From an optimization exercise on the open Yosys and OpenROAD flow, aimed at small area, a short achievable clock period and few clock cycles; shortcuts taken in it are not production practice. At most, simulation tests tie the RTL to the original design; equivalence was not proved. Some runs may be left out. An edit can pass the tests and still lose a function that they never use. Only the layout flow was run in runs 2 to 4 and 6; the RTL was not checked for function there.

[flow/config.mk]
export PLATFORM = sky130hd
export DESIGN_NAME = geofence
export DESIGN_NICKNAME = geofence
export VERILOG_FILES = /design/flow/design.v
export SDC_FILE = /design/flow/constraint.sdc
export NUM_CORES = 4
export LEC_CHECK = 0
export CAP_MARGIN = 20
export CORE_MARGIN = 2
export CORE_UTILIZATION = 35
export GPL_ROUTABILITY_DRIVEN = 1
export PLACE_DENSITY = 0.5
export SLEW_MARGIN = 20
[flow/constraint.sdc]
create_clock -name core_clock -period 24.0 [get_ports {clk}]
set_input_delay 4.8000 -clock core_clock [delete_from_list [all_inputs] [get_ports {clk}]]
set_output_delay 4.8000 -clock core_clock [all_outputs]
set_load 0.01 [all_outputs]
[flow/design.v]
module geofence ( clk,reset,X,Y,R,valid,is_inside);
    input clk;
    input reset;
    input [9:0] X;
    input [9:0] Y;
    input [10:0] R;
    output valid;
    output is_inside;
    parameter S_GET = 0;
    parameter S_SORT = 1;
    parameter S_SORT2 = 10;
    parameter S_AREA = 2;
    parameter S_AREA2 = 11;
    parameter S_AREA3 = 12;
    parameter S_PREP = 3;
    parameter S_PREP2 = 4;
    parameter S_PREP3 = 5;
    parameter S_SQRT = 6;
    parameter S_SQRT2 = 7;
    parameter S_SQRT3 = 8;
    parameter S_OUT = 9;
    reg [3:0] state_r, state_w;
    reg [2:0] count_r, count_w;
    reg [9:0] X_data_r[0:5], X_data_w[0:5];
    reg [9:0] Y_data_r[0:5], Y_data_w[0:5];
    reg [10:0] R_data_r[0:5], R_data_w[0:5];
    reg [23:0] area_r, area_w;
    reg [10:0] sqrt0_r, sqrt0_w;
    reg [10:0] sqrt1_r, sqrt1_w;
    wire count_or_not;
    wire current_S_get;
    wire current_S_sort;
    wire current_S_sort2;
    wire current_S_area;
    wire current_S_area2;
    wire current_S_area3;
    wire current_S_prep;
    wire current_S_prep2;
    wire current_S_prep3;
    wire current_S_sqrt;
    wire current_S_sqrt2;
    wire current_S_sqrt3;
    wire current_S_out;
    reg exchange;
    reg [9:0] X0,X1,X2,Y0,Y1,Y2;
    reg [10:0] R1,R2;
    reg [11:0] inst_A_addsub_0, inst_B_addsub_0;
    reg [11:0] inst_A_addsub_1, inst_B_addsub_1;
    reg [11:0] inst_A_addsub_2, inst_B_addsub_2;
    reg [11:0] inst_A_addsub_3, inst_B_addsub_3;
    reg [23:0] inst_A_addsub_4, inst_B_addsub_4;
    wire [11:0] SUM_inst_addsub_0;
    wire [11:0] SUM_inst_addsub_1;
    wire [11:0] SUM_inst_addsub_2;
    wire [11:0] SUM_inst_addsub_3;
    wire [23:0] SUM_inst_addsub_4;
    reg [11:0] inst_A_mult_0, inst_B_mult_0;
    reg [11:0] inst_A_mult_1, inst_B_mult_1;
    wire [23:0] PRODUCT_inst_mult_0, PRODUCT_inst_mult_1;
    reg [19:0] radicand_0, radicand_1;
    wire [9:0] square_root_0, square_root_1;
    assign valid = current_S_out;
    assign is_inside = !area_r[23];
    assign current_S_get = state_r==S_GET;
    assign current_S_sort = state_r==S_SORT;
    assign current_S_sort2 = state_r==S_SORT2;
    assign current_S_area = state_r==S_AREA;
    assign current_S_area2 = state_r==S_AREA2;
    assign current_S_area3 = state_r==S_AREA3;
    assign current_S_prep = state_r==S_PREP;
    assign current_S_prep2 = state_r==S_PREP2;
    assign current_S_prep3 = state_r==S_PREP3;
    assign current_S_sqrt = state_r==S_SQRT;
    assign current_S_sqrt2 = state_r==S_SQRT2;
    assign current_S_sqrt3 = state_r==S_SQRT3;
    assign current_S_out = state_r==S_OUT;
    assign count_or_not = current_S_get || current_S_sort2 || current_S_area3 || current_S_sqrt3;
    wire [2:0] count_temp, count_temp2;
    assign count_temp = count_r + 3'd1;
    assign count_temp2 = count_r + 3'd2;
    reg  [23:0] SUM_inst4_pipeline_r;
    wire [23:0] SUM_inst4_pipeline_w;
    assign SUM_inst4_pipeline_w = SUM_inst_addsub_4;
    reg  [23:0] PRODUCT_mult_pipeline0_r;
    wire [23:0] PRODUCT_mult_pipeline0_w;
    assign PRODUCT_mult_pipeline0_w = PRODUCT_inst_mult_0;
    reg  [23:0] PRODUCT_mult_pipeline1_r;
    wire [23:0] PRODUCT_mult_pipeline1_w;
    assign PRODUCT_mult_pipeline1_w = PRODUCT_inst_mult_1;
    reg inst_ADD_SUB_0, inst_ADD_SUB_1, inst_ADD_SUB_2, inst_ADD_SUB_3, inst_ADD_SUB_4;
    wire CO_inst_0;
    wire inst_CI_1;
    assign inst_CI_1 = (current_S_area3) ? CO_inst_0 : 0;
    always@ (*) begin
        if((count_r==3'd4 && current_S_sort2 && (!exchange)) || (exchange && current_S_sort2)) begin
            count_w = 0;
        end
        else if ((current_S_area3 || current_S_sqrt3) && count_r==3'd5)begin
            count_w = 0;
        end
        else if(count_or_not) begin
            count_w = count_r + 1;
        end
        else begin
            count_w = count_r;
        end
    end
    always@ (*) begin
        case(state_r) 
            S_GET:  state_w = (count_r==3'd5) ? S_SORT : S_GET;
            S_SORT: state_w = S_SORT2;
            S_SORT2: state_w = (count_r==3'd4 && (!exchange)) ? S_AREA : S_SORT;
            S_AREA: state_w = S_AREA2;
            S_AREA2: state_w = S_AREA3;
            S_AREA3: state_w = (count_r==3'd5) ? S_PREP : S_AREA;
            S_PREP: state_w = S_PREP2;
            S_PREP2: state_w = S_PREP3;
            S_PREP3: state_w = S_SQRT;
            S_SQRT: state_w = S_SQRT2;
            S_SQRT2: state_w = S_SQRT3;
            S_SQRT3: state_w = (count_r==3'd5) ? S_OUT : S_PREP;
            S_OUT: state_w = S_GET;
            default: state_w = state_r;
        endcase
    end
    always@ (*) begin
        X0 = (count_r==3'd4) ? X_data_r[1] : X_data_r[0];
        Y0 = (count_r==3'd4) ? Y_data_r[1] : Y_data_r[0];
        X1 = (current_S_sort || current_S_sort2) ? X_data_r[count_temp] : X_data_r[count_r];
        Y1 = (current_S_sort || current_S_sort2) ? Y_data_r[count_temp] : Y_data_r[count_r];
        R1 =  R_data_r[count_r]; 
        X2 = ((current_S_sort || current_S_sort2)&&(count_r!=3'd4)) ? X_data_r[count_temp2] : (((current_S_sort || current_S_sort2)&&count_r==3'd4) || (count_r==3'd5)) ? X_data_r[0] : X_data_r[count_temp];
        Y2 = ((current_S_sort || current_S_sort2)&&(count_r!=3'd4)) ? Y_data_r[count_temp2] : (((current_S_sort || current_S_sort2)&&count_r==3'd4) || (count_r==3'd5)) ? Y_data_r[0] : Y_data_r[count_temp];
        R2 = (((current_S_sort || current_S_sort2)&&count_r==3'd4) || (count_r==3'd5)) ? R_data_r[0] : R_data_r[count_temp];
    end
    always@ (*) begin
        case(state_r)
            S_SORT: begin   
                inst_A_addsub_0 = {2'd0, X1};
                inst_B_addsub_0 = {2'd0, X0};
                inst_A_addsub_1 = {2'd0, Y1};
                inst_B_addsub_1 = {2'd0, Y0};
                inst_A_addsub_2 = {2'd0, X2};
                inst_B_addsub_2 = {2'd0, X0};
                inst_A_addsub_3 = {2'd0, Y2};
                inst_B_addsub_3 = {2'd0, Y0};
                inst_ADD_SUB_0 = 1;
                inst_ADD_SUB_1 = 1;
                inst_ADD_SUB_2 = 1;
                inst_ADD_SUB_3 = 1;
            end
            S_AREA3: begin   
                inst_A_addsub_0 = SUM_inst4_pipeline_r[0 +: 12];
                inst_B_addsub_0 = area_r[0 +: 12];
                inst_A_addsub_1 = SUM_inst4_pipeline_r[12 +: 12];
                inst_B_addsub_1 = area_r[12 +: 12];
                inst_A_addsub_2 = 0;
                inst_B_addsub_2 = 0;
                inst_A_addsub_3 = 0;
                inst_B_addsub_3 = 0;
                inst_ADD_SUB_0 = 0;
                inst_ADD_SUB_1 = 0;
                inst_ADD_SUB_2 = 0;
                inst_ADD_SUB_3 = 0;
            end
            S_PREP: begin
                inst_A_addsub_0 = {2'd0, X2};
                inst_B_addsub_0 = {2'd0, X1};
                inst_A_addsub_1 = {2'd0, Y2};
                inst_B_addsub_1 = {2'd0, Y1};
                inst_A_addsub_2 = 0;
                inst_B_addsub_2 = 0;
                inst_A_addsub_3 = 0;
                inst_B_addsub_3 = 0;
                inst_ADD_SUB_0 = 1;
                inst_ADD_SUB_1 = 1;
                inst_ADD_SUB_2 = 0;
                inst_ADD_SUB_3 = 0;
            end
            S_PREP3: begin
                inst_A_addsub_0 = 0;
                inst_B_addsub_0 = 0;
                inst_A_addsub_1 = 0;
                inst_B_addsub_1 = 0;
                inst_A_addsub_2 = {1'd0, sqrt1_r};
                inst_B_addsub_2 = {1'd0, R1};
                inst_A_addsub_3 = SUM_inst_addsub_2;
                inst_B_addsub_3 = {2'd0, R2};
                inst_ADD_SUB_0 = 1;
                inst_ADD_SUB_1 = 1;
                inst_ADD_SUB_2 = 0;
                inst_ADD_SUB_3 = 0;
            end
            S_SQRT: begin
                inst_A_addsub_0 = {1'd0, sqrt0_r};
                inst_B_addsub_0 = {1'd0, sqrt1_r};
                inst_A_addsub_1 = {1'd0, sqrt0_r};
                inst_B_addsub_1 = {1'd0, R1};
                inst_A_addsub_2 = {1'd0, sqrt0_r};
                inst_B_addsub_2 = {1'd0, R2};
                inst_A_addsub_3 = 0;
                inst_B_addsub_3 = 0;
                inst_ADD_SUB_0 = 1;
                inst_ADD_SUB_1 = 1;
                inst_ADD_SUB_2 = 1;
                inst_ADD_SUB_3 = 0;
            end
            default: begin
                inst_A_addsub_0 = 0;
                inst_B_addsub_0 = 0;
                inst_A_addsub_1 = 0;
                inst_B_addsub_1 = 0;
                inst_A_addsub_2 = 0;
                inst_B_addsub_2 = 0;
                inst_A_addsub_3 = 0;
                inst_B_addsub_3 = 0;
                inst_ADD_SUB_0 =  0;
                inst_ADD_SUB_1 =  0;
                inst_ADD_SUB_2 =  0;
                inst_ADD_SUB_3 =  0;
            end
        endcase
    end
    always@ (*) begin
        case(state_r)
            S_SORT: begin
                inst_A_mult_0 = SUM_inst_addsub_0;
                inst_B_mult_0 = SUM_inst_addsub_3;
                inst_A_mult_1 = SUM_inst_addsub_1;
                inst_B_mult_1 = SUM_inst_addsub_2;
            end
            S_AREA: begin
                inst_A_mult_0 = {2'd0, X1};
                inst_B_mult_0 = {2'd0, Y2};
                inst_A_mult_1 = {2'd0, X2};
                inst_B_mult_1 = {2'd0, Y1};
            end
            S_PREP: begin
                inst_A_mult_0 = SUM_inst_addsub_0;
                inst_B_mult_0 = SUM_inst_addsub_0;
                inst_A_mult_1 = SUM_inst_addsub_1;
                inst_B_mult_1 = SUM_inst_addsub_1;
            end
            S_SQRT: begin
                inst_A_mult_0 = {2'd0, sqrt0_r};
                inst_B_mult_0 = (SUM_inst_addsub_0[11]) ? (~SUM_inst_addsub_0+1) : SUM_inst_addsub_0;
                inst_A_mult_1 = (SUM_inst_addsub_1[11]) ? (~SUM_inst_addsub_1+1) : SUM_inst_addsub_1;
                inst_B_mult_1 = (SUM_inst_addsub_2[11]) ? (~SUM_inst_addsub_2+1) : SUM_inst_addsub_2;
            end
            S_SQRT3: begin
                inst_A_mult_0 = {1'd0, sqrt0_r};
                inst_B_mult_0 = {1'd0, sqrt1_r};
                inst_A_mult_1 = 0;
                inst_B_mult_1 = 0;
            end 
            default: begin
                inst_A_mult_0 = 0;
                inst_B_mult_0 = 0;
                inst_A_mult_1 = 0;
                inst_B_mult_1 = 0;
            end
        endcase
    end
    assign PRODUCT_inst_mult_0 = $signed(inst_A_mult_0) * $signed(inst_B_mult_0);
    assign PRODUCT_inst_mult_1 = $signed(inst_A_mult_1) * $signed(inst_B_mult_1);
    DW01_addsub_inst #(.width(12)) addsub0 (.inst_A(inst_A_addsub_0), .inst_B(inst_B_addsub_0), .inst_CI(1'd0), .inst_ADD_SUB(inst_ADD_SUB_0), .SUM_inst(SUM_inst_addsub_0), .CO_inst(CO_inst_0));
    DW01_addsub_inst #(.width(12)) addsub1 (.inst_A(inst_A_addsub_1), .inst_B(inst_B_addsub_1), .inst_CI(inst_CI_1), .inst_ADD_SUB(inst_ADD_SUB_1), .SUM_inst(SUM_inst_addsub_1), .CO_inst());
    DW01_addsub_inst #(.width(12)) addsub2 (.inst_A(inst_A_addsub_2), .inst_B(inst_B_addsub_2), .inst_CI(1'd0), .inst_ADD_SUB(inst_ADD_SUB_2), .SUM_inst(SUM_inst_addsub_2), .CO_inst());
    DW01_addsub_inst #(.width(12)) addsub3 (.inst_A(inst_A_addsub_3), .inst_B(inst_B_addsub_3), .inst_CI(1'd0), .inst_ADD_SUB(inst_ADD_SUB_3), .SUM_inst(SUM_inst_addsub_3), .CO_inst());
    DW01_addsub_inst #(.width(24)) addsub4 (.inst_A(inst_A_addsub_4), .inst_B(inst_B_addsub_4), .inst_CI(1'd0), .inst_ADD_SUB(inst_ADD_SUB_4), .SUM_inst(SUM_inst_addsub_4), .CO_inst());
    DW_sqrt_inst #(.radicand_width(20), .tc_mode(0)) sqrt0 (.radicand(radicand_0), .square_root(square_root_0));
    DW_sqrt_inst #(.radicand_width(20), .tc_mode(0)) sqrt1 (.radicand(radicand_1), .square_root(square_root_1));
    always@ (*) begin
        case(state_r)
            S_SORT2: begin
                inst_A_addsub_4 = PRODUCT_mult_pipeline0_r;
                inst_B_addsub_4 = PRODUCT_mult_pipeline1_r;
                inst_ADD_SUB_4 = 1;
            end
            S_AREA2: begin
                inst_A_addsub_4 = PRODUCT_mult_pipeline0_r;
                inst_B_addsub_4 = PRODUCT_mult_pipeline1_r;
                inst_ADD_SUB_4 = 1;
            end
            S_PREP: begin
                inst_A_addsub_4 = PRODUCT_inst_mult_0;
                inst_B_addsub_4 = PRODUCT_inst_mult_1;
                inst_ADD_SUB_4 = 0;
            end
            S_SQRT3: begin
                inst_A_addsub_4 = area_r;
                inst_B_addsub_4 = PRODUCT_inst_mult_0;
                inst_ADD_SUB_4 = 1;
            end
            default: begin
                inst_A_addsub_4 = 0;
                inst_B_addsub_4 = 0;
                inst_ADD_SUB_4 = 0;
            end 
        endcase
    end
    always@ (*) begin
        case(state_r) 
            S_PREP2: begin
                radicand_0 = SUM_inst4_pipeline_r[0 +: 20];
                radicand_1 = 0;
            end
            S_SQRT2: begin
                radicand_0 = PRODUCT_mult_pipeline0_r[0 +: 20];
                radicand_1 = PRODUCT_mult_pipeline1_r[0 +: 20];
            end
            default: begin
                radicand_0 = 0;
                radicand_1 = 0;
            end
        endcase
    end
    always@ (*) begin
        if(current_S_prep2) begin
            sqrt0_w = 0;
            sqrt1_w = {1'd0, square_root_0};
        end
        else if(current_S_prep3) begin
            sqrt0_w = SUM_inst_addsub_3[1 +: 11];
            sqrt1_w = sqrt1_r;
        end
        else if(current_S_sqrt2) begin
            sqrt0_w = {1'd0, square_root_0};
            sqrt1_w = {1'd0, square_root_1};
        end
        else begin
            sqrt0_w = sqrt0_r;
            sqrt1_w = sqrt1_r;
        end
    end
    always@ (*) begin
        if(current_S_get) begin
            area_w = 0;
        end
        else if(current_S_area3 && count_r!=3'd5) begin
            area_w = {SUM_inst_addsub_1, SUM_inst_addsub_0};
        end
        else if(current_S_area3 && count_r==3'd5) begin
            area_w = {SUM_inst_addsub_1, SUM_inst_addsub_0} >> 1;
        end
        else if(current_S_sqrt3) begin
            area_w = SUM_inst_addsub_4;
        end
        else begin
            area_w = area_r;
        end
    end
    always@ (*) begin
        exchange = SUM_inst_addsub_4[23] && current_S_sort2;
    end
    integer j;
    always@ (*) begin
        for(j=0; j<=5; j=j+1) begin
            X_data_w[j] = X_data_r[j];
            Y_data_w[j] = Y_data_r[j];
            R_data_w[j] = R_data_r[j];
        end
        if(current_S_get) begin
            X_data_w[0] = X_data_r[1];
            Y_data_w[0] = Y_data_r[1];
            R_data_w[0] = R_data_r[1];
            X_data_w[1] = X_data_r[2];
            Y_data_w[1] = Y_data_r[2];
            R_data_w[1] = R_data_r[2];
            X_data_w[2] = X_data_r[3];
            Y_data_w[2] = Y_data_r[3];
            R_data_w[2] = R_data_r[3];
            X_data_w[3] = X_data_r[4];
            Y_data_w[3] = Y_data_r[4];
            R_data_w[3] = R_data_r[4];
            X_data_w[4] = X_data_r[5];
            Y_data_w[4] = Y_data_r[5];
            R_data_w[4] = R_data_r[5];
            X_data_w[5] = X;
            Y_data_w[5] = Y;
            R_data_w[5] = R;
        end
        else if(exchange) begin
            if(count_r==3'd4) begin
                X_data_w[0] = X_data_r[5];
                X_data_w[5] = X_data_r[0];
                Y_data_w[0] = Y_data_r[5];
                Y_data_w[5] = Y_data_r[0];
                R_data_w[0] = R_data_r[5];
                R_data_w[5] = R_data_r[0];
            end
            else begin
                X_data_w[count_temp] = X2;
                X_data_w[count_temp2] = X1;
                Y_data_w[count_temp] = Y2;
                Y_data_w[count_temp2] = Y1;
                R_data_w[count_temp] = R_data_r[count_temp2];
                R_data_w[count_temp2] = R_data_r[count_temp];
            end
        end
    end
    integer i;
    always@ (posedge clk or posedge reset) begin
        if(reset) begin
            state_r <= 0;
            count_r <= 0;
            area_r <= 0;
            sqrt0_r <= 0;
            sqrt1_r <= 0;
            SUM_inst4_pipeline_r <= 0;
            PRODUCT_mult_pipeline0_r <= 0;
            PRODUCT_mult_pipeline1_r <= 0;
            for(i=0; i<=5; i=i+1) begin
                X_data_r[i] <= 0;
                Y_data_r[i] <= 0;
                R_data_r[i] <= 0;
            end
        end
        else begin
            state_r <= state_w;
            count_r <= count_w;
            area_r <= area_w;
            sqrt0_r <= sqrt0_w;
            sqrt1_r <= sqrt1_w;
            SUM_inst4_pipeline_r <= SUM_inst4_pipeline_w;
            PRODUCT_mult_pipeline0_r <= PRODUCT_mult_pipeline0_w;
            PRODUCT_mult_pipeline1_r <= PRODUCT_mult_pipeline1_w;
            for(i=0; i<=5; i=i+1) begin
                X_data_r[i] <= X_data_w[i];
                Y_data_r[i] <= Y_data_w[i];
                R_data_r[i] <= R_data_w[i];
            end
        end
    end
endmodule
module DW01_addsub_inst( inst_A, inst_B, inst_CI, inst_ADD_SUB, SUM_inst, CO_inst );
    parameter width = 8;
    input [width-1 : 0] inst_A;
    input [width-1 : 0] inst_B;
    input inst_CI;
    input inst_ADD_SUB;
    output [width-1 : 0] SUM_inst;
    output CO_inst;
    wire [width:0] add_r = {1'b0, inst_A} + {1'b0, inst_B} + {{width{1'b0}}, inst_CI};
    wire [width:0] sub_r = {1'b0, inst_A} - {1'b0, inst_B} - {{width{1'b0}}, inst_CI};
    assign {CO_inst, SUM_inst} = inst_ADD_SUB ? sub_r : add_r;
endmodule
module DW_sqrt_inst (radicand, square_root);
    parameter radicand_width = 8;
    parameter tc_mode = 0;
    input [radicand_width-1 : 0] radicand;
    output [(radicand_width+1)/2-1 : 0] square_root;
    localparam RW = (radicand_width+1)/2;
    localparam PW = 2*RW;
    wire [PW-1:0] rad_p = {{(PW-radicand_width){1'b0}}, radicand};
    reg [RW+1:0] rem;
    reg [RW+1:0] trial;
    reg [RW-1:0] root;
    integer k;
    always @(*) begin
        rem = 0;
        root = 0;
        for (k = RW-1; k >= 0; k = k - 1) begin
            rem = {rem[RW-1:0], rad_p[2*k+1], rad_p[2*k]};
            trial = {root, 2'b01};
            if (rem >= trial) begin
                rem = rem - trial;
                root = {root[RW-2:0], 1'b1};
            end
            else begin
                root = {root[RW-2:0], 1'b0};
            end
        end
    end
    assign square_root = root;
endmodule
[flow/run.sh]
#!/bin/bash
# synth_recipe.tcl (not shown) runs the flow's synth.tcl, then flattens the netlist and writes it again
# the make line also repeats each setting of config.mk as NAME=value (left out here)
make -C /OpenROAD-flow-scripts/flow DESIGN_CONFIG=/design/flow/config.mk WORK_HOME=/design/flow/orfs CLKGATE_MAP_FILE= SYNTH_SCRIPT=/design/flow/synth_recipe.tcl finish
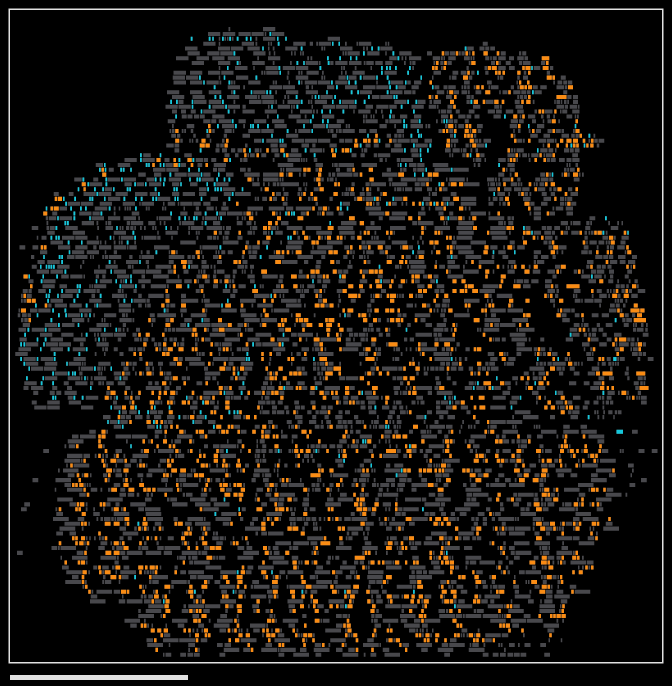
(run_1/gates.png)
Bar = 100 um.
Key: inv cells = cyan [cells 518, most used inv_1]; aoi and oai cells = orange [cells 1471, most used o21ai_0, where all over the die]

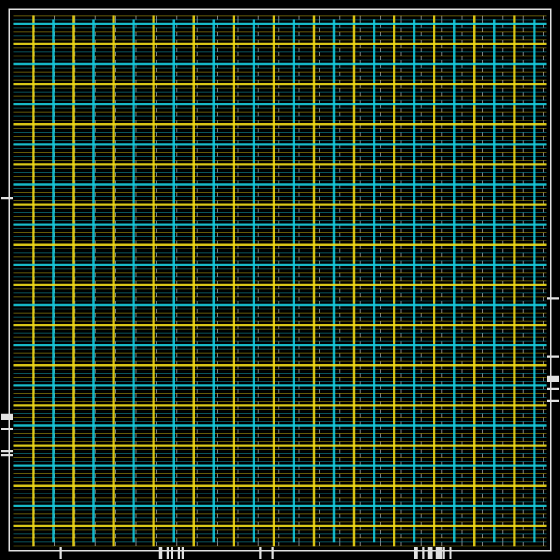
(run_1/floorplan.png)
Pins as bars on the die edge. Tap cells in gray.
Key: VDD = cyan; VSS = yellow
35 signal pins sit on the boundary. 1742 tap cells.

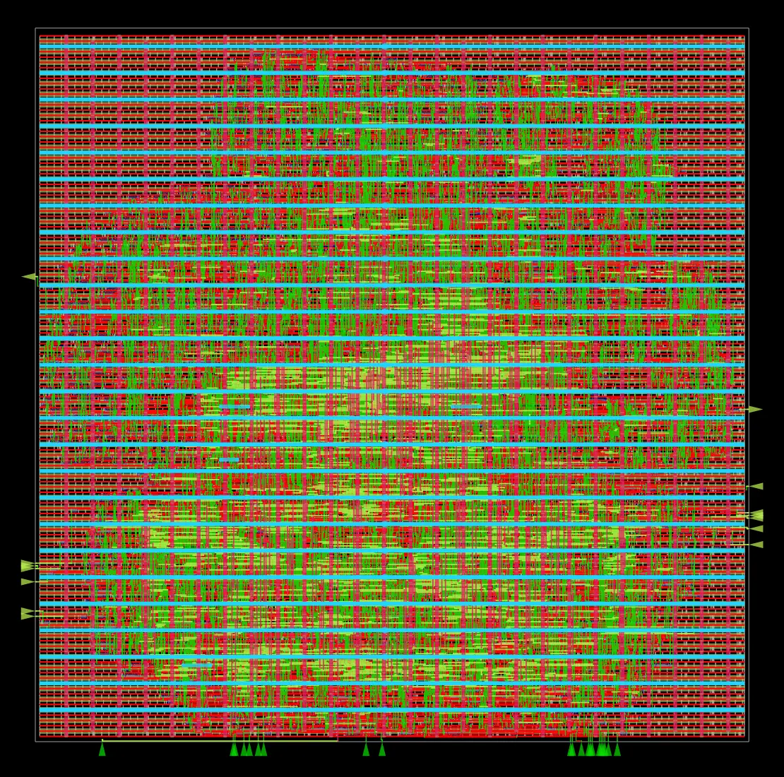
(run_1/top_view.png)
die area: 133700 um2
Cell Count, Final, Fillers Out: 7479
Die Wd: 365.7 um
I/O pin count: 35
row cnt: 132

==> impl_metrics.json, run 1 <==
{
  "synthSimpleGateAreaFrac_pct": 17.15,
  "layout_commonest_cell": "nand2_1",
  "final.setup_skew_ns": 0.03093,
  "synthAdderAreaFrac_pct": 21.33,
  "clk_pin_slew_ns": 0.06,
  "cts_tree": "yes",
  "worst_pin_slew_ns": 1.319,
  "finalCritPeriodShare_pct": 90.90,
  "synth-seq-cells": 310,
  "synth_top_family_by_area": "compound AO/OA/AOI/OAI gates",
  "grt_use_total_pct": 28.27,
  "finalMaxSlewViolations": 0,
  "grt_pass1_wl_um": 292300,
  "core-area_um2": 129600,
  "synth_top_cell_by_area": "dfrtp_1",
  "grt_max_degree": 175,
  "hold_slack_ns": 0.5134,
  "min_from": "area_r[1]$_DFFE_PP0P_",
  "min_to": "area_r[1]$_DFFE_PP0P_",
  "cp_common_cell": "ha_1",
  "syn_inst": 5817,
  "worstPathRequired_ns": 24.45,
  "portBuffers": 34,
  "areaGrowthSynthToFinish_pct": 8.752,
  "dr.pass1.iters": 9,
  "viasPerCell": 6.129,
  "setup_viol": 0,
  "hold_viol": 0,
  "critPathKind": "reg -> reg",
  "antenna_found_initial": 12,
  "cts-htree-levels": 2,
  "synthArstFlopShare_pct": 100.0,
  "reg2reg_from": "state_r[3]$_DFFE_PP0P_",
  "ctsResizeCount": 0,
  "syn-num-nets": 6459,
  "wirelength_um": 194400,
  "worstPathMaxFanout": 25,
  "cts-root-buf": "clkbuf_16",
  "status": "no timing/DRC/antenna violations",
  "post-dp-hpwl_um": 142500,
  "numCtsBuffers": 42,
  "max_freq_mhz": 45.84,
  "clk_latency_ns": 0.62,
  "reg2reg_slack_ns": 2.18,
  "synth_mux_area_share_pct": 6.006,
  "netlist_area_um2": 45790,
  "grt_pass1_vias": 44090,
  "start_util_pct": 35.32,
  "synth_compound_area_share_pct": 26.23,
  "layout-drive-gt1-share_pct": 9.698,
  "post_cts.repair.setup_buffers": 0,
  "antenna_left": 0,
  "drt_iter0_drc": 5763,
  "synth.distinct_cells": 117,
  "finalWorstSetupSlack_ns": 2.183,
  "reg2reg_to": "sqrt1_r[0]$_DFFE_PP0P_",
  "whs_path_depth": 2,
  "slew_headroom_pct": 11.14,
  "clock_path_buffers": 3,
  "largest_reg_flops": 66,
  "synth_enable_flop_cells": 0,
  "numClockSinks": 310,
  "reg.largest.list": "R_data_r x66, X_data_r x60, Y_data_r x60",
  "place_congestion": 0.9970,
  "period_needed_ns": 21.82,
  "yosysSeqAreaShare_pct": 16.94,
  "num_vias": 45840,
  "endpoint": "sqrt1_r[0]$_DFFE_PP0P_",
  "cts_hold_buffers": 0,
  "final_cell_mix": "nand2_1 (732), inv_1 (508), nor2_1 (458)",
  "fin_tns_setup_ns": 0,
  "avgSynthCellArea_um2": 7.872,
  "cp-start-kind": "flip-flop",
  "grt-ovfl-total": 0,
  "synth_top_flop_cell": "dfrtp_1",
  "synth_top_area_share_pct": 16.94,
  "crit_start": "state_r[3]$_DFFE_PP0P_",
  "cp_slowest_cell": "dfrtp_1",
  "drc": 0,
  "hold_path.class": "reg -> reg",
  "synth_xor_area_share_pct": 4.932,
  "slowest_delay_ns": 0.86,
  "regMostFlops": "R_data_r",
  "rsz0062_at_grt": "false",
  "wl_per_cell_um": 26.00,
  "crit_path_end_kind": "flip-flop",
  "r2r_cells": 89,
  "netlist_top_cells_area": "dfrtp_1 (17%), fa_1 (13%), ha_1 (8.8%)",
  "maxCapViolCount": 0,
  "worstPathArrival_ns": 22.26,
  "nets": 6347,
  "yosysWarnings": 8,
  "pre_cts_ws_ns": 2.376
}
Testbench counts for the RTL of run 1, summed over its fixed seeds: cycles 157,200.
[run 1: cells in the mapped netlist, types with 22 or more instances]
cell	instances
a211oi_1	36
a21o_1	80
a21oi_1	365
a221o_1	46
a221oi_1	48
a222oi_1	81
a22o_1	42
a22oi_1	100
a31oi_1	35
and2_1	39
and3_1	52
buf_1	47
buf_2	37
clkbuf_1	266
dfrtp_1	310
fa_1	286
ha_1	323
inv_1	509
mux2_2	162
mux2i_1	72
nand2_1	737
nand2b_1	66
nand3_1	138
nor2_1	463
nor2b_1	43
nor3_1	78
o211ai_1	100
o21a_1	37
o21ai_0	415
o21ai_1	31
o21bai_1	53
o221a_2	42
o221ai_1	30
o22ai_1	78
o31ai_1	22
xnor2_1	176
xor2_1	80
[run 1: cell type report]
type,instances,area (um2)
diodes,4,10.01
clock buffers,56,1215
clock inverters,16,196.4
fillers,13540,79850
inverters,518,1954
multi-input cells,4629,34860
flip-flops and latches,310,7760
well taps,1742,2180
repair buffers,204,1627
[run 1: kinds of logic (layout without fill, tap and decap cells)]
group | Yosys count | count (layout)
AND/OR/NAND/NOR | 1743 | 1743
AO/OA/AOI/OAI | 1769 | 1769
XOR/XNOR | 257 | 257
adder cells (fa/ha/maj) | 609 | 609
other | 0 | 4
buffers and inverters | 878 | 794
multiplexers | 251 | 251
flip-flops | 310 | 310
[run 1: worst max-delay path: cells and delay by family, from the launching register on]
family,cells,cell delay (ns)
compound gates,39,8.22
fa+ha+maj,9,2.91
buf+inv,7,1.57
mux,7,2.27
simple gates,27,5.82
flops,1,0.86
[run 1: routing by layer]
metal	vias up	GRT usage, %	share of wire [%]
met3	400	4.771	9.6
li1	20490	-	-
met2	2337	42.51	43
met5	-	0	0.025
met1	22610	40.58	44
met4	8	9.870	3.9
[run 1: per-stage QoR]
| step | instances | instance area, um2 | util, % |
|---|---|---|---|
| after floorplan | 5817 | 45790 | - |
| after global placement | 7402 | 48370 | 37.31 |
| after detailed placement | 7402 | 48370 | 37.31 |
| after CTS | 7474 | 49780 | 38.40 |
| after global routing | 7477 | 49790 | 38.41 |
| final | 7479 | 49800 | 38.41 |
==> run_1/m3.png <==
Cells faint in the background.
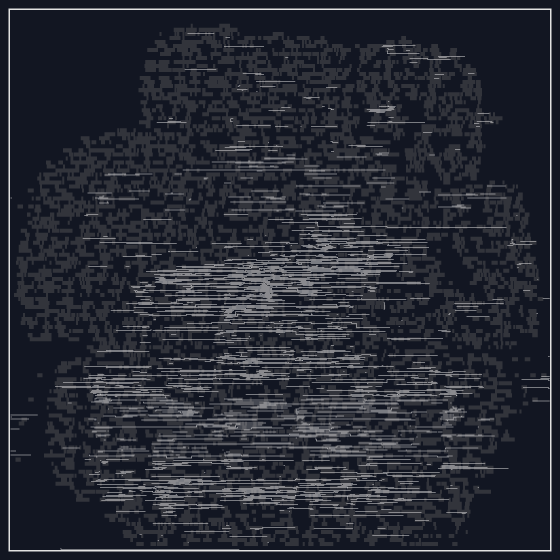

--- run 2 (changed files replaced; the others as in run 1) ---
==> flow/design.v <==
module geofence (clk, reset, X, Y, R, valid, is_inside);
    input clk;
    input reset;
    input [9:0] X;
    input [9:0] Y;
    input [10:0] R;
    output valid;
    output is_inside;
    localparam SORT = 5'd24;
    reg [4:0] cyc;
    reg valid_r;
    reg fb;                  
    reg nonconv;
    reg [1:0] sj;            
    reg [2:0] si;            
    reg [1:0] sph;           
    assign valid = valid_r;
    wire sort_done = (cyc == SORT) && (sph == 2'd2) && (sj == 2'd3) && (si == 3'd4);
    wire bad;                
    always @(posedge clk or posedge reset) begin
        if (reset) begin
            cyc <= 5'd0;
            valid_r <= 1'b0;
            fb <= 1'b0;
            sj <= 2'd0;
            si <= 3'd0;
            sph <= 2'd0;
        end else begin
            valid_r <= (cyc == 5'd22) && (fb || !bad);
            if (cyc == 5'd22)
                cyc <= (fb || !bad) ? 5'd23 : SORT;
            else if (cyc == 5'd23)
                cyc <= 5'd0;
            else if (cyc == SORT)
                cyc <= sort_done ? 5'd7 : SORT;
            else
                cyc <= cyc + 5'd1;
            if (cyc == 5'd22 && !fb && bad)
                fb <= 1'b1;
            else if (cyc == 5'd23)
                fb <= 1'b0;
            if (cyc == SORT) begin
                sph <= (sph == 2'd2) ? 2'd0 : sph + 2'd1;
                if (sph == 2'd2) begin
                    sj <= sj + 2'd1;
                    if (sj == 2'd3) si <= si + 3'd1;
                end
            end else begin
                sph <= 2'd0; sj <= 2'd0; si <= 3'd0;
            end
        end
    end
    wire load = (cyc <= 5'd5);
    reg [9:0]  rx [0:5];
    reg [9:0]  ry [0:5];
    reg [10:0] rr [0:5];
    reg [2:0]  rk [0:5];
    reg [5:0]  gtr;               
    reg [5:0]  ltr;               
    reg [2:0]  ek [0:5];          
    wire [19:0] pkey = {X, Y};
    reg  [5:0] vld, lt, gt;
    integer k;
    always @(*) begin
        for (k = 0; k < 6; k = k + 1) begin
            vld[k] = (k >= 6 - cyc);
            lt[k] = vld[k] && ({rx[k], ry[k]} < pkey);
            gt[k] = vld[k] && ({rx[k], ry[k]} > pkey);
        end
    end
    wire newf = (cyc >= 5'd1) && (cyc <= 5'd6);
    reg [2:0] ltcnt;
    always @(*) begin
        ltcnt = 3'd0;
        for (k = 0; k < 6; k = k + 1)
            ltcnt = ltcnt + {2'b0, ltr[k]};
        for (k = 0; k < 5; k = k + 1)
            ek[k] = rk[k] + {2'b0, gtr[k]};
        ek[5] = newf ? ltcnt : rk[5];
    end
    always @(posedge clk) begin
        for (k = 0; k < 5; k = k + 1) begin
            rx[k] <= rx[k+1];
            ry[k] <= ry[k+1];
            rr[k] <= rr[k+1];
            rk[k] <= ek[k+1];
        end
        if (load) begin
            rx[5] <= X; ry[5] <= Y; rr[5] <= R;
            gtr <= {1'b0, gt[5:1]};
            ltr <= lt;
        end else begin
            rx[5] <= rx[0]; ry[5] <= ry[0]; rr[5] <= rr[0]; rk[5] <= ek[0];
            gtr <= 6'd0;
            ltr <= 6'd0;
        end
    end
    function [19:0] rdxy;
        input [2:0] want;
        input [59:0] xs, ys;
        input [17:0] ks;
        integer i;
        begin
            rdxy = 20'd0;
            for (i = 0; i < 6; i = i + 1)
                if (ks[3*i +: 3] == want) rdxy = rdxy | {xs[10*i +: 10], ys[10*i +: 10]};
        end
    endfunction
    function [10:0] rdr;
        input [2:0] want;
        input [65:0] rs;
        input [17:0] ks;
        integer i;
        begin
            rdr = 11'd0;
            for (i = 0; i < 6; i = i + 1)
                if (ks[3*i +: 3] == want) rdr = rdr | rs[11*i +: 11];
        end
    endfunction
    wire [59:0] xs = {rx[5], rx[4], rx[3], rx[2], rx[1], rx[0]};
    wire [59:0] ys = {ry[5], ry[4], ry[3], ry[2], ry[1], ry[0]};
    wire [65:0] rs = {rr[5], rr[4], rr[3], rr[2], rr[1], rr[0]};
    wire [17:0] ks = {rk[5], rk[4], rk[3], rk[2], rk[1], rk[0]};
    wire [17:0] eks = {ek[5], ek[4], ek[3], ek[2], ek[1], ek[0]};
    reg f1, f2, f3, f4;           
    reg [2:0] lastU, lastL;       
    reg [2:0] p2, p3, p4;         
    reg [2:0] p0rank;             
    reg [2:0] perm1, perm2, perm3, perm4, perm5;    
    wire [2:0] n1 = (f2 == f1) ? 3'd2 : (f3 == f1) ? 3'd3 : (f4 == f1) ? 3'd4 : 3'd5;
    wire [2:0] n2 = (f3 == f2) ? 3'd3 : (f4 == f2) ? 3'd4 : 3'd5;
    wire [2:0] n3 = (f4 == f3) ? 3'd4 : 3'd5;
    reg [2:0] sa_rank, sb_rank;   
    always @(*) begin
        case (sj)
            2'd0: begin sa_rank = perm1; sb_rank = perm2; end
            2'd1: begin sa_rank = perm2; sb_rank = perm3; end
            2'd2: begin sa_rank = perm3; sb_rank = perm4; end
            default: begin sa_rank = perm4; sb_rank = perm5; end
        endcase
    end
    reg [2:0] co, ca, cb;
    reg cx_ld;
    always @(*) begin
        cx_ld = 1'b1;
        co = 3'd0; ca = 3'd5; cb = cyc[2:0] - 3'd5;      
        if (cyc == SORT) begin
            co = p0rank; ca = sa_rank; cb = sb_rank; cx_ld = (sph == 2'd0);
        end else if (cyc == 5'd11) begin
            co = 3'd0; ca = 3'd1; cb = n1;
        end else if (cyc == 5'd18) begin
            co = p2; ca = 3'd2; cb = n2;
        end else if (cyc == 5'd19) begin
            co = p3; ca = 3'd3; cb = n3;
        end else if (cyc == 5'd20) begin
            co = p4; ca = 3'd4; cb = 3'd5;
        end else if (!(cyc >= 5'd6 && cyc <= 5'd9)) begin
            cx_ld = 1'b0;
        end
    end
    wire [19:0] po = rdxy(co, xs, ys, eks);
    wire [19:0] pA = rdxy(ca, xs, ys, eks);
    wire [19:0] pB = rdxy(cb, xs, ys, eks);
    wire [10:0] ax = {1'b0, pA[19:10]} - {1'b0, po[19:10]};
    wire [10:0] ay = {1'b0, pA[9:0]}   - {1'b0, po[9:0]};
    wire [10:0] bx = {1'b0, pB[19:10]} - {1'b0, po[19:10]};
    wire [10:0] by = {1'b0, pB[9:0]}   - {1'b0, po[9:0]};
    wire [9:0] aax = ax[10] ? (10'd0 - ax[9:0]) : ax[9:0];
    wire [9:0] aay = ay[10] ? (10'd0 - ay[9:0]) : ay[9:0];
    wire [9:0] abx = bx[10] ? (10'd0 - bx[9:0]) : bx[9:0];
    wire [9:0] aby = by[10] ? (10'd0 - by[9:0]) : by[9:0];
    reg [2:0] wa, wb;
    reg wdir;                     
    reg [2:0] fo0, fo1;
    always @(*) begin
        case (cyc)
            5'd7:  begin fo0 = p0rank; fo1 = perm1; end
            5'd8:  begin fo0 = perm1;  fo1 = perm2; end
            5'd9:  begin fo0 = perm2;  fo1 = perm3; end
            5'd10: begin fo0 = perm3;  fo1 = perm4; end
            5'd11: begin fo0 = perm4;  fo1 = perm5; end
            default: begin fo0 = perm5; fo1 = p0rank; end
        endcase
        wdir = (fo0 < fo1);
        if (fb) begin
            wa = wdir ? fo0 : fo1;
            wb = wdir ? fo1 : fo0;
        end else begin
            case (cyc)
                5'd7:  begin wa = 3'd0; wb = 3'd1; end
                5'd8:  begin wa = 3'd4; wb = 3'd5; end
                5'd9:  begin wa = f2 ? lastU : lastL; wb = 3'd2; end
                5'd10: begin wa = f3 ? lastU : lastL; wb = 3'd3; end
                5'd11: begin wa = f4 ? lastU : lastL; wb = 3'd4; end
                default: begin wa = f4 ? lastL : lastU; wb = 3'd5; end
            endcase
        end
    end
    always @(posedge clk) begin
        if (cyc == 5'd8) begin
            lastU <= f1 ? 3'd1 : 3'd0;
            lastL <= f1 ? 3'd0 : 3'd1;
        end else if (cyc == 5'd9) begin
            if (f2) lastU <= 3'd2; else lastL <= 3'd2;
        end else if (cyc == 5'd10) begin
            if (f3) lastU <= 3'd3; else lastL <= 3'd3;
        end else if (cyc == 5'd11) begin
            if (f4) lastU <= 3'd4; else lastL <= 3'd4;
        end
        if (!fb) begin
            if (cyc == 5'd9)  p2 <= wa;
            if (cyc == 5'd10) p3 <= wa;
            if (cyc == 5'd11) p4 <= wa;
        end
    end
    wire [19:0] pa = rdxy(wa, xs, ys, ks);
    wire [19:0] pb = rdxy(wb, xs, ys, ks);
    wire [9:0]  s0_dx = pb[19:10] - pa[19:10];
    wire [10:0] s0_dys = {1'b0, pb[9:0]} - {1'b0, pa[9:0]};
    wire [9:0]  s0_dy = s0_dys[10] ? (10'd0 - s0_dys[9:0]) : s0_dys[9:0];
    wire [10:0] s0_h  = {1'b0, pa[9:0]} + {1'b0, pb[9:0]};
    reg [9:0] s1_dx, s1_dy; reg [10:0] s1_h; reg [2:0] s1_ra, s1_rb; reg s1_dir;
    always @(posedge clk) begin
        s1_dx <= s0_dx; s1_dy <= s0_dy; s1_h <= s0_h; s1_ra <= wa; s1_rb <= wb; s1_dir <= wdir;
    end
    reg [20:0] s1_d2;
    integer i, j;
    always @(*) begin
        s1_d2 = 21'd0;
        for (i = 0; i < 10; i = i + 1) begin
            s1_d2 = s1_d2 + ({20'd0, s1_dx[i]} << (2*i)) + ({20'd0, s1_dy[i]} << (2*i));
            for (j = i + 1; j < 10; j = j + 1)
                s1_d2 = s1_d2 + ({20'd0, s1_dx[i] & s1_dx[j]} << (i+j+1))
                              + ({20'd0, s1_dy[i] & s1_dy[j]} << (i+j+1));
        end
    end
    reg [19:0] s2_d2; reg [9:0] s2_dx; reg [10:0] s2_h; reg [2:0] s2_ra, s2_rb; reg s2_dir;
    always @(posedge clk) begin
        s2_d2 <= s1_d2[19:0]; s2_dx <= s1_dx; s2_h <= s1_h; s2_ra <= s1_ra; s2_rb <= s1_rb; s2_dir <= s1_dir;
    end
    wire [12:0] c2_r; wire [9:0] c2_q;
    nrsqrt #(0, 5) sqc0 (.r_in(13'd0), .q_in(10'd0), .rad(s2_d2), .r_out(c2_r), .q_out(c2_q));
    reg [12:0] s3_r; reg [9:0] s3_q; reg [19:0] s3_rad; reg [9:0] s3_dx; reg [10:0] s3_h; reg [2:0] s3_ra, s3_rb; reg s3_dir;
    always @(posedge clk) begin
        s3_r <= c2_r; s3_q <= c2_q; s3_rad <= s2_d2; s3_dx <= s2_dx; s3_h <= s2_h; s3_ra <= s2_ra; s3_rb <= s2_rb; s3_dir <= s2_dir;
    end
    wire [12:0] c3_r; wire [9:0] c3_q;
    nrsqrt #(5, 8) sqc1 (.r_in(s3_r), .q_in(s3_q), .rad(s3_rad), .r_out(c3_r), .q_out(c3_q));
    reg [12:0] s4_r; reg [9:0] s4_q; reg [19:0] s4_rad; reg [2:0] s4_ra, s4_rb;
    always @(posedge clk) begin
        s4_r <= c3_r; s4_q <= c3_q; s4_rad <= s3_rad; s4_ra <= s3_ra; s4_rb <= s3_rb;
    end
    wire [12:0] c4_r; wire [9:0] c4_q;
    nrsqrt #(8, 10) sqc2 (.r_in(s4_r), .q_in(s4_q), .rad(s4_rad), .r_out(c4_r), .q_out(c4_q));
    wire [10:0] ra4 = rdr(s4_ra, rs, ks);
    wire [10:0] rb4 = rdr(s4_rb, rs, ks);
    reg [9:0] s5_c; reg [11:0] e5, d5;
    always @(posedge clk) begin
        s5_c <= c4_q;
        e5 <= {1'b0, ra4} + {1'b0, rb4};
        d5 <= {1'b0, ra4} - {1'b0, rb4};
    end
    wire [12:0] sum5 = {1'b0, e5} + {3'b0, s5_c};
    wire [12:0] smc  = {1'b0, e5} - {3'b0, s5_c};
    wire [12:0] sma  = {3'b0, s5_c} - {d5[11], d5};
    wire [12:0] smb  = {3'b0, s5_c} + {d5[11], d5};
    wire [11:0] hsmc = smc[12:1];
    wire [11:0] hsma = sma[12:1];
    wire [11:0] hsmb = smb[12:1];
    wire [10:0] s5_s = sum5[11:1];
    wire [10:0] s5_p = hsmc[11] ? (11'd0 - hsmc[10:0]) : hsmc[10:0];
    wire [10:0] s5_q = hsma[11] ? (11'd0 - hsma[10:0]) : hsma[10:0];
    wire [10:0] s5_rr = hsmb[11] ? (11'd0 - hsmb[10:0]) : hsmb[10:0];
    reg [10:0] m_a0, m_b0, m_a1, m_b1;
    reg neg1, neg2;
    always @(posedge clk) begin
        if (cx_ld) begin
            m_a0 <= {1'b0, aax}; m_b0 <= {1'b0, aby};
            m_a1 <= {1'b0, aay}; m_b1 <= {1'b0, abx};
            neg1 <= ax[10] ^ by[10]; neg2 <= ay[10] ^ bx[10];
        end else begin
            m_a0 <= s5_s; m_b0 <= s5_p;
            m_a1 <= s5_q; m_b1 <= s5_rr;
        end
    end
    wire [19:0] u6 = m_a0 * m_b0;
    wire [19:0] v6 = m_a1 * m_b1;
    wire gt6 = (u6 > v6);
    reg [19:0] s7_u, s7_v;
    always @(posedge clk) begin
        s7_u <= u6; s7_v <= v6;
    end
    wire cpos = (neg1 == neg2) ? (neg1 ^ gt6) : ~neg1;     
    always @(posedge clk) begin
        if (cyc == 5'd7)  f1 <= cpos;
        if (cyc == 5'd8)  f2 <= cpos;
        if (cyc == 5'd9)  f3 <= cpos;
        if (cyc == 5'd10) f4 <= cpos;
    end
    reg neg1_d, neg2_d;
    always @(posedge clk) begin
        neg1_d <= neg1; neg2_d <= neg2;
    end
    wire gt7 = (s7_u > s7_v);
    wire eq7 = (s7_u == s7_v);
    wire cz_r = eq7 && ((neg1_d == neg2_d) || (s7_u == 20'd0));
    wire cpos_r = (neg1_d == neg2_d) ? (neg1_d ^ gt7) : ~neg1_d;
    always @(posedge clk) begin
        if (cyc == 5'd6)
            nonconv <= 1'b0;
        else if (cyc >= 5'd8 && cyc <= 5'd11)
            nonconv <= nonconv | cz_r;
        else if (cyc == 5'd13)
            nonconv <= nonconv | cz_r | (cpos_r == f1);
        else if (cyc == 5'd20)
            nonconv <= nonconv | cz_r | (cpos_r == f2);
        else if (cyc == 5'd21)
            nonconv <= nonconv | cz_r | (cpos_r == f3);
    end
    assign bad = nonconv | cz_r | (cpos_r == f4);
    always @(posedge clk) begin
        if (cyc == 5'd6) begin
            p0rank <= ek[0];
            perm1 <= ek[1]; perm2 <= ek[2]; perm3 <= ek[3]; perm4 <= ek[4]; perm5 <= ek[5];
        end else if (cyc == SORT && sph == 2'd2 && !cpos_r && !cz_r) begin
            case (sj)
                2'd0: begin perm1 <= perm2; perm2 <= perm1; end
                2'd1: begin perm2 <= perm3; perm3 <= perm2; end
                2'd2: begin perm3 <= perm4; perm4 <= perm3; end
                default: begin perm4 <= perm5; perm5 <= perm4; end
            endcase
        end
    end
    wire [12:0] u7_r, v7_r; wire [9:0] u7_q, v7_q;
    nrsqrt #(0, 5) squ0 (.r_in(13'd0), .q_in(10'd0), .rad(s7_u), .r_out(u7_r), .q_out(u7_q));
    nrsqrt #(0, 5) sqv0 (.r_in(13'd0), .q_in(10'd0), .rad(s7_v), .r_out(v7_r), .q_out(v7_q));
    reg [12:0] s8_ur, s8_vr; reg [9:0] s8_uq, s8_vq; reg [19:0] s8_u, s8_v;
    always @(posedge clk) begin
        s8_ur <= u7_r; s8_vr <= v7_r; s8_uq <= u7_q; s8_vq <= v7_q; s8_u <= s7_u; s8_v <= s7_v;
    end
    wire [12:0] u8_r, v8_r; wire [9:0] u8_q, v8_q;
    nrsqrt #(5, 8) squ1 (.r_in(s8_ur), .q_in(s8_uq), .rad(s8_u), .r_out(u8_r), .q_out(u8_q));
    nrsqrt #(5, 8) sqv1 (.r_in(s8_vr), .q_in(s8_vq), .rad(s8_v), .r_out(v8_r), .q_out(v8_q));
    reg [12:0] s9_ur, s9_vr; reg [9:0] s9_uq, s9_vq; reg [19:0] s9_u, s9_v;
    always @(posedge clk) begin
        s9_ur <= u8_r; s9_vr <= v8_r; s9_uq <= u8_q; s9_vq <= v8_q; s9_u <= s8_u; s9_v <= s8_v;
    end
    wire [12:0] u9_r, v9_r; wire [9:0] u9_q, v9_q;
    nrsqrt #(8, 10) squ2 (.r_in(s9_ur), .q_in(s9_uq), .rad(s9_u), .r_out(u9_r), .q_out(u9_q));
    nrsqrt #(8, 10) sqv2 (.r_in(s9_vr), .q_in(s9_vq), .rad(s9_v), .r_out(v9_r), .q_out(v9_q));
    reg plusP;
    always @(*) begin
        if (fb)
            plusP = s3_dir;
        else case (cyc)
            5'd10: plusP = ~f1;
            5'd11: plusP = ~f4;
            5'd12: plusP = ~f2;
            5'd13: plusP = ~f3;
            5'd14: plusP = ~f4;
            default: plusP = f4;
        endcase
    end
    reg [9:0] ma_r;
    reg [11:0] mb_r;
    always @(posedge clk) begin
        if (cyc >= 5'd10 && cyc <= 5'd15) begin
            ma_r <= s3_dx;
            mb_r <= plusP ? {1'b0, s3_h} : (12'd0 - {1'b0, s3_h});
        end else begin
            ma_r <= u9_q;
            mb_r <= {1'b0, v9_q, 1'b0};
        end
    end
    wire signed [22:0] mprod = $signed({1'b0, ma_r}) * $signed(mb_r);
    reg signed [25:0] acc;
    always @(posedge clk) begin
        if (cyc >= 5'd11 && cyc <= 5'd22)
            acc <= ((cyc == 5'd11) ? -26'sd1 : acc) + mprod;
    end
    assign is_inside = acc[25];
endmodule
module nrsqrt #(parameter J0 = 0, parameter J1 = 10) (r_in, q_in, rad, r_out, q_out);
    input  [12:0] r_in;
    input  [9:0]  q_in;
    input  [19:0] rad;
    output [12:0] r_out;
    output [9:0]  q_out;
    wire [12:0] rw [J0:J1];
    wire [9:0]  qw [J0:J1];
    assign rw[J0] = r_in;
    assign qw[J0] = q_in;
    genvar j;
    generate
        for (j = J0; j < J1; j = j + 1) begin : row
            localparam W = j + 3;
            wire [W-1:0] base = {rw[j][W-3:0], rad[2*(9-j)+1], rad[2*(9-j)]};
            wire [W-1:0] t;
            wire neg = (j == 0) ? 1'b0 : rw[j][W-2];
            if (j == 0) begin : t0
                assign t = {{(W-2){1'b0}}, 2'b01};
            end else begin : tj
                assign t = {{(W-2-j){1'b0}}, qw[j][j-1:0], neg, 1'b1};
            end
            wire [W-1:0] res = neg ? base + t : base - t;
            assign rw[j+1] = {{(13-W){res[W-1]}}, res};
            assign qw[j+1] = {qw[j][8:0], ~res[W-1]};
        end
    endgenerate
    assign r_out = rw[J1];
    assign q_out = qw[J1];
endmodule
==> flow/config.mk <==
export PLATFORM = sky130hd
export DESIGN_NAME = geofence
export DESIGN_NICKNAME = geofence
export VERILOG_FILES = /design/flow/design.v
export SDC_FILE = /design/flow/constraint.sdc
export NUM_CORES = 4
export LEC_CHECK = 0
export CAP_MARGIN = 20
export CORE_MARGIN = 2
export CORE_UTILIZATION = 60
export GPL_ROUTABILITY_DRIVEN = 1
export GPL_TIMING_DRIVEN = 1
export PLACE_DENSITY = 0.75
export SLEW_MARGIN = 20
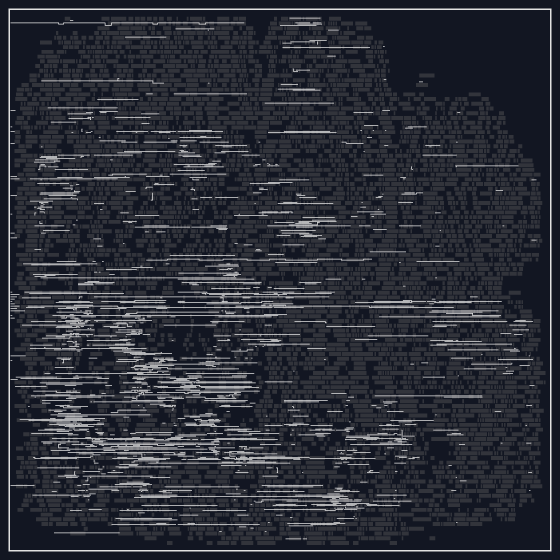
(run_2/m3.png)
Cells faint in the background.
590 nets have wire on it. The layer carries 12300 um of wire. The longest straight run is 135 um. The wires run mostly horizontal.

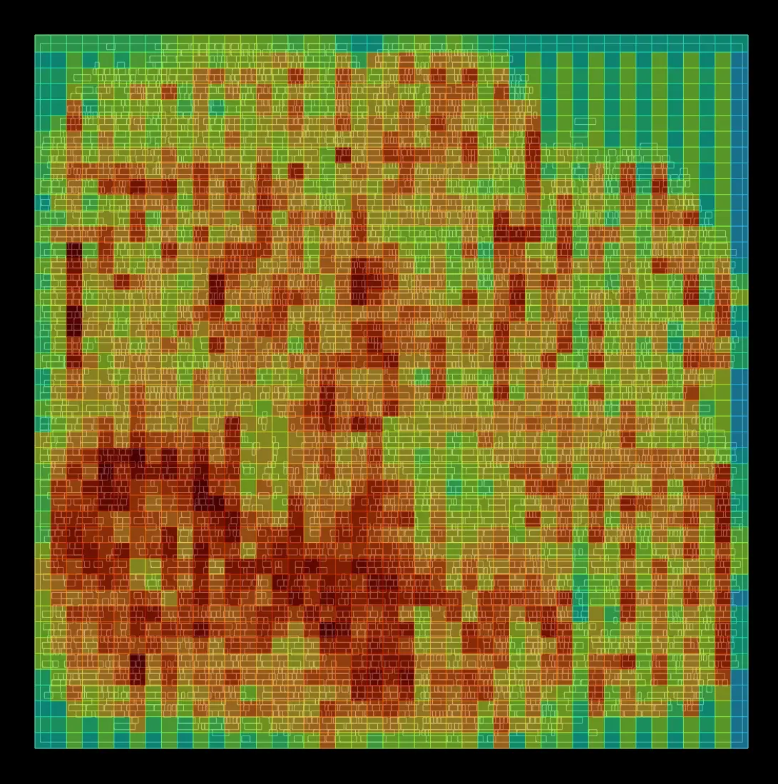
(run_2/congestion_map.png)
GRT Total Usage: 31.43%
final core occ: 65.25%
met1 Track Usage GR: 40.68%

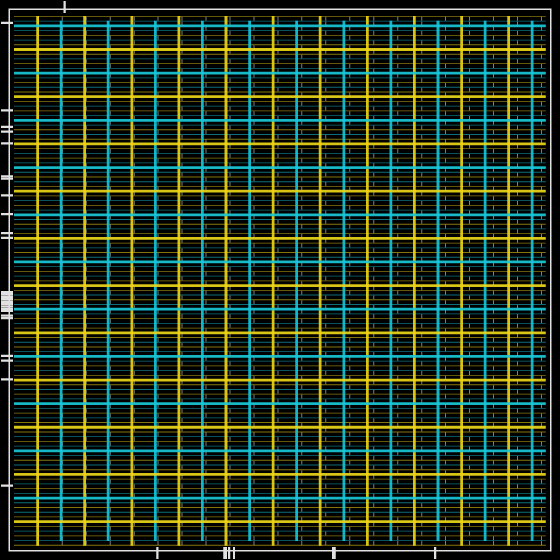
(run_2/floorplan.png)
Pins as bars on the die edge. Tap cells in gray.
Key: VDD = cyan; VSS = yellow
113 met1 rails follow the rows. 1254 tap cells.

==> impl_metrics.json, run 2 <==
{
  "slew_headroom_pct": 20.40,
  "portBuffers": 34,
  "num_vias": 44000,
  "worstPathArrival_ns": 9.34,
  "reg2reg_to": "s1_dy[4]$_DFF_P_",
  "post_cts.repair.setup_buffers": 0,
  "reg2reg_slack_ns": 15.19,
  "finalCritPeriodShare_pct": 36.70,
  "grt-ovfl-total": 0,
  "wl_per_cell_um": 20.75,
  "cts_hold_buffers": 0,
  "die_area_um2": 96770,
  "path_delay_family": "compound AO/OA/AOI/OAI gates",
  "grt_use_met3_pct": 5.305,
  "synthArstFlopShare_pct": 2.038,
  "cts-root-buf": "clkbuf_16",
  "ctsResizeCount": 0,
  "synth.distinct_cells": 98,
  "clk_pin_slew_ns": 0.06,
  "finalMaxSlewViolations": 0,
  "synth_top_area_share_pct": 21.41,
  "reg2reg_from": "cyc[0]$_DFF_PP0_",
  "final_cell_mix": "inv_1 (730), ha_1 (677), dfxtp_1 (605)",
  "wl_met1_um": 62420,
  "grt_pass1_wl_um": 243000,
  "largest_reg_flops": 66,
  "worst_pin_slew_ns": 1.194,
  "grt-busiest-layer": "met2",
  "synth-seq-cells": 687,
  "viasPerCell": 5.984,
  "synth_top_flop_cell": "dfxtp_1",
  "areaGrowthSynthToFinish_pct": 7.636,
  "r2r_cells": 32,
  "rsz0062_at_grt": "false",
  "regMostFlops": "rr",
  "critPathKind": "reg -> reg",
  "nets": 7140,
  "synthSimpleGateAreaFrac_pct": 12.46,
  "core-area_um2": 93330,
  "cp_slowest_cell": "and4bb_1",
  "slowest_delay_ns": 0.65,
  "dr.pass1.iters": 12,
  "path_buf_inv": 3,
  "io_pins": 35,
  "drt_iter0_drc": 4055,
  "cp-start-kind": "flip-flop",
  "row_count": 112,
  "synth_mux_area_share_pct": 1.648,
  "numClockSinks": 687,
  "syn-num-nets": 7199,
  "antenna_left": 0,
  "use_met2_pct": 50.75,
  "yosys-top-cells-count": "inv_1 (730), ha_1 (677), dfxtp_1 (605)",
  "worstPathRequired_ns": 24.53,
  "setup_viol": 0,
  "synth_top_family_by_area": "adder cells",
  "fin_tns_setup_ns": 0,
  "instances_no_fill": 7353,
  "synth_xor_area_share_pct": 9.870,
  "wl_met2_um": 69650,
  "hold_path.class": "reg -> reg",
  "top_layer": "met4",
  "max_freq_mhz": 113.5,
  "antenna_found_initial": 6,
  "synth_enable_flop_cells": 68,
  "synth_compound_area_share_pct": 14.81,
  "cts-htree-levels": 3,
  "period_needed_ns": 8.808,
  "whs_path_depth": 0,
  "avgSynthCellArea_um2": 9.286,
  "place_congestion": 0.9729,
  "clock_path_buffers": 3,
  "synth.most_common_cell": "inv_1",
  "numCtsBuffers": 77,
  "pre_cts_ws_ns": 15.39,
  "final.setup_skew_ns": 0.02206,
  "layout_commonest_cell": "inv_1",
  "post-dp-hpwl_um": 117500,
  "grt_pass1_vias": 44230,
  "synthAdderAreaFrac_pct": 28.98,
  "hold_viol": 0,
  "wirelength_um": 152600,
  "min_from": "s8_u[3]$_DFF_P_",
  "start_util_pct": 60.62,
  "die_w_um": 311.1,
  "cts_tree": "yes",
  "yosysWarnings": 9,
  "syn_inst": 6093,
  "layout-drive-gt1-share_pct": 5.281,
  "min_to": "s9_u[3]$_DFF_P_",
  "wl_met3_um": 12310,
  "drc": 0,
  "maxCapViolCount": 0,
  "dp_cells": 7209,
  "yosysSeqAreaShare_pct": 25.63,
  "reg.largest.list": "rr x66, rx x60, ry x60",
  "worstPathMaxFanout": 21,
  "finalWorstSetupSlack_ns": 15.19,
  "synth_top_cell_by_area": "dfxtp_1",
  "crit_path_end_kind": "flip-flop",
  "die_y_um": 311.1,
  "status": "no timing/DRC/antenna violations",
  "netlist_area_um2": 56580,
  "grt_max_degree": 69,
  "clk_latency_ns": 0.65,
  "netlist_top_cells_area": "dfxtp_1 (21%), ha_1 (15%), fa_1 (14%)"
}
-- run 2: cell count changes in the layout (fill, tap and decap cells not counted), moves of 107 or more --
cell	delta
dfrtp_1	-294
nor2_1	-205
o21ai_0	-221
fa_1	+110
buf_4	-107
inv_1	+222
ha_1	+359
a22oi_1	+109
nand2_1	-280
dfxtp_1	+605
mux2_2	-118
xor2_1	+142
xnor2_1	+235
and2_1	+192
-- run 2: layout make-up --
| class | count | area [um2] |
|---|---|---|
| fill | 7582 | 32430 |
| sequential | 687 | 14500 |
| timing repair buffer | 95 | 798.3 |
| inverter | 734 | 2756 |
| multi-input combinational | 4439 | 38530 |
| antenna | 2 | 5.005 |
| tap | 1254 | 1569 |
| clock buffer | 102 | 2152 |
| clock inverter | 40 | 583.1 |
-- run 2: how the worst max path moves through the flow --
stage	start	to	slack (ns)	cells after the start
after CTS	cyc[0]$_DFF_PP0_	s1_dy[4]$_DFF_P_	15.35	32
final	cyc[0]$_DFF_PP0_	s1_dy[4]$_DFF_P_	15.19	32
after detailed placement	cyc[0]$_DFF_PP0_	s1_dy[4]$_DFF_P_	15.39	32
after global placement	cyc[0]$_DFF_PP0_	s1_dy[4]$_DFF_P_	15.63	32
after global routing	cyc[0]$_DFF_PP0_	s1_dy[4]$_DFF_P_	14.43	32
after floorplan	cyc[0]$_DFF_PP0_	s1_dy[4]$_DFF_P_	17.00	32
-- run 2: stage by stage --
stage | hold WS [ns] | instance area (um2) | utilization, %
after floorplan | 0.3096 | 56580 | -
after global placement | 0.3103 | 58160 | 62.32
after detailed placement | 0.3121 | 58160 | 62.32
after CTS | 0.2992 | 60890 | 65.25
after global routing | 0.3052 | 60890 | 65.25
final | 0.3055 | 60900 | 65.25
-- run 2: worst register-to-register path, delay by kind of cell (launching register included) --
kind	cells	cell delay [ns]
multiplexers	1	0.36
adder cells (fa/ha/maj)	3	0.97
AND/OR/NAND/NOR	7	1.52
flip-flops	1	0.48
buffers and inverters	3	0.55
XOR/XNOR	2	0.42
AO/OA/AOI/OAI	16	4.40
==> run_2/m2.png <==
Bar = 100 um.
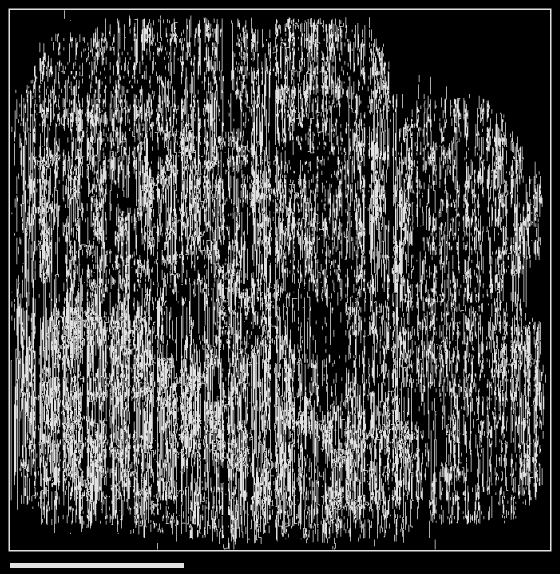

==> inputs of run 3 (changes only) <==
--- a/flow/config.mk
+++ b/flow/config.mk
@@ -7,8 +7,7 @@
 export LEC_CHECK = 0
 export CAP_MARGIN = 20
 export CORE_MARGIN = 2
-export CORE_UTILIZATION = 60
+export CORE_UTILIZATION = 35
 export GPL_ROUTABILITY_DRIVEN = 1
-export GPL_TIMING_DRIVEN = 1
-export PLACE_DENSITY = 0.75
+export PLACE_DENSITY = 0.5
 export SLEW_MARGIN = 20
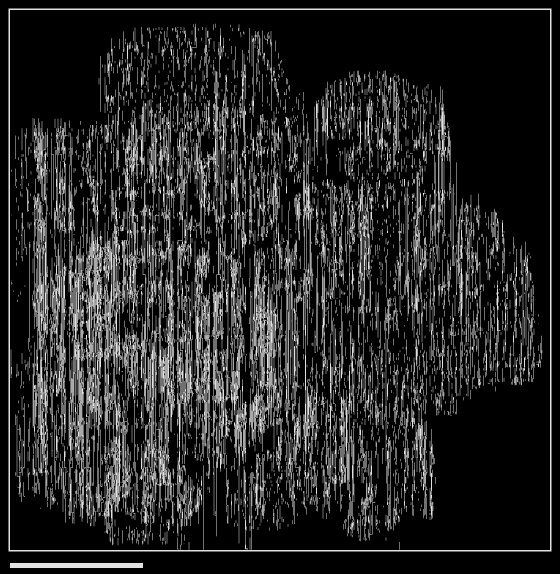
(run_3/m2.png)
Bar = 100 um.
The wires run mostly vertical. The layer holds 45% of the routed length. The longest straight run is 120 um. The layer carries 75.0 mm of wire. 5853 nets have wire on it.

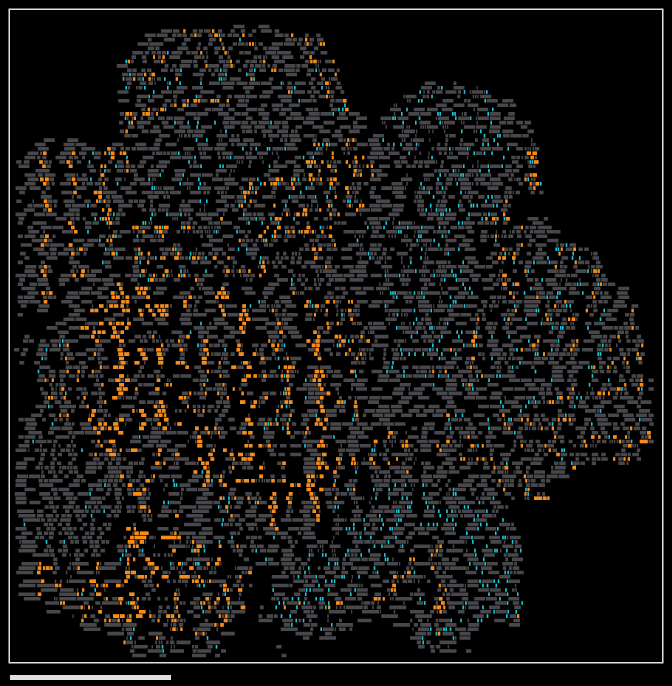
(run_3/gates.png)
Bar = 100 um.
Key: aoi and oai cells = orange [cells 985, most used a21oi_1, where all over the die]; inv cells = cyan [cells 734, most used inv_1]

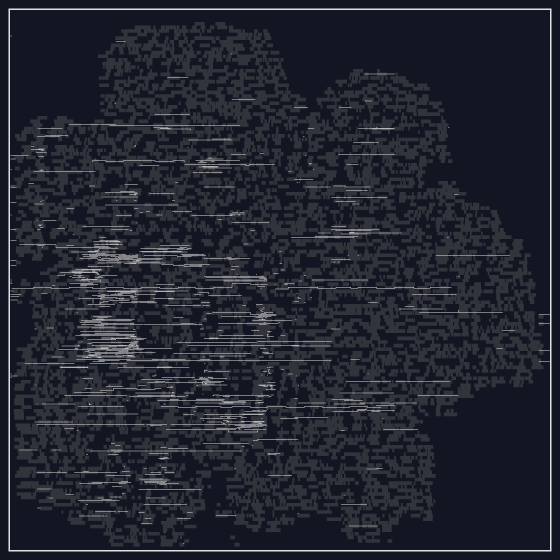
(run_3/m3.png)
Cells faint in the background.
DR vias: 42880
routing usage on met3: 3.156%
Final Routed Wirelength: 167700 um

==> impl_metrics.json, run 3 <==
{
  "die_y_um": 406.1,
  "synth_top_cell_by_area": "dfxtp_1",
  "critPathKind": "reg -> reg",
  "ctsResizeCount": 0,
  "finalWorstSetupSlack_ns": 15.31,
  "rsz0062_at_grt": "false",
  "layout_commonest_cell": "inv_1",
  "cts-root-buf": "clkbuf_16",
  "synth_top_flop_cell": "dfxtp_1",
  "yosys-top-cells-count": "inv_1 (730), ha_1 (677), dfxtp_1 (605)",
  "largest_reg_flops": 66,
  "netlist_top_cells_area": "dfxtp_1 (21%), ha_1 (15%), fa_1 (14%)",
  "synth_top_area_share_pct": 21.41,
  "synth_enable_flop_cells": 68,
  "grt_use_total_pct": 20.39,
  "yosysSeqAreaShare_pct": 25.63,
  "final_cell_mix": "inv_1 (730), ha_1 (677), dfxtp_1 (605)",
  "drc": 0,
  "die_area_um2": 164900,
  "finalMaxSlewViolations": 0,
  "die_w_um": 406.1,
  "clk_latency_ns": 0.71,
  "grt-ovfl-total": 0,
  "post-dp-hpwl_um": 128600,
  "core-area_um2": 160600,
  "worstPathArrival_ns": 9.28,
  "drt_iter0_drc": 3487,
  "synth.distinct_cells": 98,
  "cp_slowest_cell": "and4bb_1",
  "io_pins": 35,
  "finalCritPeriodShare_pct": 36.21,
  "nets": 7142,
  "final.setup_skew_ns": 0.05229,
  "portBuffers": 34,
  "areaGrowthSynthToFinish_pct": 9.832,
  "synth.most_common_cell": "inv_1",
  "setup_viol": 0,
  "cts_hold_buffers": 0,
  "crit_path_end_kind": "flip-flop",
  "worst_pin_slew_ns": 1.143,
  "cts_tree": "yes",
  "netlist_area_um2": 56580,
  "fillers": 16140,
  "cp-start-kind": "flip-flop",
  "grt_max_degree": 69,
  "row_count": 147,
  "grt_pass1_vias": 43400,
  "post_cts.repair.setup_buffers": 0,
  "antenna_found_initial": 4,
  "seq_area_um2": 14500,
  "clock_path_buffers": 3,
  "avgSynthCellArea_um2": 9.286,
  "worstPathMaxFanout": 21,
  "start_util_pct": 35.24,
  "reg.largest.list": "rr x66, rx x60, ry x60",
  "place_congestion": 0.8951,
  "antenna_left": 0,
  "synth-seq-cells": 687,
  "multi_input_area_um2": 38530,
  "hold_viol": 0,
  "slew_headroom_pct": 23.82,
  "pre_cts_ws_ns": 15.40,
  "cts-htree-levels": 3,
  "fin_tns_setup_ns": 0,
  "viasPerCell": 5.187,
  "max_freq_mhz": 115.1,
  "hold_path.class": "reg -> reg",
  "regMostFlops": "rr",
  "period_needed_ns": 8.691,
  "dr.pass1.iters": 7,
  "status": "no timing/DRC/antenna violations",
  "maxCapViolCount": 0,
  "syn-num-nets": 7199,
  "numCtsBuffers": 84,
  "wl_per_cell_um": 20.28,
  "syn_inst": 6093,
  "slowest_delay_ns": 0.68,
  "clk_pin_slew_ns": 0.06,
  "grt_pass1_wl_um": 260000,
  "numClockSinks": 687,
  "yosysWarnings": 9,
  "layout-drive-gt1-share_pct": 5.454,
  "worstPathRequired_ns": 24.59,
  "synthArstFlopShare_pct": 2.038
}
run 3: cell counts after synthesis:
No cell type changed its count.
run 3: final cells by class:
cell class                      count  area share [%]
Multi-Input combinational cell   4439           62.00
Sequential cell                   687           23.34
Inverter                          734           4.436
Tap cell                         2160           4.349
Clock buffer                      109           3.795
Timing Repair Buffer               90           1.224
Clock inverter                     47          0.8497
Antenna cell                        1        0.004027
run 3: final timing paths:
kind,start,slack (ns),to,cells after the start
worst min register to register,s2_h[10]$_DFF_P_,0.32,s3_h[10]$_DFF_P_,0
max in group asynchronous,reset,19.20,si[2]$_DFFE_PP0P_,2
worst max register to register,cyc[0]$_DFF_PP0_,15.31,s1_dy[4]$_DFF_P_,32
min in group asynchronous,reset,4.44,fb$_DFFE_PP0P_,2
worst max-delay path,cyc[0]$_DFF_PP0_,15.31,s1_dy[4]$_DFF_P_,32
worst min-delay path,s2_h[10]$_DFF_P_,0.32,s3_h[10]$_DFF_P_,0
run 3: kinds of logic after synthesis:
family	count (synthesis)	share of synthesized area, %
xor+xnor	635	9.870
buf+inv	967	6.592
mux	86	1.647
compound gates	1218	14.81
fa+ha+maj	1073	28.98
flops	687	25.63
simple gates	1427	12.46
run 3: routing by layer:
layer | track usage (%) | share of wire (%) | vias up
li1 | - | - | 20510
met1 | 28.01 | 46 | 20860
met2 | 32.47 | 45 | 1198
met3 | 3.156 | 5.6 | 306
met4 | 7.031 | 3.6 | 2
met5 | 0 | 0.0083 | -
run 3: metrics by stage:
step | instances | hold slack [ns] | area [um2] | utilization [%]
global route | 8266 | 0.3272 | 62140 | 38.70
global placement | 8110 | 0.3101 | 59250 | 36.90
finish | 8267 | 0.3211 | 62140 | 38.70
CTS | 8266 | 0.3251 | 62140 | 38.70
floorplan | 6093 | 0.3096 | 56580 | -
detailed placement | 8110 | 0.3121 | 59250 | 36.90
run 3: worst max-delay path: cells and delay by family (launching register included):
kind / cells / cell delay, ns
fa+ha+maj: 3 / 0.95
xor+xnor: 2 / 0.37
buf+inv: 3 / 0.58
simple gates: 7 / 1.54
compound gates: 16 / 4.27
flops: 1 / 0.47
mux: 1 / 0.35
==> run_3/top_view.png <==
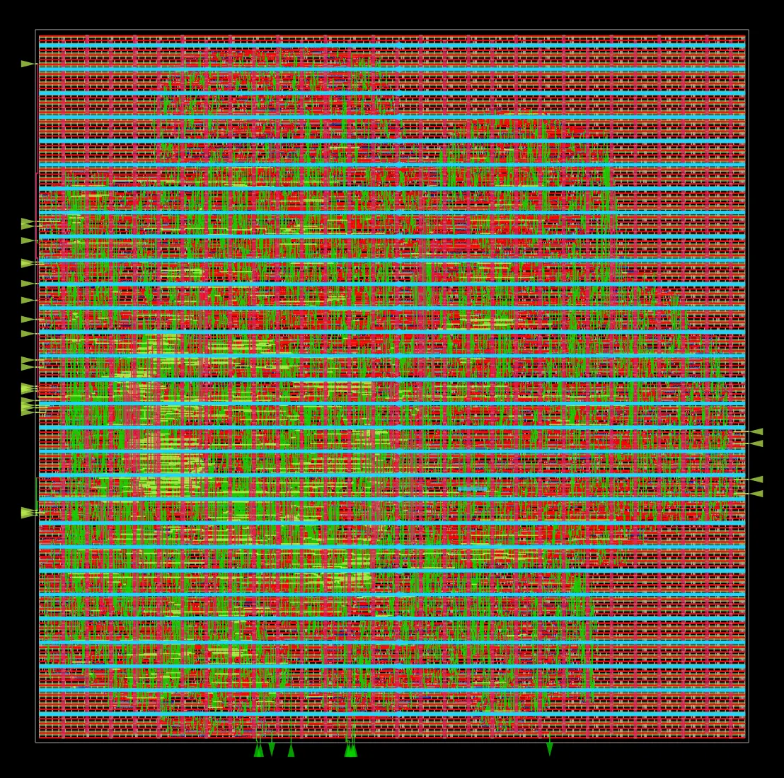

==> inputs of run 4 (changes only) <==
--- a/flow/config.mk
+++ b/flow/config.mk
@@ -5,9 +5,9 @@
 export SDC_FILE = /design/flow/constraint.sdc
 export NUM_CORES = 4
 export LEC_CHECK = 0
-export CAP_MARGIN = 20
+export CAP_MARGIN = 50
 export CORE_MARGIN = 2
 export CORE_UTILIZATION = 35
 export GPL_ROUTABILITY_DRIVEN = 1
 export PLACE_DENSITY = 0.5
-export SLEW_MARGIN = 20
+export SLEW_MARGIN = 75
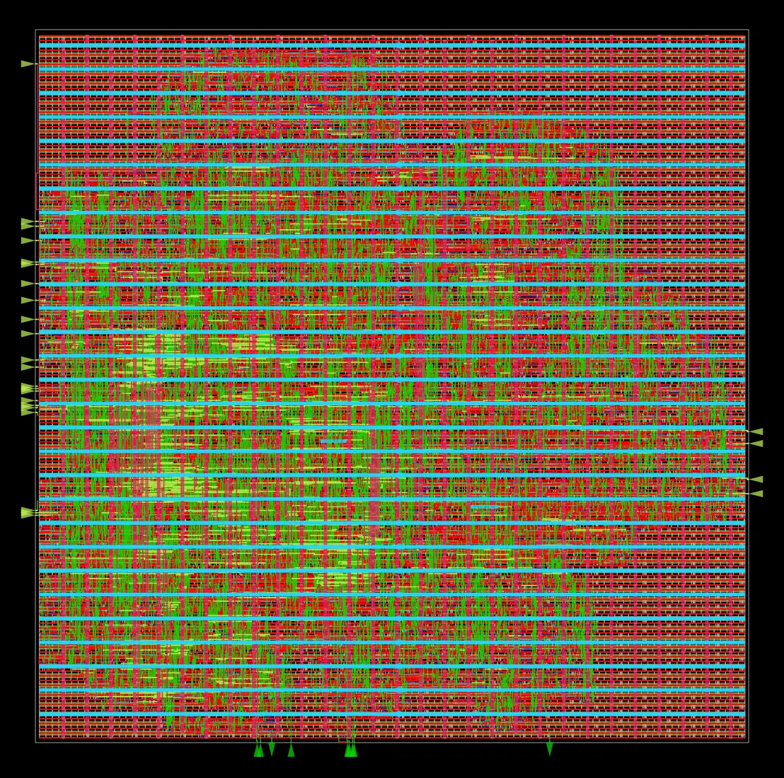
(run_4/top_view.png)
row cnt: 147
Final Routed Wirelength: 169700 um
fin area: 64990 um2

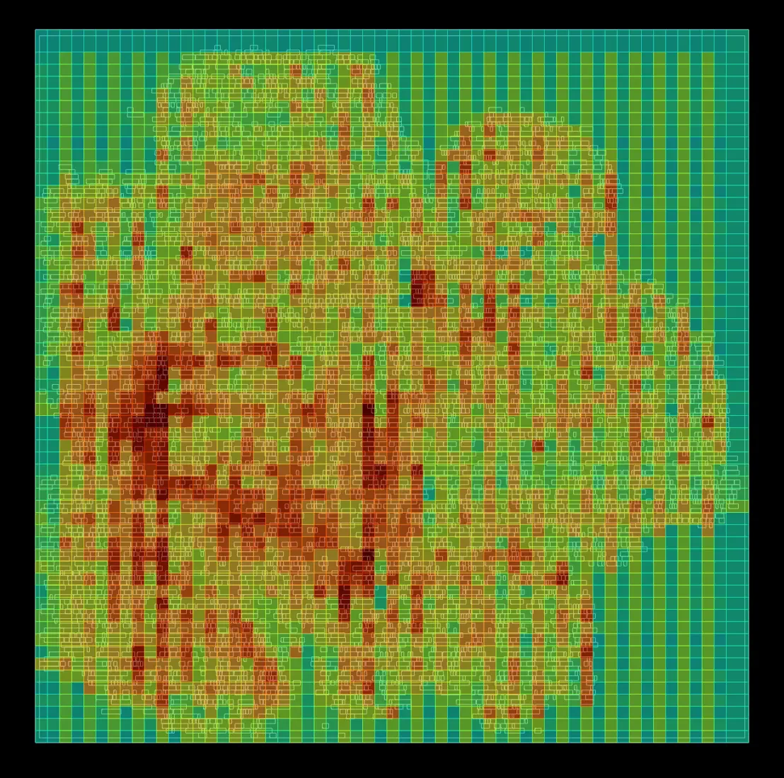
(run_4/congestion_map.png)
final core occ: 40.48%
drt wl/cell: 20.31 um
gr busiest metal: met2
M2 GR Usage: 33.37%
GRT Total Usage: 20.68%

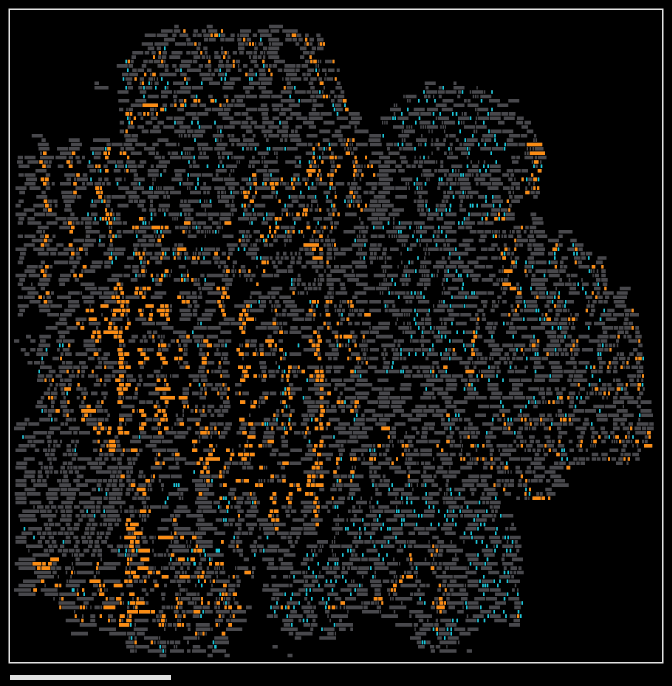
(run_4/gates.png)
Bar = 100 um.
Key: inv cells = cyan [cells 734, most used inv_1]; aoi and oai cells = orange [cells 985, most used a21oi_1, where all over the die]

==> impl_metrics.json, run 4 <==
{
  "status": "no timing/DRC/antenna violations",
  "critPathKind": "reg -> reg",
  "synth_enable_flop_cells": 68,
  "clk_pin_slew_ns": 0.06,
  "yosysWarnings": 9,
  "seq_area_um2": 14740,
  "final.setup_skew_ns": 0.05170,
  "syn_inst": 6093,
  "antenna_found_initial": 5,
  "io_pins": 35,
  "instances_no_fill": 8352,
  "period_needed_ns": 8.099,
  "crit_path_end_kind": "flip-flop",
  "core-area_um2": 160600,
  "drc": 0,
  "synth.distinct_cells": 98,
  "synth_top_area_share_pct": 21.41,
  "post-dp-hpwl_um": 130100,
  "max_freq_mhz": 123.5,
  "cts-root-buf": "clkbuf_16",
  "slew_headroom_pct": 73.30,
  "synth_compound_area_share_pct": 14.81,
  "synth_mux_area_share_pct": 1.648,
  "die_y_um": 406.1,
  "synth_xor_area_share_pct": 9.870,
  "die_area_um2": 164900,
  "hold_viol": 0,
  "fin_tns_setup_ns": 0,
  "hold_path.class": "reg -> reg",
  "grt_max_degree": 35,
  "cp-start-kind": "flip-flop",
  "fillers": 15770,
  "maxCapViolCount": 0,
  "largest_reg_flops": 66,
  "min_to": "s9_u[1]$_DFF_P_",
  "reg2reg_slack_ns": 15.90,
  "synthArstFlopShare_pct": 2.038,
  "reg2reg_from": "cyc[0]$_DFF_PP0_",
  "whs_path_depth": 0,
  "die_w_um": 406.1,
  "dr.pass1.iters": 9,
  "min_from": "s8_u[1]$_DFF_P_",
  "start_util_pct": 35.24,
  "grt-ovfl-total": 0,
  "num_vias": 43290,
  "drt_iter0_drc": 3700,
  "syn-num-nets": 7199,
  "netlist_top_cells_area": "dfxtp_1 (21%), ha_1 (15%), fa_1 (14%)",
  "yosysSeqAreaShare_pct": 25.63,
  "worstPathMaxFanout": 20,
  "regMostFlops": "rr",
  "layout_commonest_cell": "inv_1",
  "grt_pass1_vias": 44090,
  "rsz0062_at_grt": "false",
  "avgSynthCellArea_um2": 9.286,
  "cts_hold_buffers": 0,
  "clk_latency_ns": 0.73,
  "reg2reg_to": "s1_dy[4]$_DFF_P_",
  "viasPerCell": 5.183,
  "layout-drive-gt1-share_pct": 12.58,
  "portBuffers": 34,
  "synth_top_cell_by_area": "dfxtp_1",
  "synth-seq-cells": 687,
  "multi_input_area_um2": 40130,
  "cts_tree": "yes"
}
run 4: cell counts after synthesis:
Identical to the previous run, type by type.
run 4: logic make-up (layout without fill, tap and decap cells):
| family | count (synthesis) | count (layout) |
|---|---|---|
| AOI/OAI and AO/OA | 1218 | 1218 |
| muxes | 86 | 86 |
| buffers and inverters | 967 | 1066 |
| DFF | 687 | 687 |
| and+or+nand+nor | 1427 | 1427 |
| xor gates and xnor gates | 635 | 635 |
| adders and majority gates | 1073 | 1073 |
run 4: cell type report:
type                            count  area share [%]
Multi-Input combinational cell   4439           61.75
Sequential cell                   687           22.68
Inverter                          734           4.255
Tap cell                         2160           4.158
Clock buffer                      118           3.924
Timing Repair Buffer              169           2.204
Clock inverter                     45           1.030
run 4: worst max path at each step:
stage / slack, ns / to / start / cells after the start
4_1_cts: 15.95 / s1_dy[4]$_DFF_P_ / cyc[0]$_DFF_PP0_ / 33
6_report: 15.90 / s1_dy[4]$_DFF_P_ / cyc[0]$_DFF_PP0_ / 34
2_1_floorplan: 17.00 / s1_dy[4]$_DFF_P_ / cyc[0]$_DFF_PP0_ / 32
3_3_place_gp: 15.50 / s1_dy[4]$_DFF_P_ / cyc[0]$_DFF_PP0_ / 32
3_5_place_dp: 15.91 / s1_dy[4]$_DFF_P_ / cyc[0]$_DFF_PP0_ / 33
5_1_grt: 15.42 / s1_dy[4]$_DFF_P_ / cyc[0]$_DFF_PP0_ / 34
run 4: per-stage QoR:
stage,setup slack (ns),util [%]
floorplan,17.00,-
global placement,15.50,36.90
detailed placement,15.91,38.19
CTS,15.95,40.19
global route,15.42,40.48
finish,15.90,40.48
run 4: layer usage:
| metal | routed length [um] | GRT usage, % | up-vias |
|---|---|---|---|
| met2 | 76990 | 33.37 | 1207 |
| met4 | 5420 | 6.365 | 4 |
| met3 | 9408 | 3.160 | 304 |
| met5 | 26 | 0 | - |
| li1 | - | - | 20700 |
| met1 | 77820 | 28.36 | 21080 |
run 4: critical path: cells and delay by family (launching register included):
kind	cells	cell delay (ns)
buf+inv	4	1.01
simple gates	8	1.39
flops	1	0.48
compound gates	15	3.23
mux	1	0.35
xor+xnor	2	0.35
fa+ha+maj	4	1.18
==> run_4/m3.png <==
Cells faint in the background.
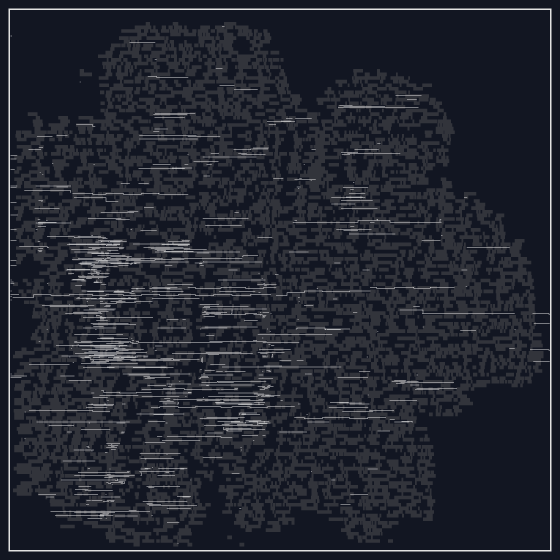

--- run 5 (changed files replaced; the others as in run 4) ---
==> flow/design.v <==
module geofence (clk, reset, X, Y, R, valid, is_inside);
    input clk;
    input reset;
    input [9:0] X;
    input [9:0] Y;
    input [10:0] R;
    output valid;
    output is_inside;
    localparam SORT = 5'd24;
    reg [4:0] cyc;
    reg valid_r;
    reg fb;                  
    reg nonconv;
    reg [1:0] sj;            
    reg [2:0] si;            
    reg sph;                 
    assign valid = valid_r;
    wire sort_done = (cyc == SORT) && sph && (sj == 2'd3) && (si == 3'd4);
    always @(posedge clk or posedge reset) begin
        if (reset) begin
            cyc <= 5'd0;
            valid_r <= 1'b0;
            fb <= 1'b0;
            sj <= 2'd0;
            si <= 3'd0;
            sph <= 1'b0;
        end else begin
            valid_r <= (cyc == 5'd22) && (fb || !nonconv);
            if (cyc == 5'd22)
                cyc <= (fb || !nonconv) ? 5'd23 : SORT;
            else if (cyc == 5'd23)
                cyc <= 5'd0;
            else if (cyc == SORT)
                cyc <= sort_done ? 5'd7 : SORT;
            else
                cyc <= cyc + 5'd1;
            if (cyc == 5'd22 && !fb && nonconv)
                fb <= 1'b1;
            else if (cyc == 5'd23)
                fb <= 1'b0;
            if (cyc == SORT) begin
                sph <= ~sph;
                if (sph) begin
                    sj <= sj + 2'd1;
                    if (sj == 2'd3) si <= si + 3'd1;
                end
            end else begin
                sph <= 1'b0; sj <= 2'd0; si <= 3'd0;
            end
        end
    end
    wire load = (cyc <= 5'd5);
    reg [9:0]  rx [0:5];
    reg [9:0]  ry [0:5];
    reg [10:0] rr [0:5];
    reg [2:0]  rk [0:5];
    wire [19:0] pkey = {X, Y};
    reg  [5:0] vld, lt, gt;
    reg  [2:0] newrank;
    integer k;
    always @(*) begin
        newrank = 3'd0;
        for (k = 0; k < 6; k = k + 1) begin
            vld[k] = (k >= 6 - cyc);
            lt[k] = vld[k] && ({rx[k], ry[k]} < pkey);
            gt[k] = vld[k] && ({rx[k], ry[k]} > pkey);
            newrank = newrank + {2'b0, lt[k]};
        end
    end
    always @(posedge clk) begin
        for (k = 0; k < 5; k = k + 1) begin
            rx[k] <= rx[k+1];
            ry[k] <= ry[k+1];
            rr[k] <= rr[k+1];
            rk[k] <= load ? rk[k+1] + {2'b0, gt[k+1]} : rk[k+1];
        end
        if (load) begin
            rx[5] <= X; ry[5] <= Y; rr[5] <= R; rk[5] <= newrank;
        end else begin
            rx[5] <= rx[0]; ry[5] <= ry[0]; rr[5] <= rr[0]; rk[5] <= rk[0];
        end
    end
    function [19:0] rdxy;
        input [2:0] want;
        input [59:0] xs, ys;
        input [17:0] ks;
        integer i;
        begin
            rdxy = 20'd0;
            for (i = 0; i < 6; i = i + 1)
                if (ks[3*i +: 3] == want) rdxy = rdxy | {xs[10*i +: 10], ys[10*i +: 10]};
        end
    endfunction
    function [10:0] rdr;
        input [2:0] want;
        input [65:0] rs;
        input [17:0] ks;
        integer i;
        begin
            rdr = 11'd0;
            for (i = 0; i < 6; i = i + 1)
                if (ks[3*i +: 3] == want) rdr = rdr | rs[11*i +: 11];
        end
    endfunction
    wire [59:0] xs = {rx[5], rx[4], rx[3], rx[2], rx[1], rx[0]};
    wire [59:0] ys = {ry[5], ry[4], ry[3], ry[2], ry[1], ry[0]};
    wire [65:0] rs = {rr[5], rr[4], rr[3], rr[2], rr[1], rr[0]};
    wire [17:0] ks = {rk[5], rk[4], rk[3], rk[2], rk[1], rk[0]};
    reg f1, f2, f3, f4;           
    reg [2:0] lastU, lastL;       
    reg [2:0] p2, p3, p4;         
    reg [2:0] p0rank;             
    reg [2:0] perm1, perm2, perm3, perm4, perm5;    
    wire [2:0] n1 = (f2 == f1) ? 3'd2 : (f3 == f1) ? 3'd3 : (f4 == f1) ? 3'd4 : 3'd5;
    wire [2:0] n2 = (f3 == f2) ? 3'd3 : (f4 == f2) ? 3'd4 : 3'd5;
    wire [2:0] n3 = (f4 == f3) ? 3'd4 : 3'd5;
    reg [2:0] sa_rank, sb_rank;   
    always @(*) begin
        case (sj)
            2'd0: begin sa_rank = perm1; sb_rank = perm2; end
            2'd1: begin sa_rank = perm2; sb_rank = perm3; end
            2'd2: begin sa_rank = perm3; sb_rank = perm4; end
            default: begin sa_rank = perm4; sb_rank = perm5; end
        endcase
    end
    reg [2:0] co, ca, cb;
    reg cx_ld;
    always @(*) begin
        cx_ld = 1'b1;
        co = 3'd0; ca = 3'd5; cb = cyc[2:0] - 3'd5;      
        if (cyc == SORT) begin
            co = p0rank; ca = sa_rank; cb = sb_rank; cx_ld = ~sph;
        end else if (cyc == 5'd11) begin
            co = 3'd0; ca = 3'd1; cb = n1;
        end else if (cyc == 5'd18) begin
            co = p2; ca = 3'd2; cb = n2;
        end else if (cyc == 5'd19) begin
            co = p3; ca = 3'd3; cb = n3;
        end else if (cyc == 5'd20) begin
            co = p4; ca = 3'd4; cb = 3'd5;
        end else if (!(cyc >= 5'd6 && cyc <= 5'd9)) begin
            cx_ld = 1'b0;
        end
    end
    wire [19:0] po = rdxy(co, xs, ys, ks);
    wire [19:0] pA = rdxy(ca, xs, ys, ks);
    wire [19:0] pB = rdxy(cb, xs, ys, ks);
    wire [10:0] ax = {1'b0, pA[19:10]} - {1'b0, po[19:10]};
    wire [10:0] ay = {1'b0, pA[9:0]}   - {1'b0, po[9:0]};
    wire [10:0] bx = {1'b0, pB[19:10]} - {1'b0, po[19:10]};
    wire [10:0] by = {1'b0, pB[9:0]}   - {1'b0, po[9:0]};
    wire [9:0] aax = ax[10] ? (10'd0 - ax[9:0]) : ax[9:0];
    wire [9:0] aay = ay[10] ? (10'd0 - ay[9:0]) : ay[9:0];
    wire [9:0] abx = bx[10] ? (10'd0 - bx[9:0]) : bx[9:0];
    wire [9:0] aby = by[10] ? (10'd0 - by[9:0]) : by[9:0];
    reg [2:0] wa, wb;
    reg wdir;                     
    reg [2:0] fo0, fo1;
    always @(*) begin
        case (cyc)
            5'd7:  begin fo0 = p0rank; fo1 = perm1; end
            5'd8:  begin fo0 = perm1;  fo1 = perm2; end
            5'd9:  begin fo0 = perm2;  fo1 = perm3; end
            5'd10: begin fo0 = perm3;  fo1 = perm4; end
            5'd11: begin fo0 = perm4;  fo1 = perm5; end
            default: begin fo0 = perm5; fo1 = p0rank; end
        endcase
        wdir = (fo0 < fo1);
        if (fb) begin
            wa = wdir ? fo0 : fo1;
            wb = wdir ? fo1 : fo0;
        end else begin
            case (cyc)
                5'd7:  begin wa = 3'd0; wb = 3'd1; end
                5'd8:  begin wa = 3'd4; wb = 3'd5; end
                5'd9:  begin wa = f2 ? lastU : lastL; wb = 3'd2; end
                5'd10: begin wa = f3 ? lastU : lastL; wb = 3'd3; end
                5'd11: begin wa = f4 ? lastU : lastL; wb = 3'd4; end
                default: begin wa = f4 ? lastL : lastU; wb = 3'd5; end
            endcase
        end
    end
    always @(posedge clk) begin
        if (cyc == 5'd8) begin
            lastU <= f1 ? 3'd1 : 3'd0;
            lastL <= f1 ? 3'd0 : 3'd1;
        end else if (cyc == 5'd9) begin
            if (f2) lastU <= 3'd2; else lastL <= 3'd2;
        end else if (cyc == 5'd10) begin
            if (f3) lastU <= 3'd3; else lastL <= 3'd3;
        end else if (cyc == 5'd11) begin
            if (f4) lastU <= 3'd4; else lastL <= 3'd4;
        end
        if (!fb) begin
            if (cyc == 5'd9)  p2 <= wa;
            if (cyc == 5'd10) p3 <= wa;
            if (cyc == 5'd11) p4 <= wa;
        end
    end
    wire [19:0] pa = rdxy(wa, xs, ys, ks);
    wire [19:0] pb = rdxy(wb, xs, ys, ks);
    wire [9:0]  s0_dx = pb[19:10] - pa[19:10];
    wire [10:0] s0_dys = {1'b0, pb[9:0]} - {1'b0, pa[9:0]};
    wire [9:0]  s0_dy = s0_dys[10] ? (10'd0 - s0_dys[9:0]) : s0_dys[9:0];
    wire [10:0] s0_h  = {1'b0, pa[9:0]} + {1'b0, pb[9:0]};
    reg [9:0] s1_dx, s1_dy; reg [10:0] s1_h; reg [2:0] s1_ra, s1_rb; reg s1_dir;
    always @(posedge clk) begin
        s1_dx <= s0_dx; s1_dy <= s0_dy; s1_h <= s0_h; s1_ra <= wa; s1_rb <= wb; s1_dir <= wdir;
    end
    reg [20:0] s1_d2;
    integer i, j;
    always @(*) begin
        s1_d2 = 21'd0;
        for (i = 0; i < 10; i = i + 1) begin
            s1_d2 = s1_d2 + ({20'd0, s1_dx[i]} << (2*i)) + ({20'd0, s1_dy[i]} << (2*i));
            for (j = i + 1; j < 10; j = j + 1)
                s1_d2 = s1_d2 + ({20'd0, s1_dx[i] & s1_dx[j]} << (i+j+1))
                              + ({20'd0, s1_dy[i] & s1_dy[j]} << (i+j+1));
        end
    end
    reg [19:0] s2_d2; reg [9:0] s2_dx; reg [10:0] s2_h; reg [2:0] s2_ra, s2_rb; reg s2_dir;
    always @(posedge clk) begin
        s2_d2 <= s1_d2[19:0]; s2_dx <= s1_dx; s2_h <= s1_h; s2_ra <= s1_ra; s2_rb <= s1_rb; s2_dir <= s1_dir;
    end
    wire [12:0] c2_r; wire [9:0] c2_q;
    nrsqrt #(0, 4) sqc0 (.r_in(13'd0), .q_in(10'd0), .rad(s2_d2), .r_out(c2_r), .q_out(c2_q));
    reg [12:0] s3_r; reg [9:0] s3_q; reg [19:0] s3_rad; reg [9:0] s3_dx; reg [10:0] s3_h; reg [2:0] s3_ra, s3_rb; reg s3_dir;
    always @(posedge clk) begin
        s3_r <= c2_r; s3_q <= c2_q; s3_rad <= s2_d2; s3_dx <= s2_dx; s3_h <= s2_h; s3_ra <= s2_ra; s3_rb <= s2_rb; s3_dir <= s2_dir;
    end
    wire [12:0] c3_r; wire [9:0] c3_q;
    nrsqrt #(4, 7) sqc1 (.r_in(s3_r), .q_in(s3_q), .rad(s3_rad), .r_out(c3_r), .q_out(c3_q));
    reg [12:0] s4_r; reg [9:0] s4_q; reg [19:0] s4_rad; reg [2:0] s4_ra, s4_rb;
    always @(posedge clk) begin
        s4_r <= c3_r; s4_q <= c3_q; s4_rad <= s3_rad; s4_ra <= s3_ra; s4_rb <= s3_rb;
    end
    wire [12:0] c4_r; wire [9:0] c4_q;
    nrsqrt #(7, 10) sqc2 (.r_in(s4_r), .q_in(s4_q), .rad(s4_rad), .r_out(c4_r), .q_out(c4_q));
    reg [9:0] s5_c; reg [2:0] s5_ra, s5_rb;
    always @(posedge clk) begin
        s5_c <= c4_q; s5_ra <= s4_ra; s5_rb <= s4_rb;
    end
    wire [10:0] ra5 = rdr(s5_ra, rs, ks);
    wire [10:0] rb5 = rdr(s5_rb, rs, ks);
    wire [11:0] e5 = {1'b0, ra5} + {1'b0, rb5};
    wire [11:0] d5 = {1'b0, ra5} - {1'b0, rb5};
    wire [12:0] sum5 = {1'b0, e5} + {3'b0, s5_c};
    wire [12:0] smc  = {1'b0, e5} - {3'b0, s5_c};
    wire [12:0] sma  = {3'b0, s5_c} - {d5[11], d5};
    wire [12:0] smb  = {3'b0, s5_c} + {d5[11], d5};
    wire [11:0] hsmc = smc[12:1];
    wire [11:0] hsma = sma[12:1];
    wire [11:0] hsmb = smb[12:1];
    wire [10:0] s5_s = sum5[11:1];
    wire [10:0] s5_p = hsmc[11] ? (11'd0 - hsmc[10:0]) : hsmc[10:0];
    wire [10:0] s5_q = hsma[11] ? (11'd0 - hsma[10:0]) : hsma[10:0];
    wire [10:0] s5_rr = hsmb[11] ? (11'd0 - hsmb[10:0]) : hsmb[10:0];
    reg [10:0] m_a0, m_b0, m_a1, m_b1;
    reg neg1, neg2;
    always @(posedge clk) begin
        if (cx_ld) begin
            m_a0 <= {1'b0, aax}; m_b0 <= {1'b0, aby};
            m_a1 <= {1'b0, aay}; m_b1 <= {1'b0, abx};
            neg1 <= ax[10] ^ by[10]; neg2 <= ay[10] ^ bx[10];
        end else begin
            m_a0 <= s5_s; m_b0 <= s5_p;
            m_a1 <= s5_q; m_b1 <= s5_rr;
        end
    end
    wire [19:0] u6 = m_a0 * m_b0;
    wire [19:0] v6 = m_a1 * m_b1;
    wire gt6 = (u6 > v6);
    wire eq6 = (u6 == v6);
    wire cz = eq6 && ((neg1 == neg2) || (u6 == 20'd0));
    wire cpos = (neg1 == neg2) ? (neg1 ^ gt6) : ~neg1;     
    always @(posedge clk) begin
        if (cyc == 5'd7)  f1 <= cpos;
        if (cyc == 5'd8)  f2 <= cpos;
        if (cyc == 5'd9)  f3 <= cpos;
        if (cyc == 5'd10) f4 <= cpos;
    end
    always @(posedge clk) begin
        if (cyc == 5'd6)
            nonconv <= 1'b0;
        else if (cyc >= 5'd7 && cyc <= 5'd10)
            nonconv <= nonconv | cz;
        else if (cyc == 5'd12)
            nonconv <= nonconv | cz | (cpos == f1);
        else if (cyc == 5'd19)
            nonconv <= nonconv | cz | (cpos == f2);
        else if (cyc == 5'd20)
            nonconv <= nonconv | cz | (cpos == f3);
        else if (cyc == 5'd21)
            nonconv <= nonconv | cz | (cpos == f4);
    end
    always @(posedge clk) begin
        if (cyc == 5'd6) begin
            p0rank <= rk[0];
            perm1 <= rk[1]; perm2 <= rk[2]; perm3 <= rk[3]; perm4 <= rk[4]; perm5 <= rk[5];
        end else if (cyc == SORT && sph && !cpos && !cz) begin
            case (sj)
                2'd0: begin perm1 <= perm2; perm2 <= perm1; end
                2'd1: begin perm2 <= perm3; perm3 <= perm2; end
                2'd2: begin perm3 <= perm4; perm4 <= perm3; end
                default: begin perm4 <= perm5; perm5 <= perm4; end
            endcase
        end
    end
    reg [19:0] s7_u, s7_v;
    always @(posedge clk) begin
        s7_u <= u6; s7_v <= v6;
    end
    wire [12:0] u7_r, v7_r; wire [9:0] u7_q, v7_q;
    nrsqrt #(0, 4) squ0 (.r_in(13'd0), .q_in(10'd0), .rad(s7_u), .r_out(u7_r), .q_out(u7_q));
    nrsqrt #(0, 4) sqv0 (.r_in(13'd0), .q_in(10'd0), .rad(s7_v), .r_out(v7_r), .q_out(v7_q));
    reg [12:0] s8_ur, s8_vr; reg [9:0] s8_uq, s8_vq; reg [19:0] s8_u, s8_v;
    always @(posedge clk) begin
        s8_ur <= u7_r; s8_vr <= v7_r; s8_uq <= u7_q; s8_vq <= v7_q; s8_u <= s7_u; s8_v <= s7_v;
    end
    wire [12:0] u8_r, v8_r; wire [9:0] u8_q, v8_q;
    nrsqrt #(4, 7) squ1 (.r_in(s8_ur), .q_in(s8_uq), .rad(s8_u), .r_out(u8_r), .q_out(u8_q));
    nrsqrt #(4, 7) sqv1 (.r_in(s8_vr), .q_in(s8_vq), .rad(s8_v), .r_out(v8_r), .q_out(v8_q));
    reg [12:0] s9_ur, s9_vr; reg [9:0] s9_uq, s9_vq; reg [19:0] s9_u, s9_v;
    always @(posedge clk) begin
        s9_ur <= u8_r; s9_vr <= v8_r; s9_uq <= u8_q; s9_vq <= v8_q; s9_u <= s8_u; s9_v <= s8_v;
    end
    wire [12:0] u9_r, v9_r; wire [9:0] u9_q, v9_q;
    nrsqrt #(7, 10) squ2 (.r_in(s9_ur), .q_in(s9_uq), .rad(s9_u), .r_out(u9_r), .q_out(u9_q));
    nrsqrt #(7, 10) sqv2 (.r_in(s9_vr), .q_in(s9_vq), .rad(s9_v), .r_out(v9_r), .q_out(v9_q));
    reg plusP;
    always @(*) begin
        if (fb)
            plusP = s3_dir;
        else case (cyc)
            5'd10: plusP = ~f1;
            5'd11: plusP = ~f4;
            5'd12: plusP = ~f2;
            5'd13: plusP = ~f3;
            5'd14: plusP = ~f4;
            default: plusP = f4;
        endcase
    end
    reg [9:0] ma_r;
    reg [11:0] mb_r;
    always @(posedge clk) begin
        if (cyc >= 5'd10 && cyc <= 5'd15) begin
            ma_r <= s3_dx;
            mb_r <= plusP ? {1'b0, s3_h} : (12'd0 - {1'b0, s3_h});
        end else begin
            ma_r <= u9_q;
            mb_r <= {1'b0, v9_q, 1'b0};
        end
    end
    wire signed [22:0] mprod = $signed({1'b0, ma_r}) * $signed(mb_r);
    reg signed [25:0] acc;
    always @(posedge clk) begin
        if (cyc >= 5'd11 && cyc <= 5'd22)
            acc <= ((cyc == 5'd11) ? -26'sd1 : acc) + mprod;
    end
    assign is_inside = acc[25];
endmodule
module nrsqrt #(parameter J0 = 0, parameter J1 = 10) (r_in, q_in, rad, r_out, q_out);
    input  [12:0] r_in;
    input  [9:0]  q_in;
    input  [19:0] rad;
    output [12:0] r_out;
    output [9:0]  q_out;
    wire [12:0] rw [J0:J1];
    wire [9:0]  qw [J0:J1];
    assign rw[J0] = r_in;
    assign qw[J0] = q_in;
    genvar j;
    generate
        for (j = J0; j < J1; j = j + 1) begin : row
            localparam W = j + 3;
            wire [W-1:0] base = {rw[j][W-3:0], rad[2*(9-j)+1], rad[2*(9-j)]};
            wire [W-1:0] t;
            wire neg = (j == 0) ? 1'b0 : rw[j][W-2];
            if (j == 0) begin : t0
                assign t = {{(W-2){1'b0}}, 2'b01};
            end else begin : tj
                assign t = {{(W-2-j){1'b0}}, qw[j][j-1:0], neg, 1'b1};
            end
            wire [W-1:0] res = neg ? base + t : base - t;
            assign rw[j+1] = {{(13-W){res[W-1]}}, res};
            assign qw[j+1] = {qw[j][8:0], ~res[W-1]};
        end
    endgenerate
    assign r_out = rw[J1];
    assign q_out = qw[J1];
endmodule
==> flow/config.mk <==
export PLATFORM = sky130hd
export DESIGN_NAME = geofence
export DESIGN_NICKNAME = geofence
export VERILOG_FILES = /design/flow/design.v
export SDC_FILE = /design/flow/constraint.sdc
export NUM_CORES = 4
export LEC_CHECK = 0
export CAP_MARGIN = 20
export CORE_MARGIN = 2
export CORE_UTILIZATION = 35
export GPL_ROUTABILITY_DRIVEN = 1
export PLACE_DENSITY = 0.5
export SLEW_MARGIN = 20
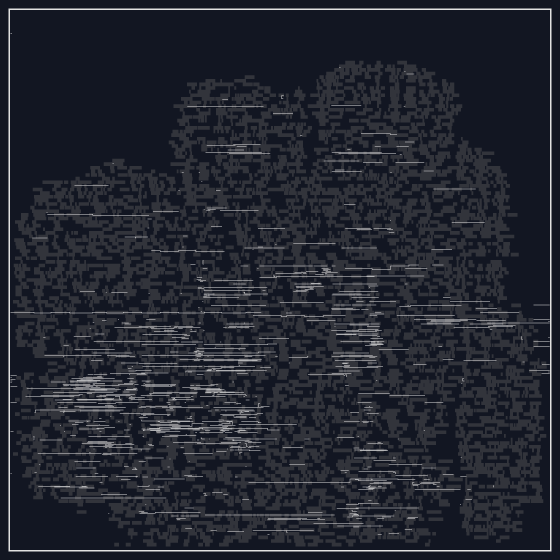
(run_5/m3.png)
Cells faint in the background.
The wires run mostly horizontal. The layer carries 9400 um of wire.

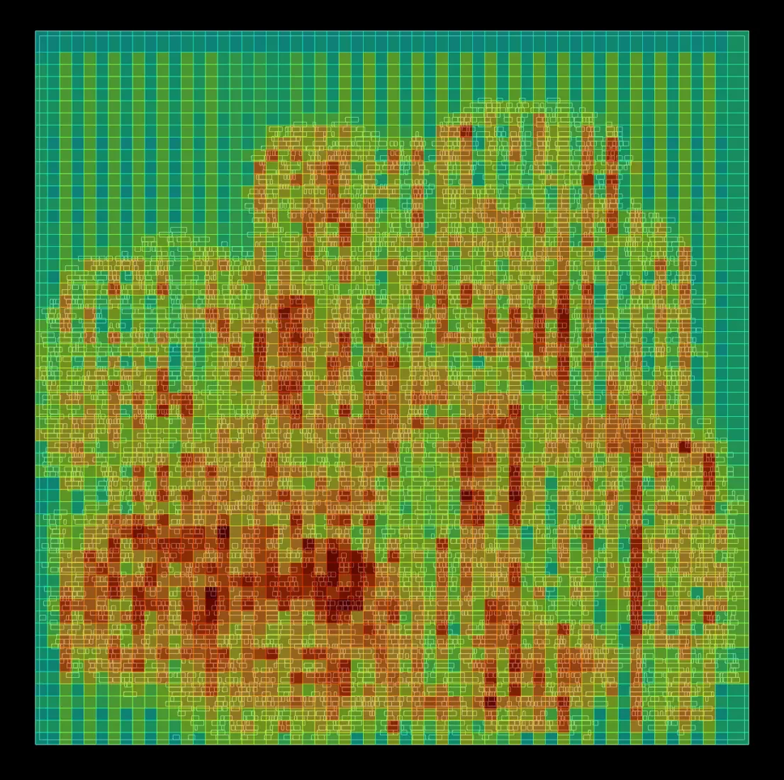
(run_5/congestion_map.png)
GRT Total Usage: 20.24%
routing usage on met3: 2.521%
drt wl/cell: 19.93 um
M2 GR Usage: 32.56%

==> impl_metrics.json, run 5 <==
{
  "place_congestion": 0.9011,
  "antenna_left": 0,
  "regMostFlops": "rr",
  "critPathKind": "in -> reg",
  "drc": 0,
  "clk_latency_ns": 0.69,
  "period_needed_ns": 9.059,
  "post_cts.repair.setup_buffers": 0,
  "io_pins": 35,
  "final_cell_mix": "inv_1 (712), ha_1 (655), dfxtp_1 (578)",
  "clk_pin_slew_ns": 0.06,
  "die_y_um": 405.3,
  "syn_inst": 6113,
  "drt_iter0_drc": 3441,
  "worstPathRequired_ns": 24.58,
  "nets": 7132,
  "start_util_pct": 35.19,
  "postLayoutCoreUtil_pct": 38.60,
  "yosysSeqAreaShare_pct": 24.56,
  "finalWorstSetupSlack_ns": 14.94,
  "cp_slowest_cell": "fa_1",
  "synth-seq-cells": 656,
  "reg2reg_from": "cyc[0]$_DFF_PP0_",
  "netlist_area_um2": 56380,
  "worst_pin_slew_ns": 1.077,
  "ctsResizeCount": 0,
  "num_vias": 43430,
  "antenna_found_initial": 8,
  "numClockSinks": 656,
  "clock_path_buffers": 3,
  "cp_common_cell": "a21o_1",
  "synth.distinct_cells": 112,
  "rsz0062_at_grt": "false",
  "synth_top_cell_by_area": "dfxtp_1",
  "min_from": "s2_dir$_DFF_P_",
  "grt-ovfl-total": 0,
  "synth_top_flop_cell": "dfxtp_1",
  "cts-htree-levels": 3,
  "row_count": 147,
  "status": "no timing/DRC/antenna violations",
  "crit_path_end_kind": "flip-flop",
  "largest_reg_flops": 66,
  "reg2reg_slack_ns": 15.12,
  "finalMaxSlewViolations": 0,
  "synth_enable_flop_cells": 65,
  "setup_viol": 0,
  "min_to": "s3_dir$_DFF_P_",
  "cts_hold_buffers": 0,
  "grt_max_degree": 50,
  "yosys-top-cells-count": "inv_1 (712), ha_1 (655), dfxtp_1 (578)",
  "synth_top_area_share_pct": 20.53,
  "finalCritPeriodShare_pct": 37.75,
  "cts_tree": "yes",
  "hold_viol": 0,
  "core-area_um2": 160200,
  "dp_cells": 8127,
  "reg2reg_to": "s1_dy[7]$_DFF_P_",
  "cp_cell_sequence": "clkdlybuf4s50_1 > inv_1 > ha_1 > a21o_1 > a21o_1 > a21o_1 > a21o_1 > a21oi_1 > o21ai_0 > a221oi_1 > o21ai_0 > a31oi_1 > fa_1 > fa_1 > ha_1 > fa_1 > mux2_2",
  "yosysWarnings": 8,
  "synthArstFlopShare_pct": 1.982,
  "worstPathMaxFanout": 6,
  "fin_tns_setup_ns": 0,
  "r2r_cells": 29,
  "layout-drive-gt1-share_pct": 5.957,
  "worstPathArrival_ns": 9.64,
  "dr.pass1.iters": 7,
  "slowest_delay_ns": 0.50,
  "whs_path_depth": 0,
  "hold_path.class": "reg -> reg",
  "grt_pass1_wl_um": 260000,
  "die_w_um": 405.3,
  "slew_headroom_pct": 26.33,
  "synth.most_common_cell": "inv_1",
  "syn-num-nets": 7197,
  "final.setup_skew_ns": 0.03604,
  "reg.largest.list": "rr x66, rx x60, ry x60",
  "areaGrowthSynthToFinish_pct": 9.694,
  "maxCapViolCount": 0,
  "numCtsBuffers": 79,
  "netlist_top_cells_area": "dfxtp_1 (21%), ha_1 (15%), fa_1 (14%)",
  "wirelength_um": 164900,
  "viasPerCell": 5.250,
  "cp-start-kind": "input port",
  "portBuffers": 34,
  "avgSynthCellArea_um2": 9.222,
  "post-dp-hpwl_um": 128300,
  "max_freq_mhz": 110.4,
  "die_area_um2": 164300,
  "pre_cts_ws_ns": 14.25,
  "grt_pass1_vias": 44140,
  "cts-root-buf": "clkbuf_16"
}
Testbench counts for the RTL of run 5, summed over its fixed seeds: cycles 39,072.
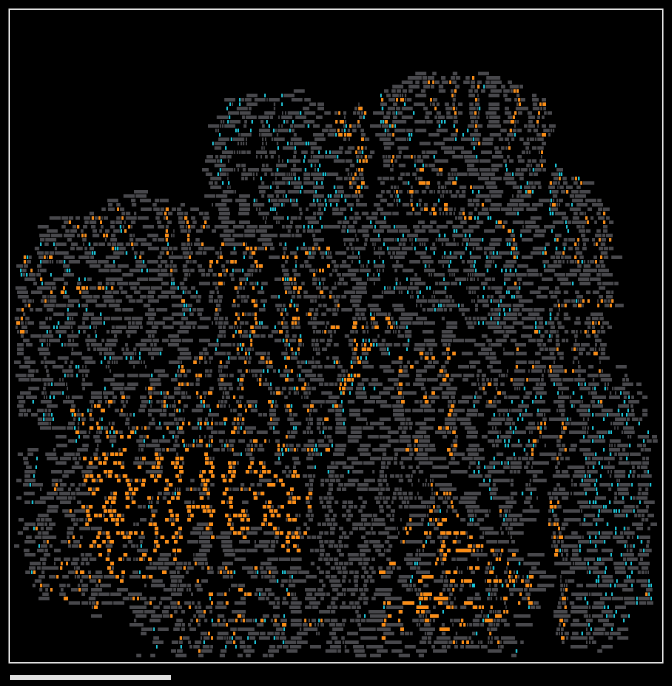
(run_5/gates.png)
Bar = 100 um.
commonest non-fill, non-tap cell in the layout: inv_1
multi-input gate share of the layout cell area: 63.04%
Cell Count, Final, Fillers Out: 8273

run 5: layout make-up:
| type | count | area (um2) |
|---|---|---|
| fill | 16080 | 98360 |
| multi-input combinational | 4491 | 38980 |
| sequential | 656 | 13850 |
| inverter | 720 | 2705 |
| tap | 2160 | 2703 |
| clock buffer | 102 | 2238 |
| timing repair buffer | 100 | 835.8 |
| clock inverter | 41 | 518.0 |
| antenna | 3 | 7.507 |
run 5: worst max-delay path by stage:
| stage | from | endpoint | slack, ns |
|---|---|---|---|
| CTS | Y[1] | rk[5][1]$_DFF_P_ | 15.02 |
| finish | Y[1] | rk[5][1]$_DFF_P_ | 14.94 |
| global placement | Y[1] | rk[5][1]$_DFF_P_ | 14.22 |
| detailed placement | Y[1] | rk[5][1]$_DFF_P_ | 14.25 |
| floorplan | Y[1] | rk[5][1]$_DFF_P_ | 15.52 |
| global route | m_b0[4]$_DFF_P_ | perm2[0]$_DFFE_PP_ | 14.57 |
run 5: cells by family (layout without fill, tap and decap cells):
logic type / Yosys count / count (layout) / share of synthesized area (%)
buffers and inverters: 966 / 963 / 6.585
flip-flops: 656 / 656 / 24.56
XOR/XNOR: 608 / 608 / 9.599
other: 0 / 3 / 0
adder cells (fa/ha/maj): 1051 / 1051 / 28.60
AND/OR/NAND/NOR: 1520 / 1520 / 13.78
AO/OA/AOI/OAI: 1211 / 1211 / 14.94
multiplexers: 101 / 101 / 1.940
run 5: through the flow:
stage          area, um2  hold WS, ns
3_5_place_dp       59080       0.3121
5_1_grt            61840       0.3240
6_report           61840       0.3187
2_1_floorplan      56380       0.3096
4_1_cts            61830       0.3181
3_3_place_gp       59080       0.3099
run 5: metal layers:
layer | share of wire, % | global-route usage (%) | vias to the layer above
met5 | 0.012 | 0 | -
met4 | 3.0 | 6.540 | 2
li1 | - | - | 20710
met1 | 46 | 28.07 | 21140
met3 | 5.7 | 2.521 | 271
met2 | 45 | 32.56 | 1315
run 5: worst max-delay path: cells and delay by family:
| family | cells | cell delay [ns] |
|---|---|---|
| muxes | 1 | 0.26 |
| buffers and inverters | 2 | 0.60 |
| AOI/OAI and AO/OA | 9 | 1.99 |
| adders and majority gates | 5 | 1.95 |
==> run_5/floorplan.png <==
Pins as bars on the die edge. Tap cells in gray.
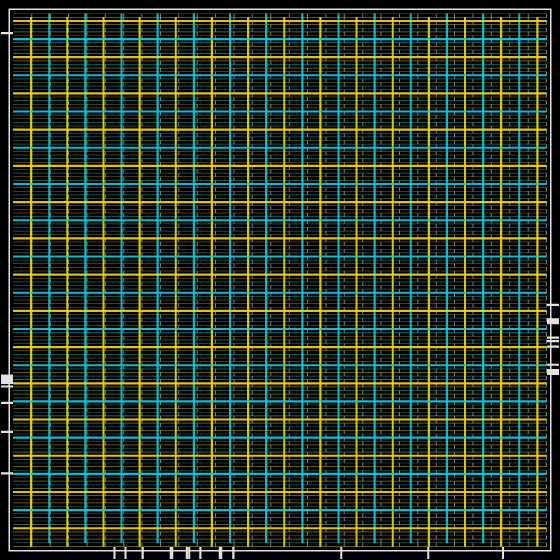

==> run 6: too many edits to list; what changed since run 5 <==
flow/design.v: 391 -> 462 lines; modules unchanged: 1
  geofence: edited, 361 -> 432 lines
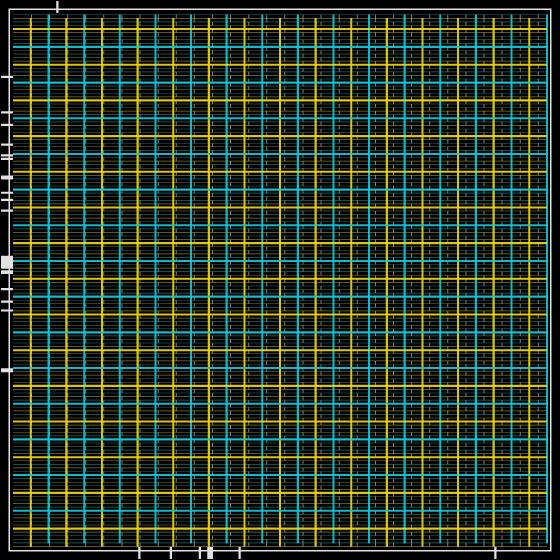
(run_6/floorplan.png)
Pins as bars on the die edge. Tap cells in gray.
height of the die: 411.6 um
Die Wd: 411.6 um

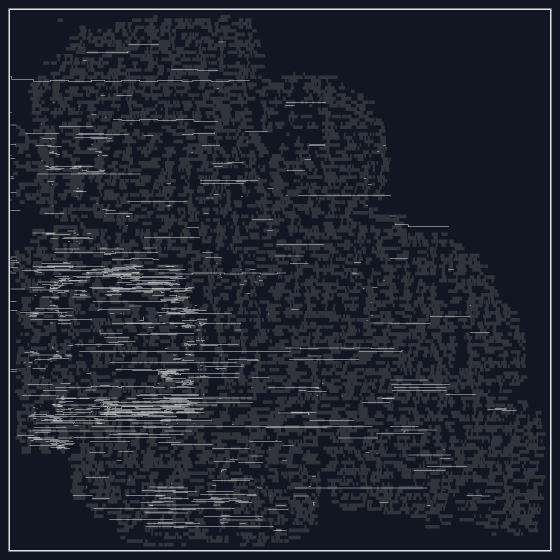
(run_6/m3.png)
Cells faint in the background.
routing usage on met3: 3.574%
Final Routed Wirelength: 171500 um
DR vias: 43950

==> impl_metrics.json, run 6 <==
{
  "synth_top_area_share_pct": 21.99,
  "cts-root-buf": "clkbuf_16",
  "grt_max_degree": 51,
  "clock_path_buffers": 3,
  "portBuffers": 34,
  "drc": 0,
  "synth_top_flop_cell": "dfxtp_1",
  "worstPathRequired_ns": 24.58,
  "clk_latency_ns": 0.73,
  "start_util_pct": 35.25,
  "clk_pin_slew_ns": 0.06,
  "critPathKind": "reg -> reg",
  "die_area_um2": 169500,
  "yosysWarnings": 9,
  "seq_area_um2": 15240,
  "path_buf_inv": 4,
  "post-dp-hpwl_um": 133400,
  "largest_reg_flops": 66,
  "antenna_left": 0,
  "yosys-top-cells-count": "inv_1 (799), ha_1 (687), dfxtp_1 (639)",
  "cts-htree-levels": 3,
  "maxCapViolCount": 0,
  "final.setup_skew_ns": 0.07510,
  "worstPathArrival_ns": 8.16,
  "core-area_um2": 165000,
  "synth-seq-cells": 726,
  "synthArstFlopShare_pct": 4.545,
  "viasPerCell": 5.194,
  "dp_cells": 8295,
  "fin_tns_setup_ns": 0,
  "dr.pass1.iters": 9,
  "avgSynthCellArea_um2": 9.321,
  "place_congestion": 0.9415,
  "finalMaxSlewViolations": 0,
  "period_needed_ns": 7.586,
  "cp_slowest_cell": "a221oi_1",
  "max_freq_mhz": 131.8,
  "synth.most_common_cell": "inv_1",
  "syn-num-nets": 7356,
  "postLayoutCoreUtil_pct": 38.85,
  "rsz0062_at_grt": "false",
  "reg.largest.list": "rr x66, rx x60, ry x60",
  "yosysSeqAreaShare_pct": 26.20,
  "slew_headroom_pct": 24.76,
  "synth_top_cell_by_area": "dfxtp_1",
  "layout-drive-gt1-share_pct": 5.725,
  "crit_path_end_kind": "flip-flop",
  "cp-start-kind": "flip-flop",
  "post_cts.repair.setup_buffers": 0,
  "netlist_top_cells_area": "dfxtp_1 (22%), ha_1 (15%), fa_1 (14%)",
  "hold_path.class": "reg -> reg",
  "layout_commonest_cell": "inv_1",
  "dpl_cell_area_um2": 61040,
  "worst_pin_slew_ns": 1.124,
  "row_count": 149,
  "setup_viol": 0,
  "grt_pass1_wl_um": 265900,
  "synth.distinct_cells": 105,
  "synth_enable_flop_cells": 54,
  "instances_no_fill": 8462,
  "fillers": 16530,
  "slowest_delay_ns": 0.69,
  "numCtsBuffers": 88,
  "final_area_um2": 64110,
  "ctsResizeCount": 0,
  "regMostFlops": "rr",
  "antenna_found_initial": 5,
  "cp_common_cell": "fa_1",
  "numClockSinks": 726,
  "cts_hold_buffers": 0,
  "final_cell_mix": "inv_1 (799), ha_1 (687), dfxtp_1 (639)",
  "grt-ovfl-total": 0,
  "grt_pass1_vias": 44360,
  "path_delay_family": "adder cells",
  "worstPathMaxFanout": 11,
  "cts_tree": "yes",
  "areaGrowthSynthToFinish_pct": 10.22,
  "netlist_area_um2": 58160,
  "syn_inst": 6240,
  "nets": 7312,
  "wl_per_cell_um": 20.27,
  "hold_viol": 0,
  "drt_iter0_drc": 3449,
  "status": "no timing/DRC/antenna violations",
  "multi_input_area_um2": 39280,
  "finalCritPeriodShare_pct": 31.61,
  "io_pins": 35
}
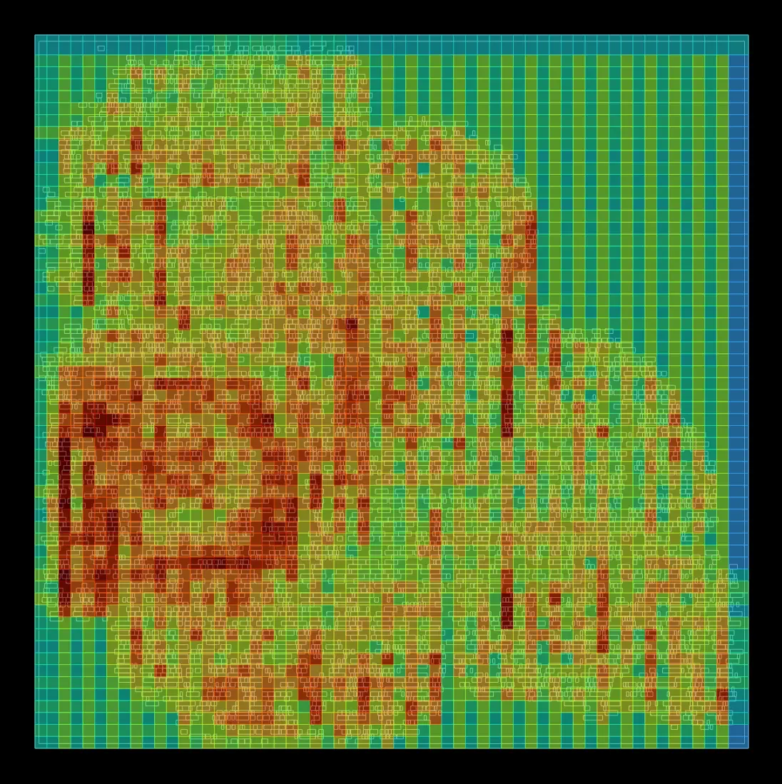
(run_6/congestion_map.png)
M2 GR Usage: 31.05%
GRT Total Usage: 20.19%

-- run 6: logic make-up after synthesis --
kind of cell / after synthesis / synth area share, %
AO/OA/AOI/OAI: 1193 / 14.58
flip-flops: 726 / 26.20
buffers and inverters: 1028 / 6.690
XOR/XNOR: 623 / 9.468
adder cells (fa/ha/maj): 1083 / 28.41
AND/OR/NAND/NOR: 1495 / 12.93
multiplexers: 92 / 1.712
-- run 6: layout make-up --
type / instances / area share (%)
timing repair buffer: 89 / 1.187
clock inverter: 56 / 1.040
sequential: 726 / 23.78
clock buffer: 109 / 3.734
inverter: 805 / 4.713
tap: 2189 / 4.272
antenna: 2 / 0.007807
multi-input combinational: 4486 / 61.27
-- run 6: layer usage --
| layer | routed length [um] | track usage [%] | share of wire (%) | vias to the layer above |
|---|---|---|---|---|
| met5 | 22 | 0 | 0.013 | - |
| met4 | 7516 | 8.753 | 4.4 | 4 |
| met3 | 10240 | 3.574 | 6.0 | 315 |
| met2 | 74550 | 31.05 | 43 | 1309 |
| met1 | 79200 | 27.65 | 46 | 21240 |
| li1 | - | - | - | 21080 |
-- run 6: stage by stage --
| step | hold WS [ns] | setup WS (ns) |
|---|---|---|
| finish | 0.3132 | 16.41 |
| global route | 0.3127 | 15.91 |
| CTS | 0.3102 | 16.36 |
| detailed placement | 0.3121 | 16.31 |
| global placement | 0.3098 | 16.42 |
| floorplan | 0.3096 | 17.39 |
-- run 6: path summary, 6_finish.rpt --
check	startpoint	endpoint	slack, ns	depth (start not counted)
max	m_b0[4]$_DFF_P_	flast$_DFFE_PP_	16.41	26
min	s2_ra[1]$_DFF_P_	s3_ra[1]$_DFF_P_	0.31	0
max reg2reg	m_b0[4]$_DFF_P_	flast$_DFFE_PP_	16.41	26
min reg2reg	s2_ra[1]$_DFF_P_	s3_ra[1]$_DFF_P_	0.31	0
max in group asynchronous	reset	d_load$_DFF_PP1_	19.17	3
min in group asynchronous	reset	si[1]$_DFFE_PP0P_	4.47	3

-- what the ideal ports hide --
The results above use ideal ports. As a check the final layouts listed here were re-extracted and re-timed, cells and wires unchanged.
Step 1 sets driving cells, clkbuf_16 on the clock port and buf_2 on the other inputs (assumed; they add their load-dependent delay and slew).
Step 2 adds t to the input delays and takes it off the output delays; t is the mean of the earliest and latest rising clock arrival at the registers after step 1. Input paths then give back, and output paths get back, about the clock's delay inside the block.
Three values: no drivers, after step 1, after step 2; two values: the first two.
| run | shift t [ns] | setup WS [ns] | hold slack, ns |
|---|---|---|---|
| run 1 | 0.671 | 2.183 / 2.183 / 2.183 | 0.513 / 0.513 / 0.513 |
| run 2 | 0.707 | 15.192 / 15.192 / 15.192 | 0.306 / 0.306 / 0.306 |
| run 3 | 0.760 | 15.310 / 15.310 / 15.310 | 0.321 / 0.321 / 0.321 |
| run 4 | 0.790 | 15.901 / 15.901 / 15.901 | 0.313 / 0.313 / 0.313 |
| run 5 | 0.749 | 14.941 / 14.992 / 14.243 | 0.319 / 0.319 / 0.319 |
| run 6 | 0.770 | 16.414 / 16.414 / 16.359 | 0.313 / 0.313 / 0.313 |
After both steps every run listed still meets setup and hold. The setup slack of run 5, which loses most, moves by +0.051 ns with the drivers and by -0.698 ns with both steps.
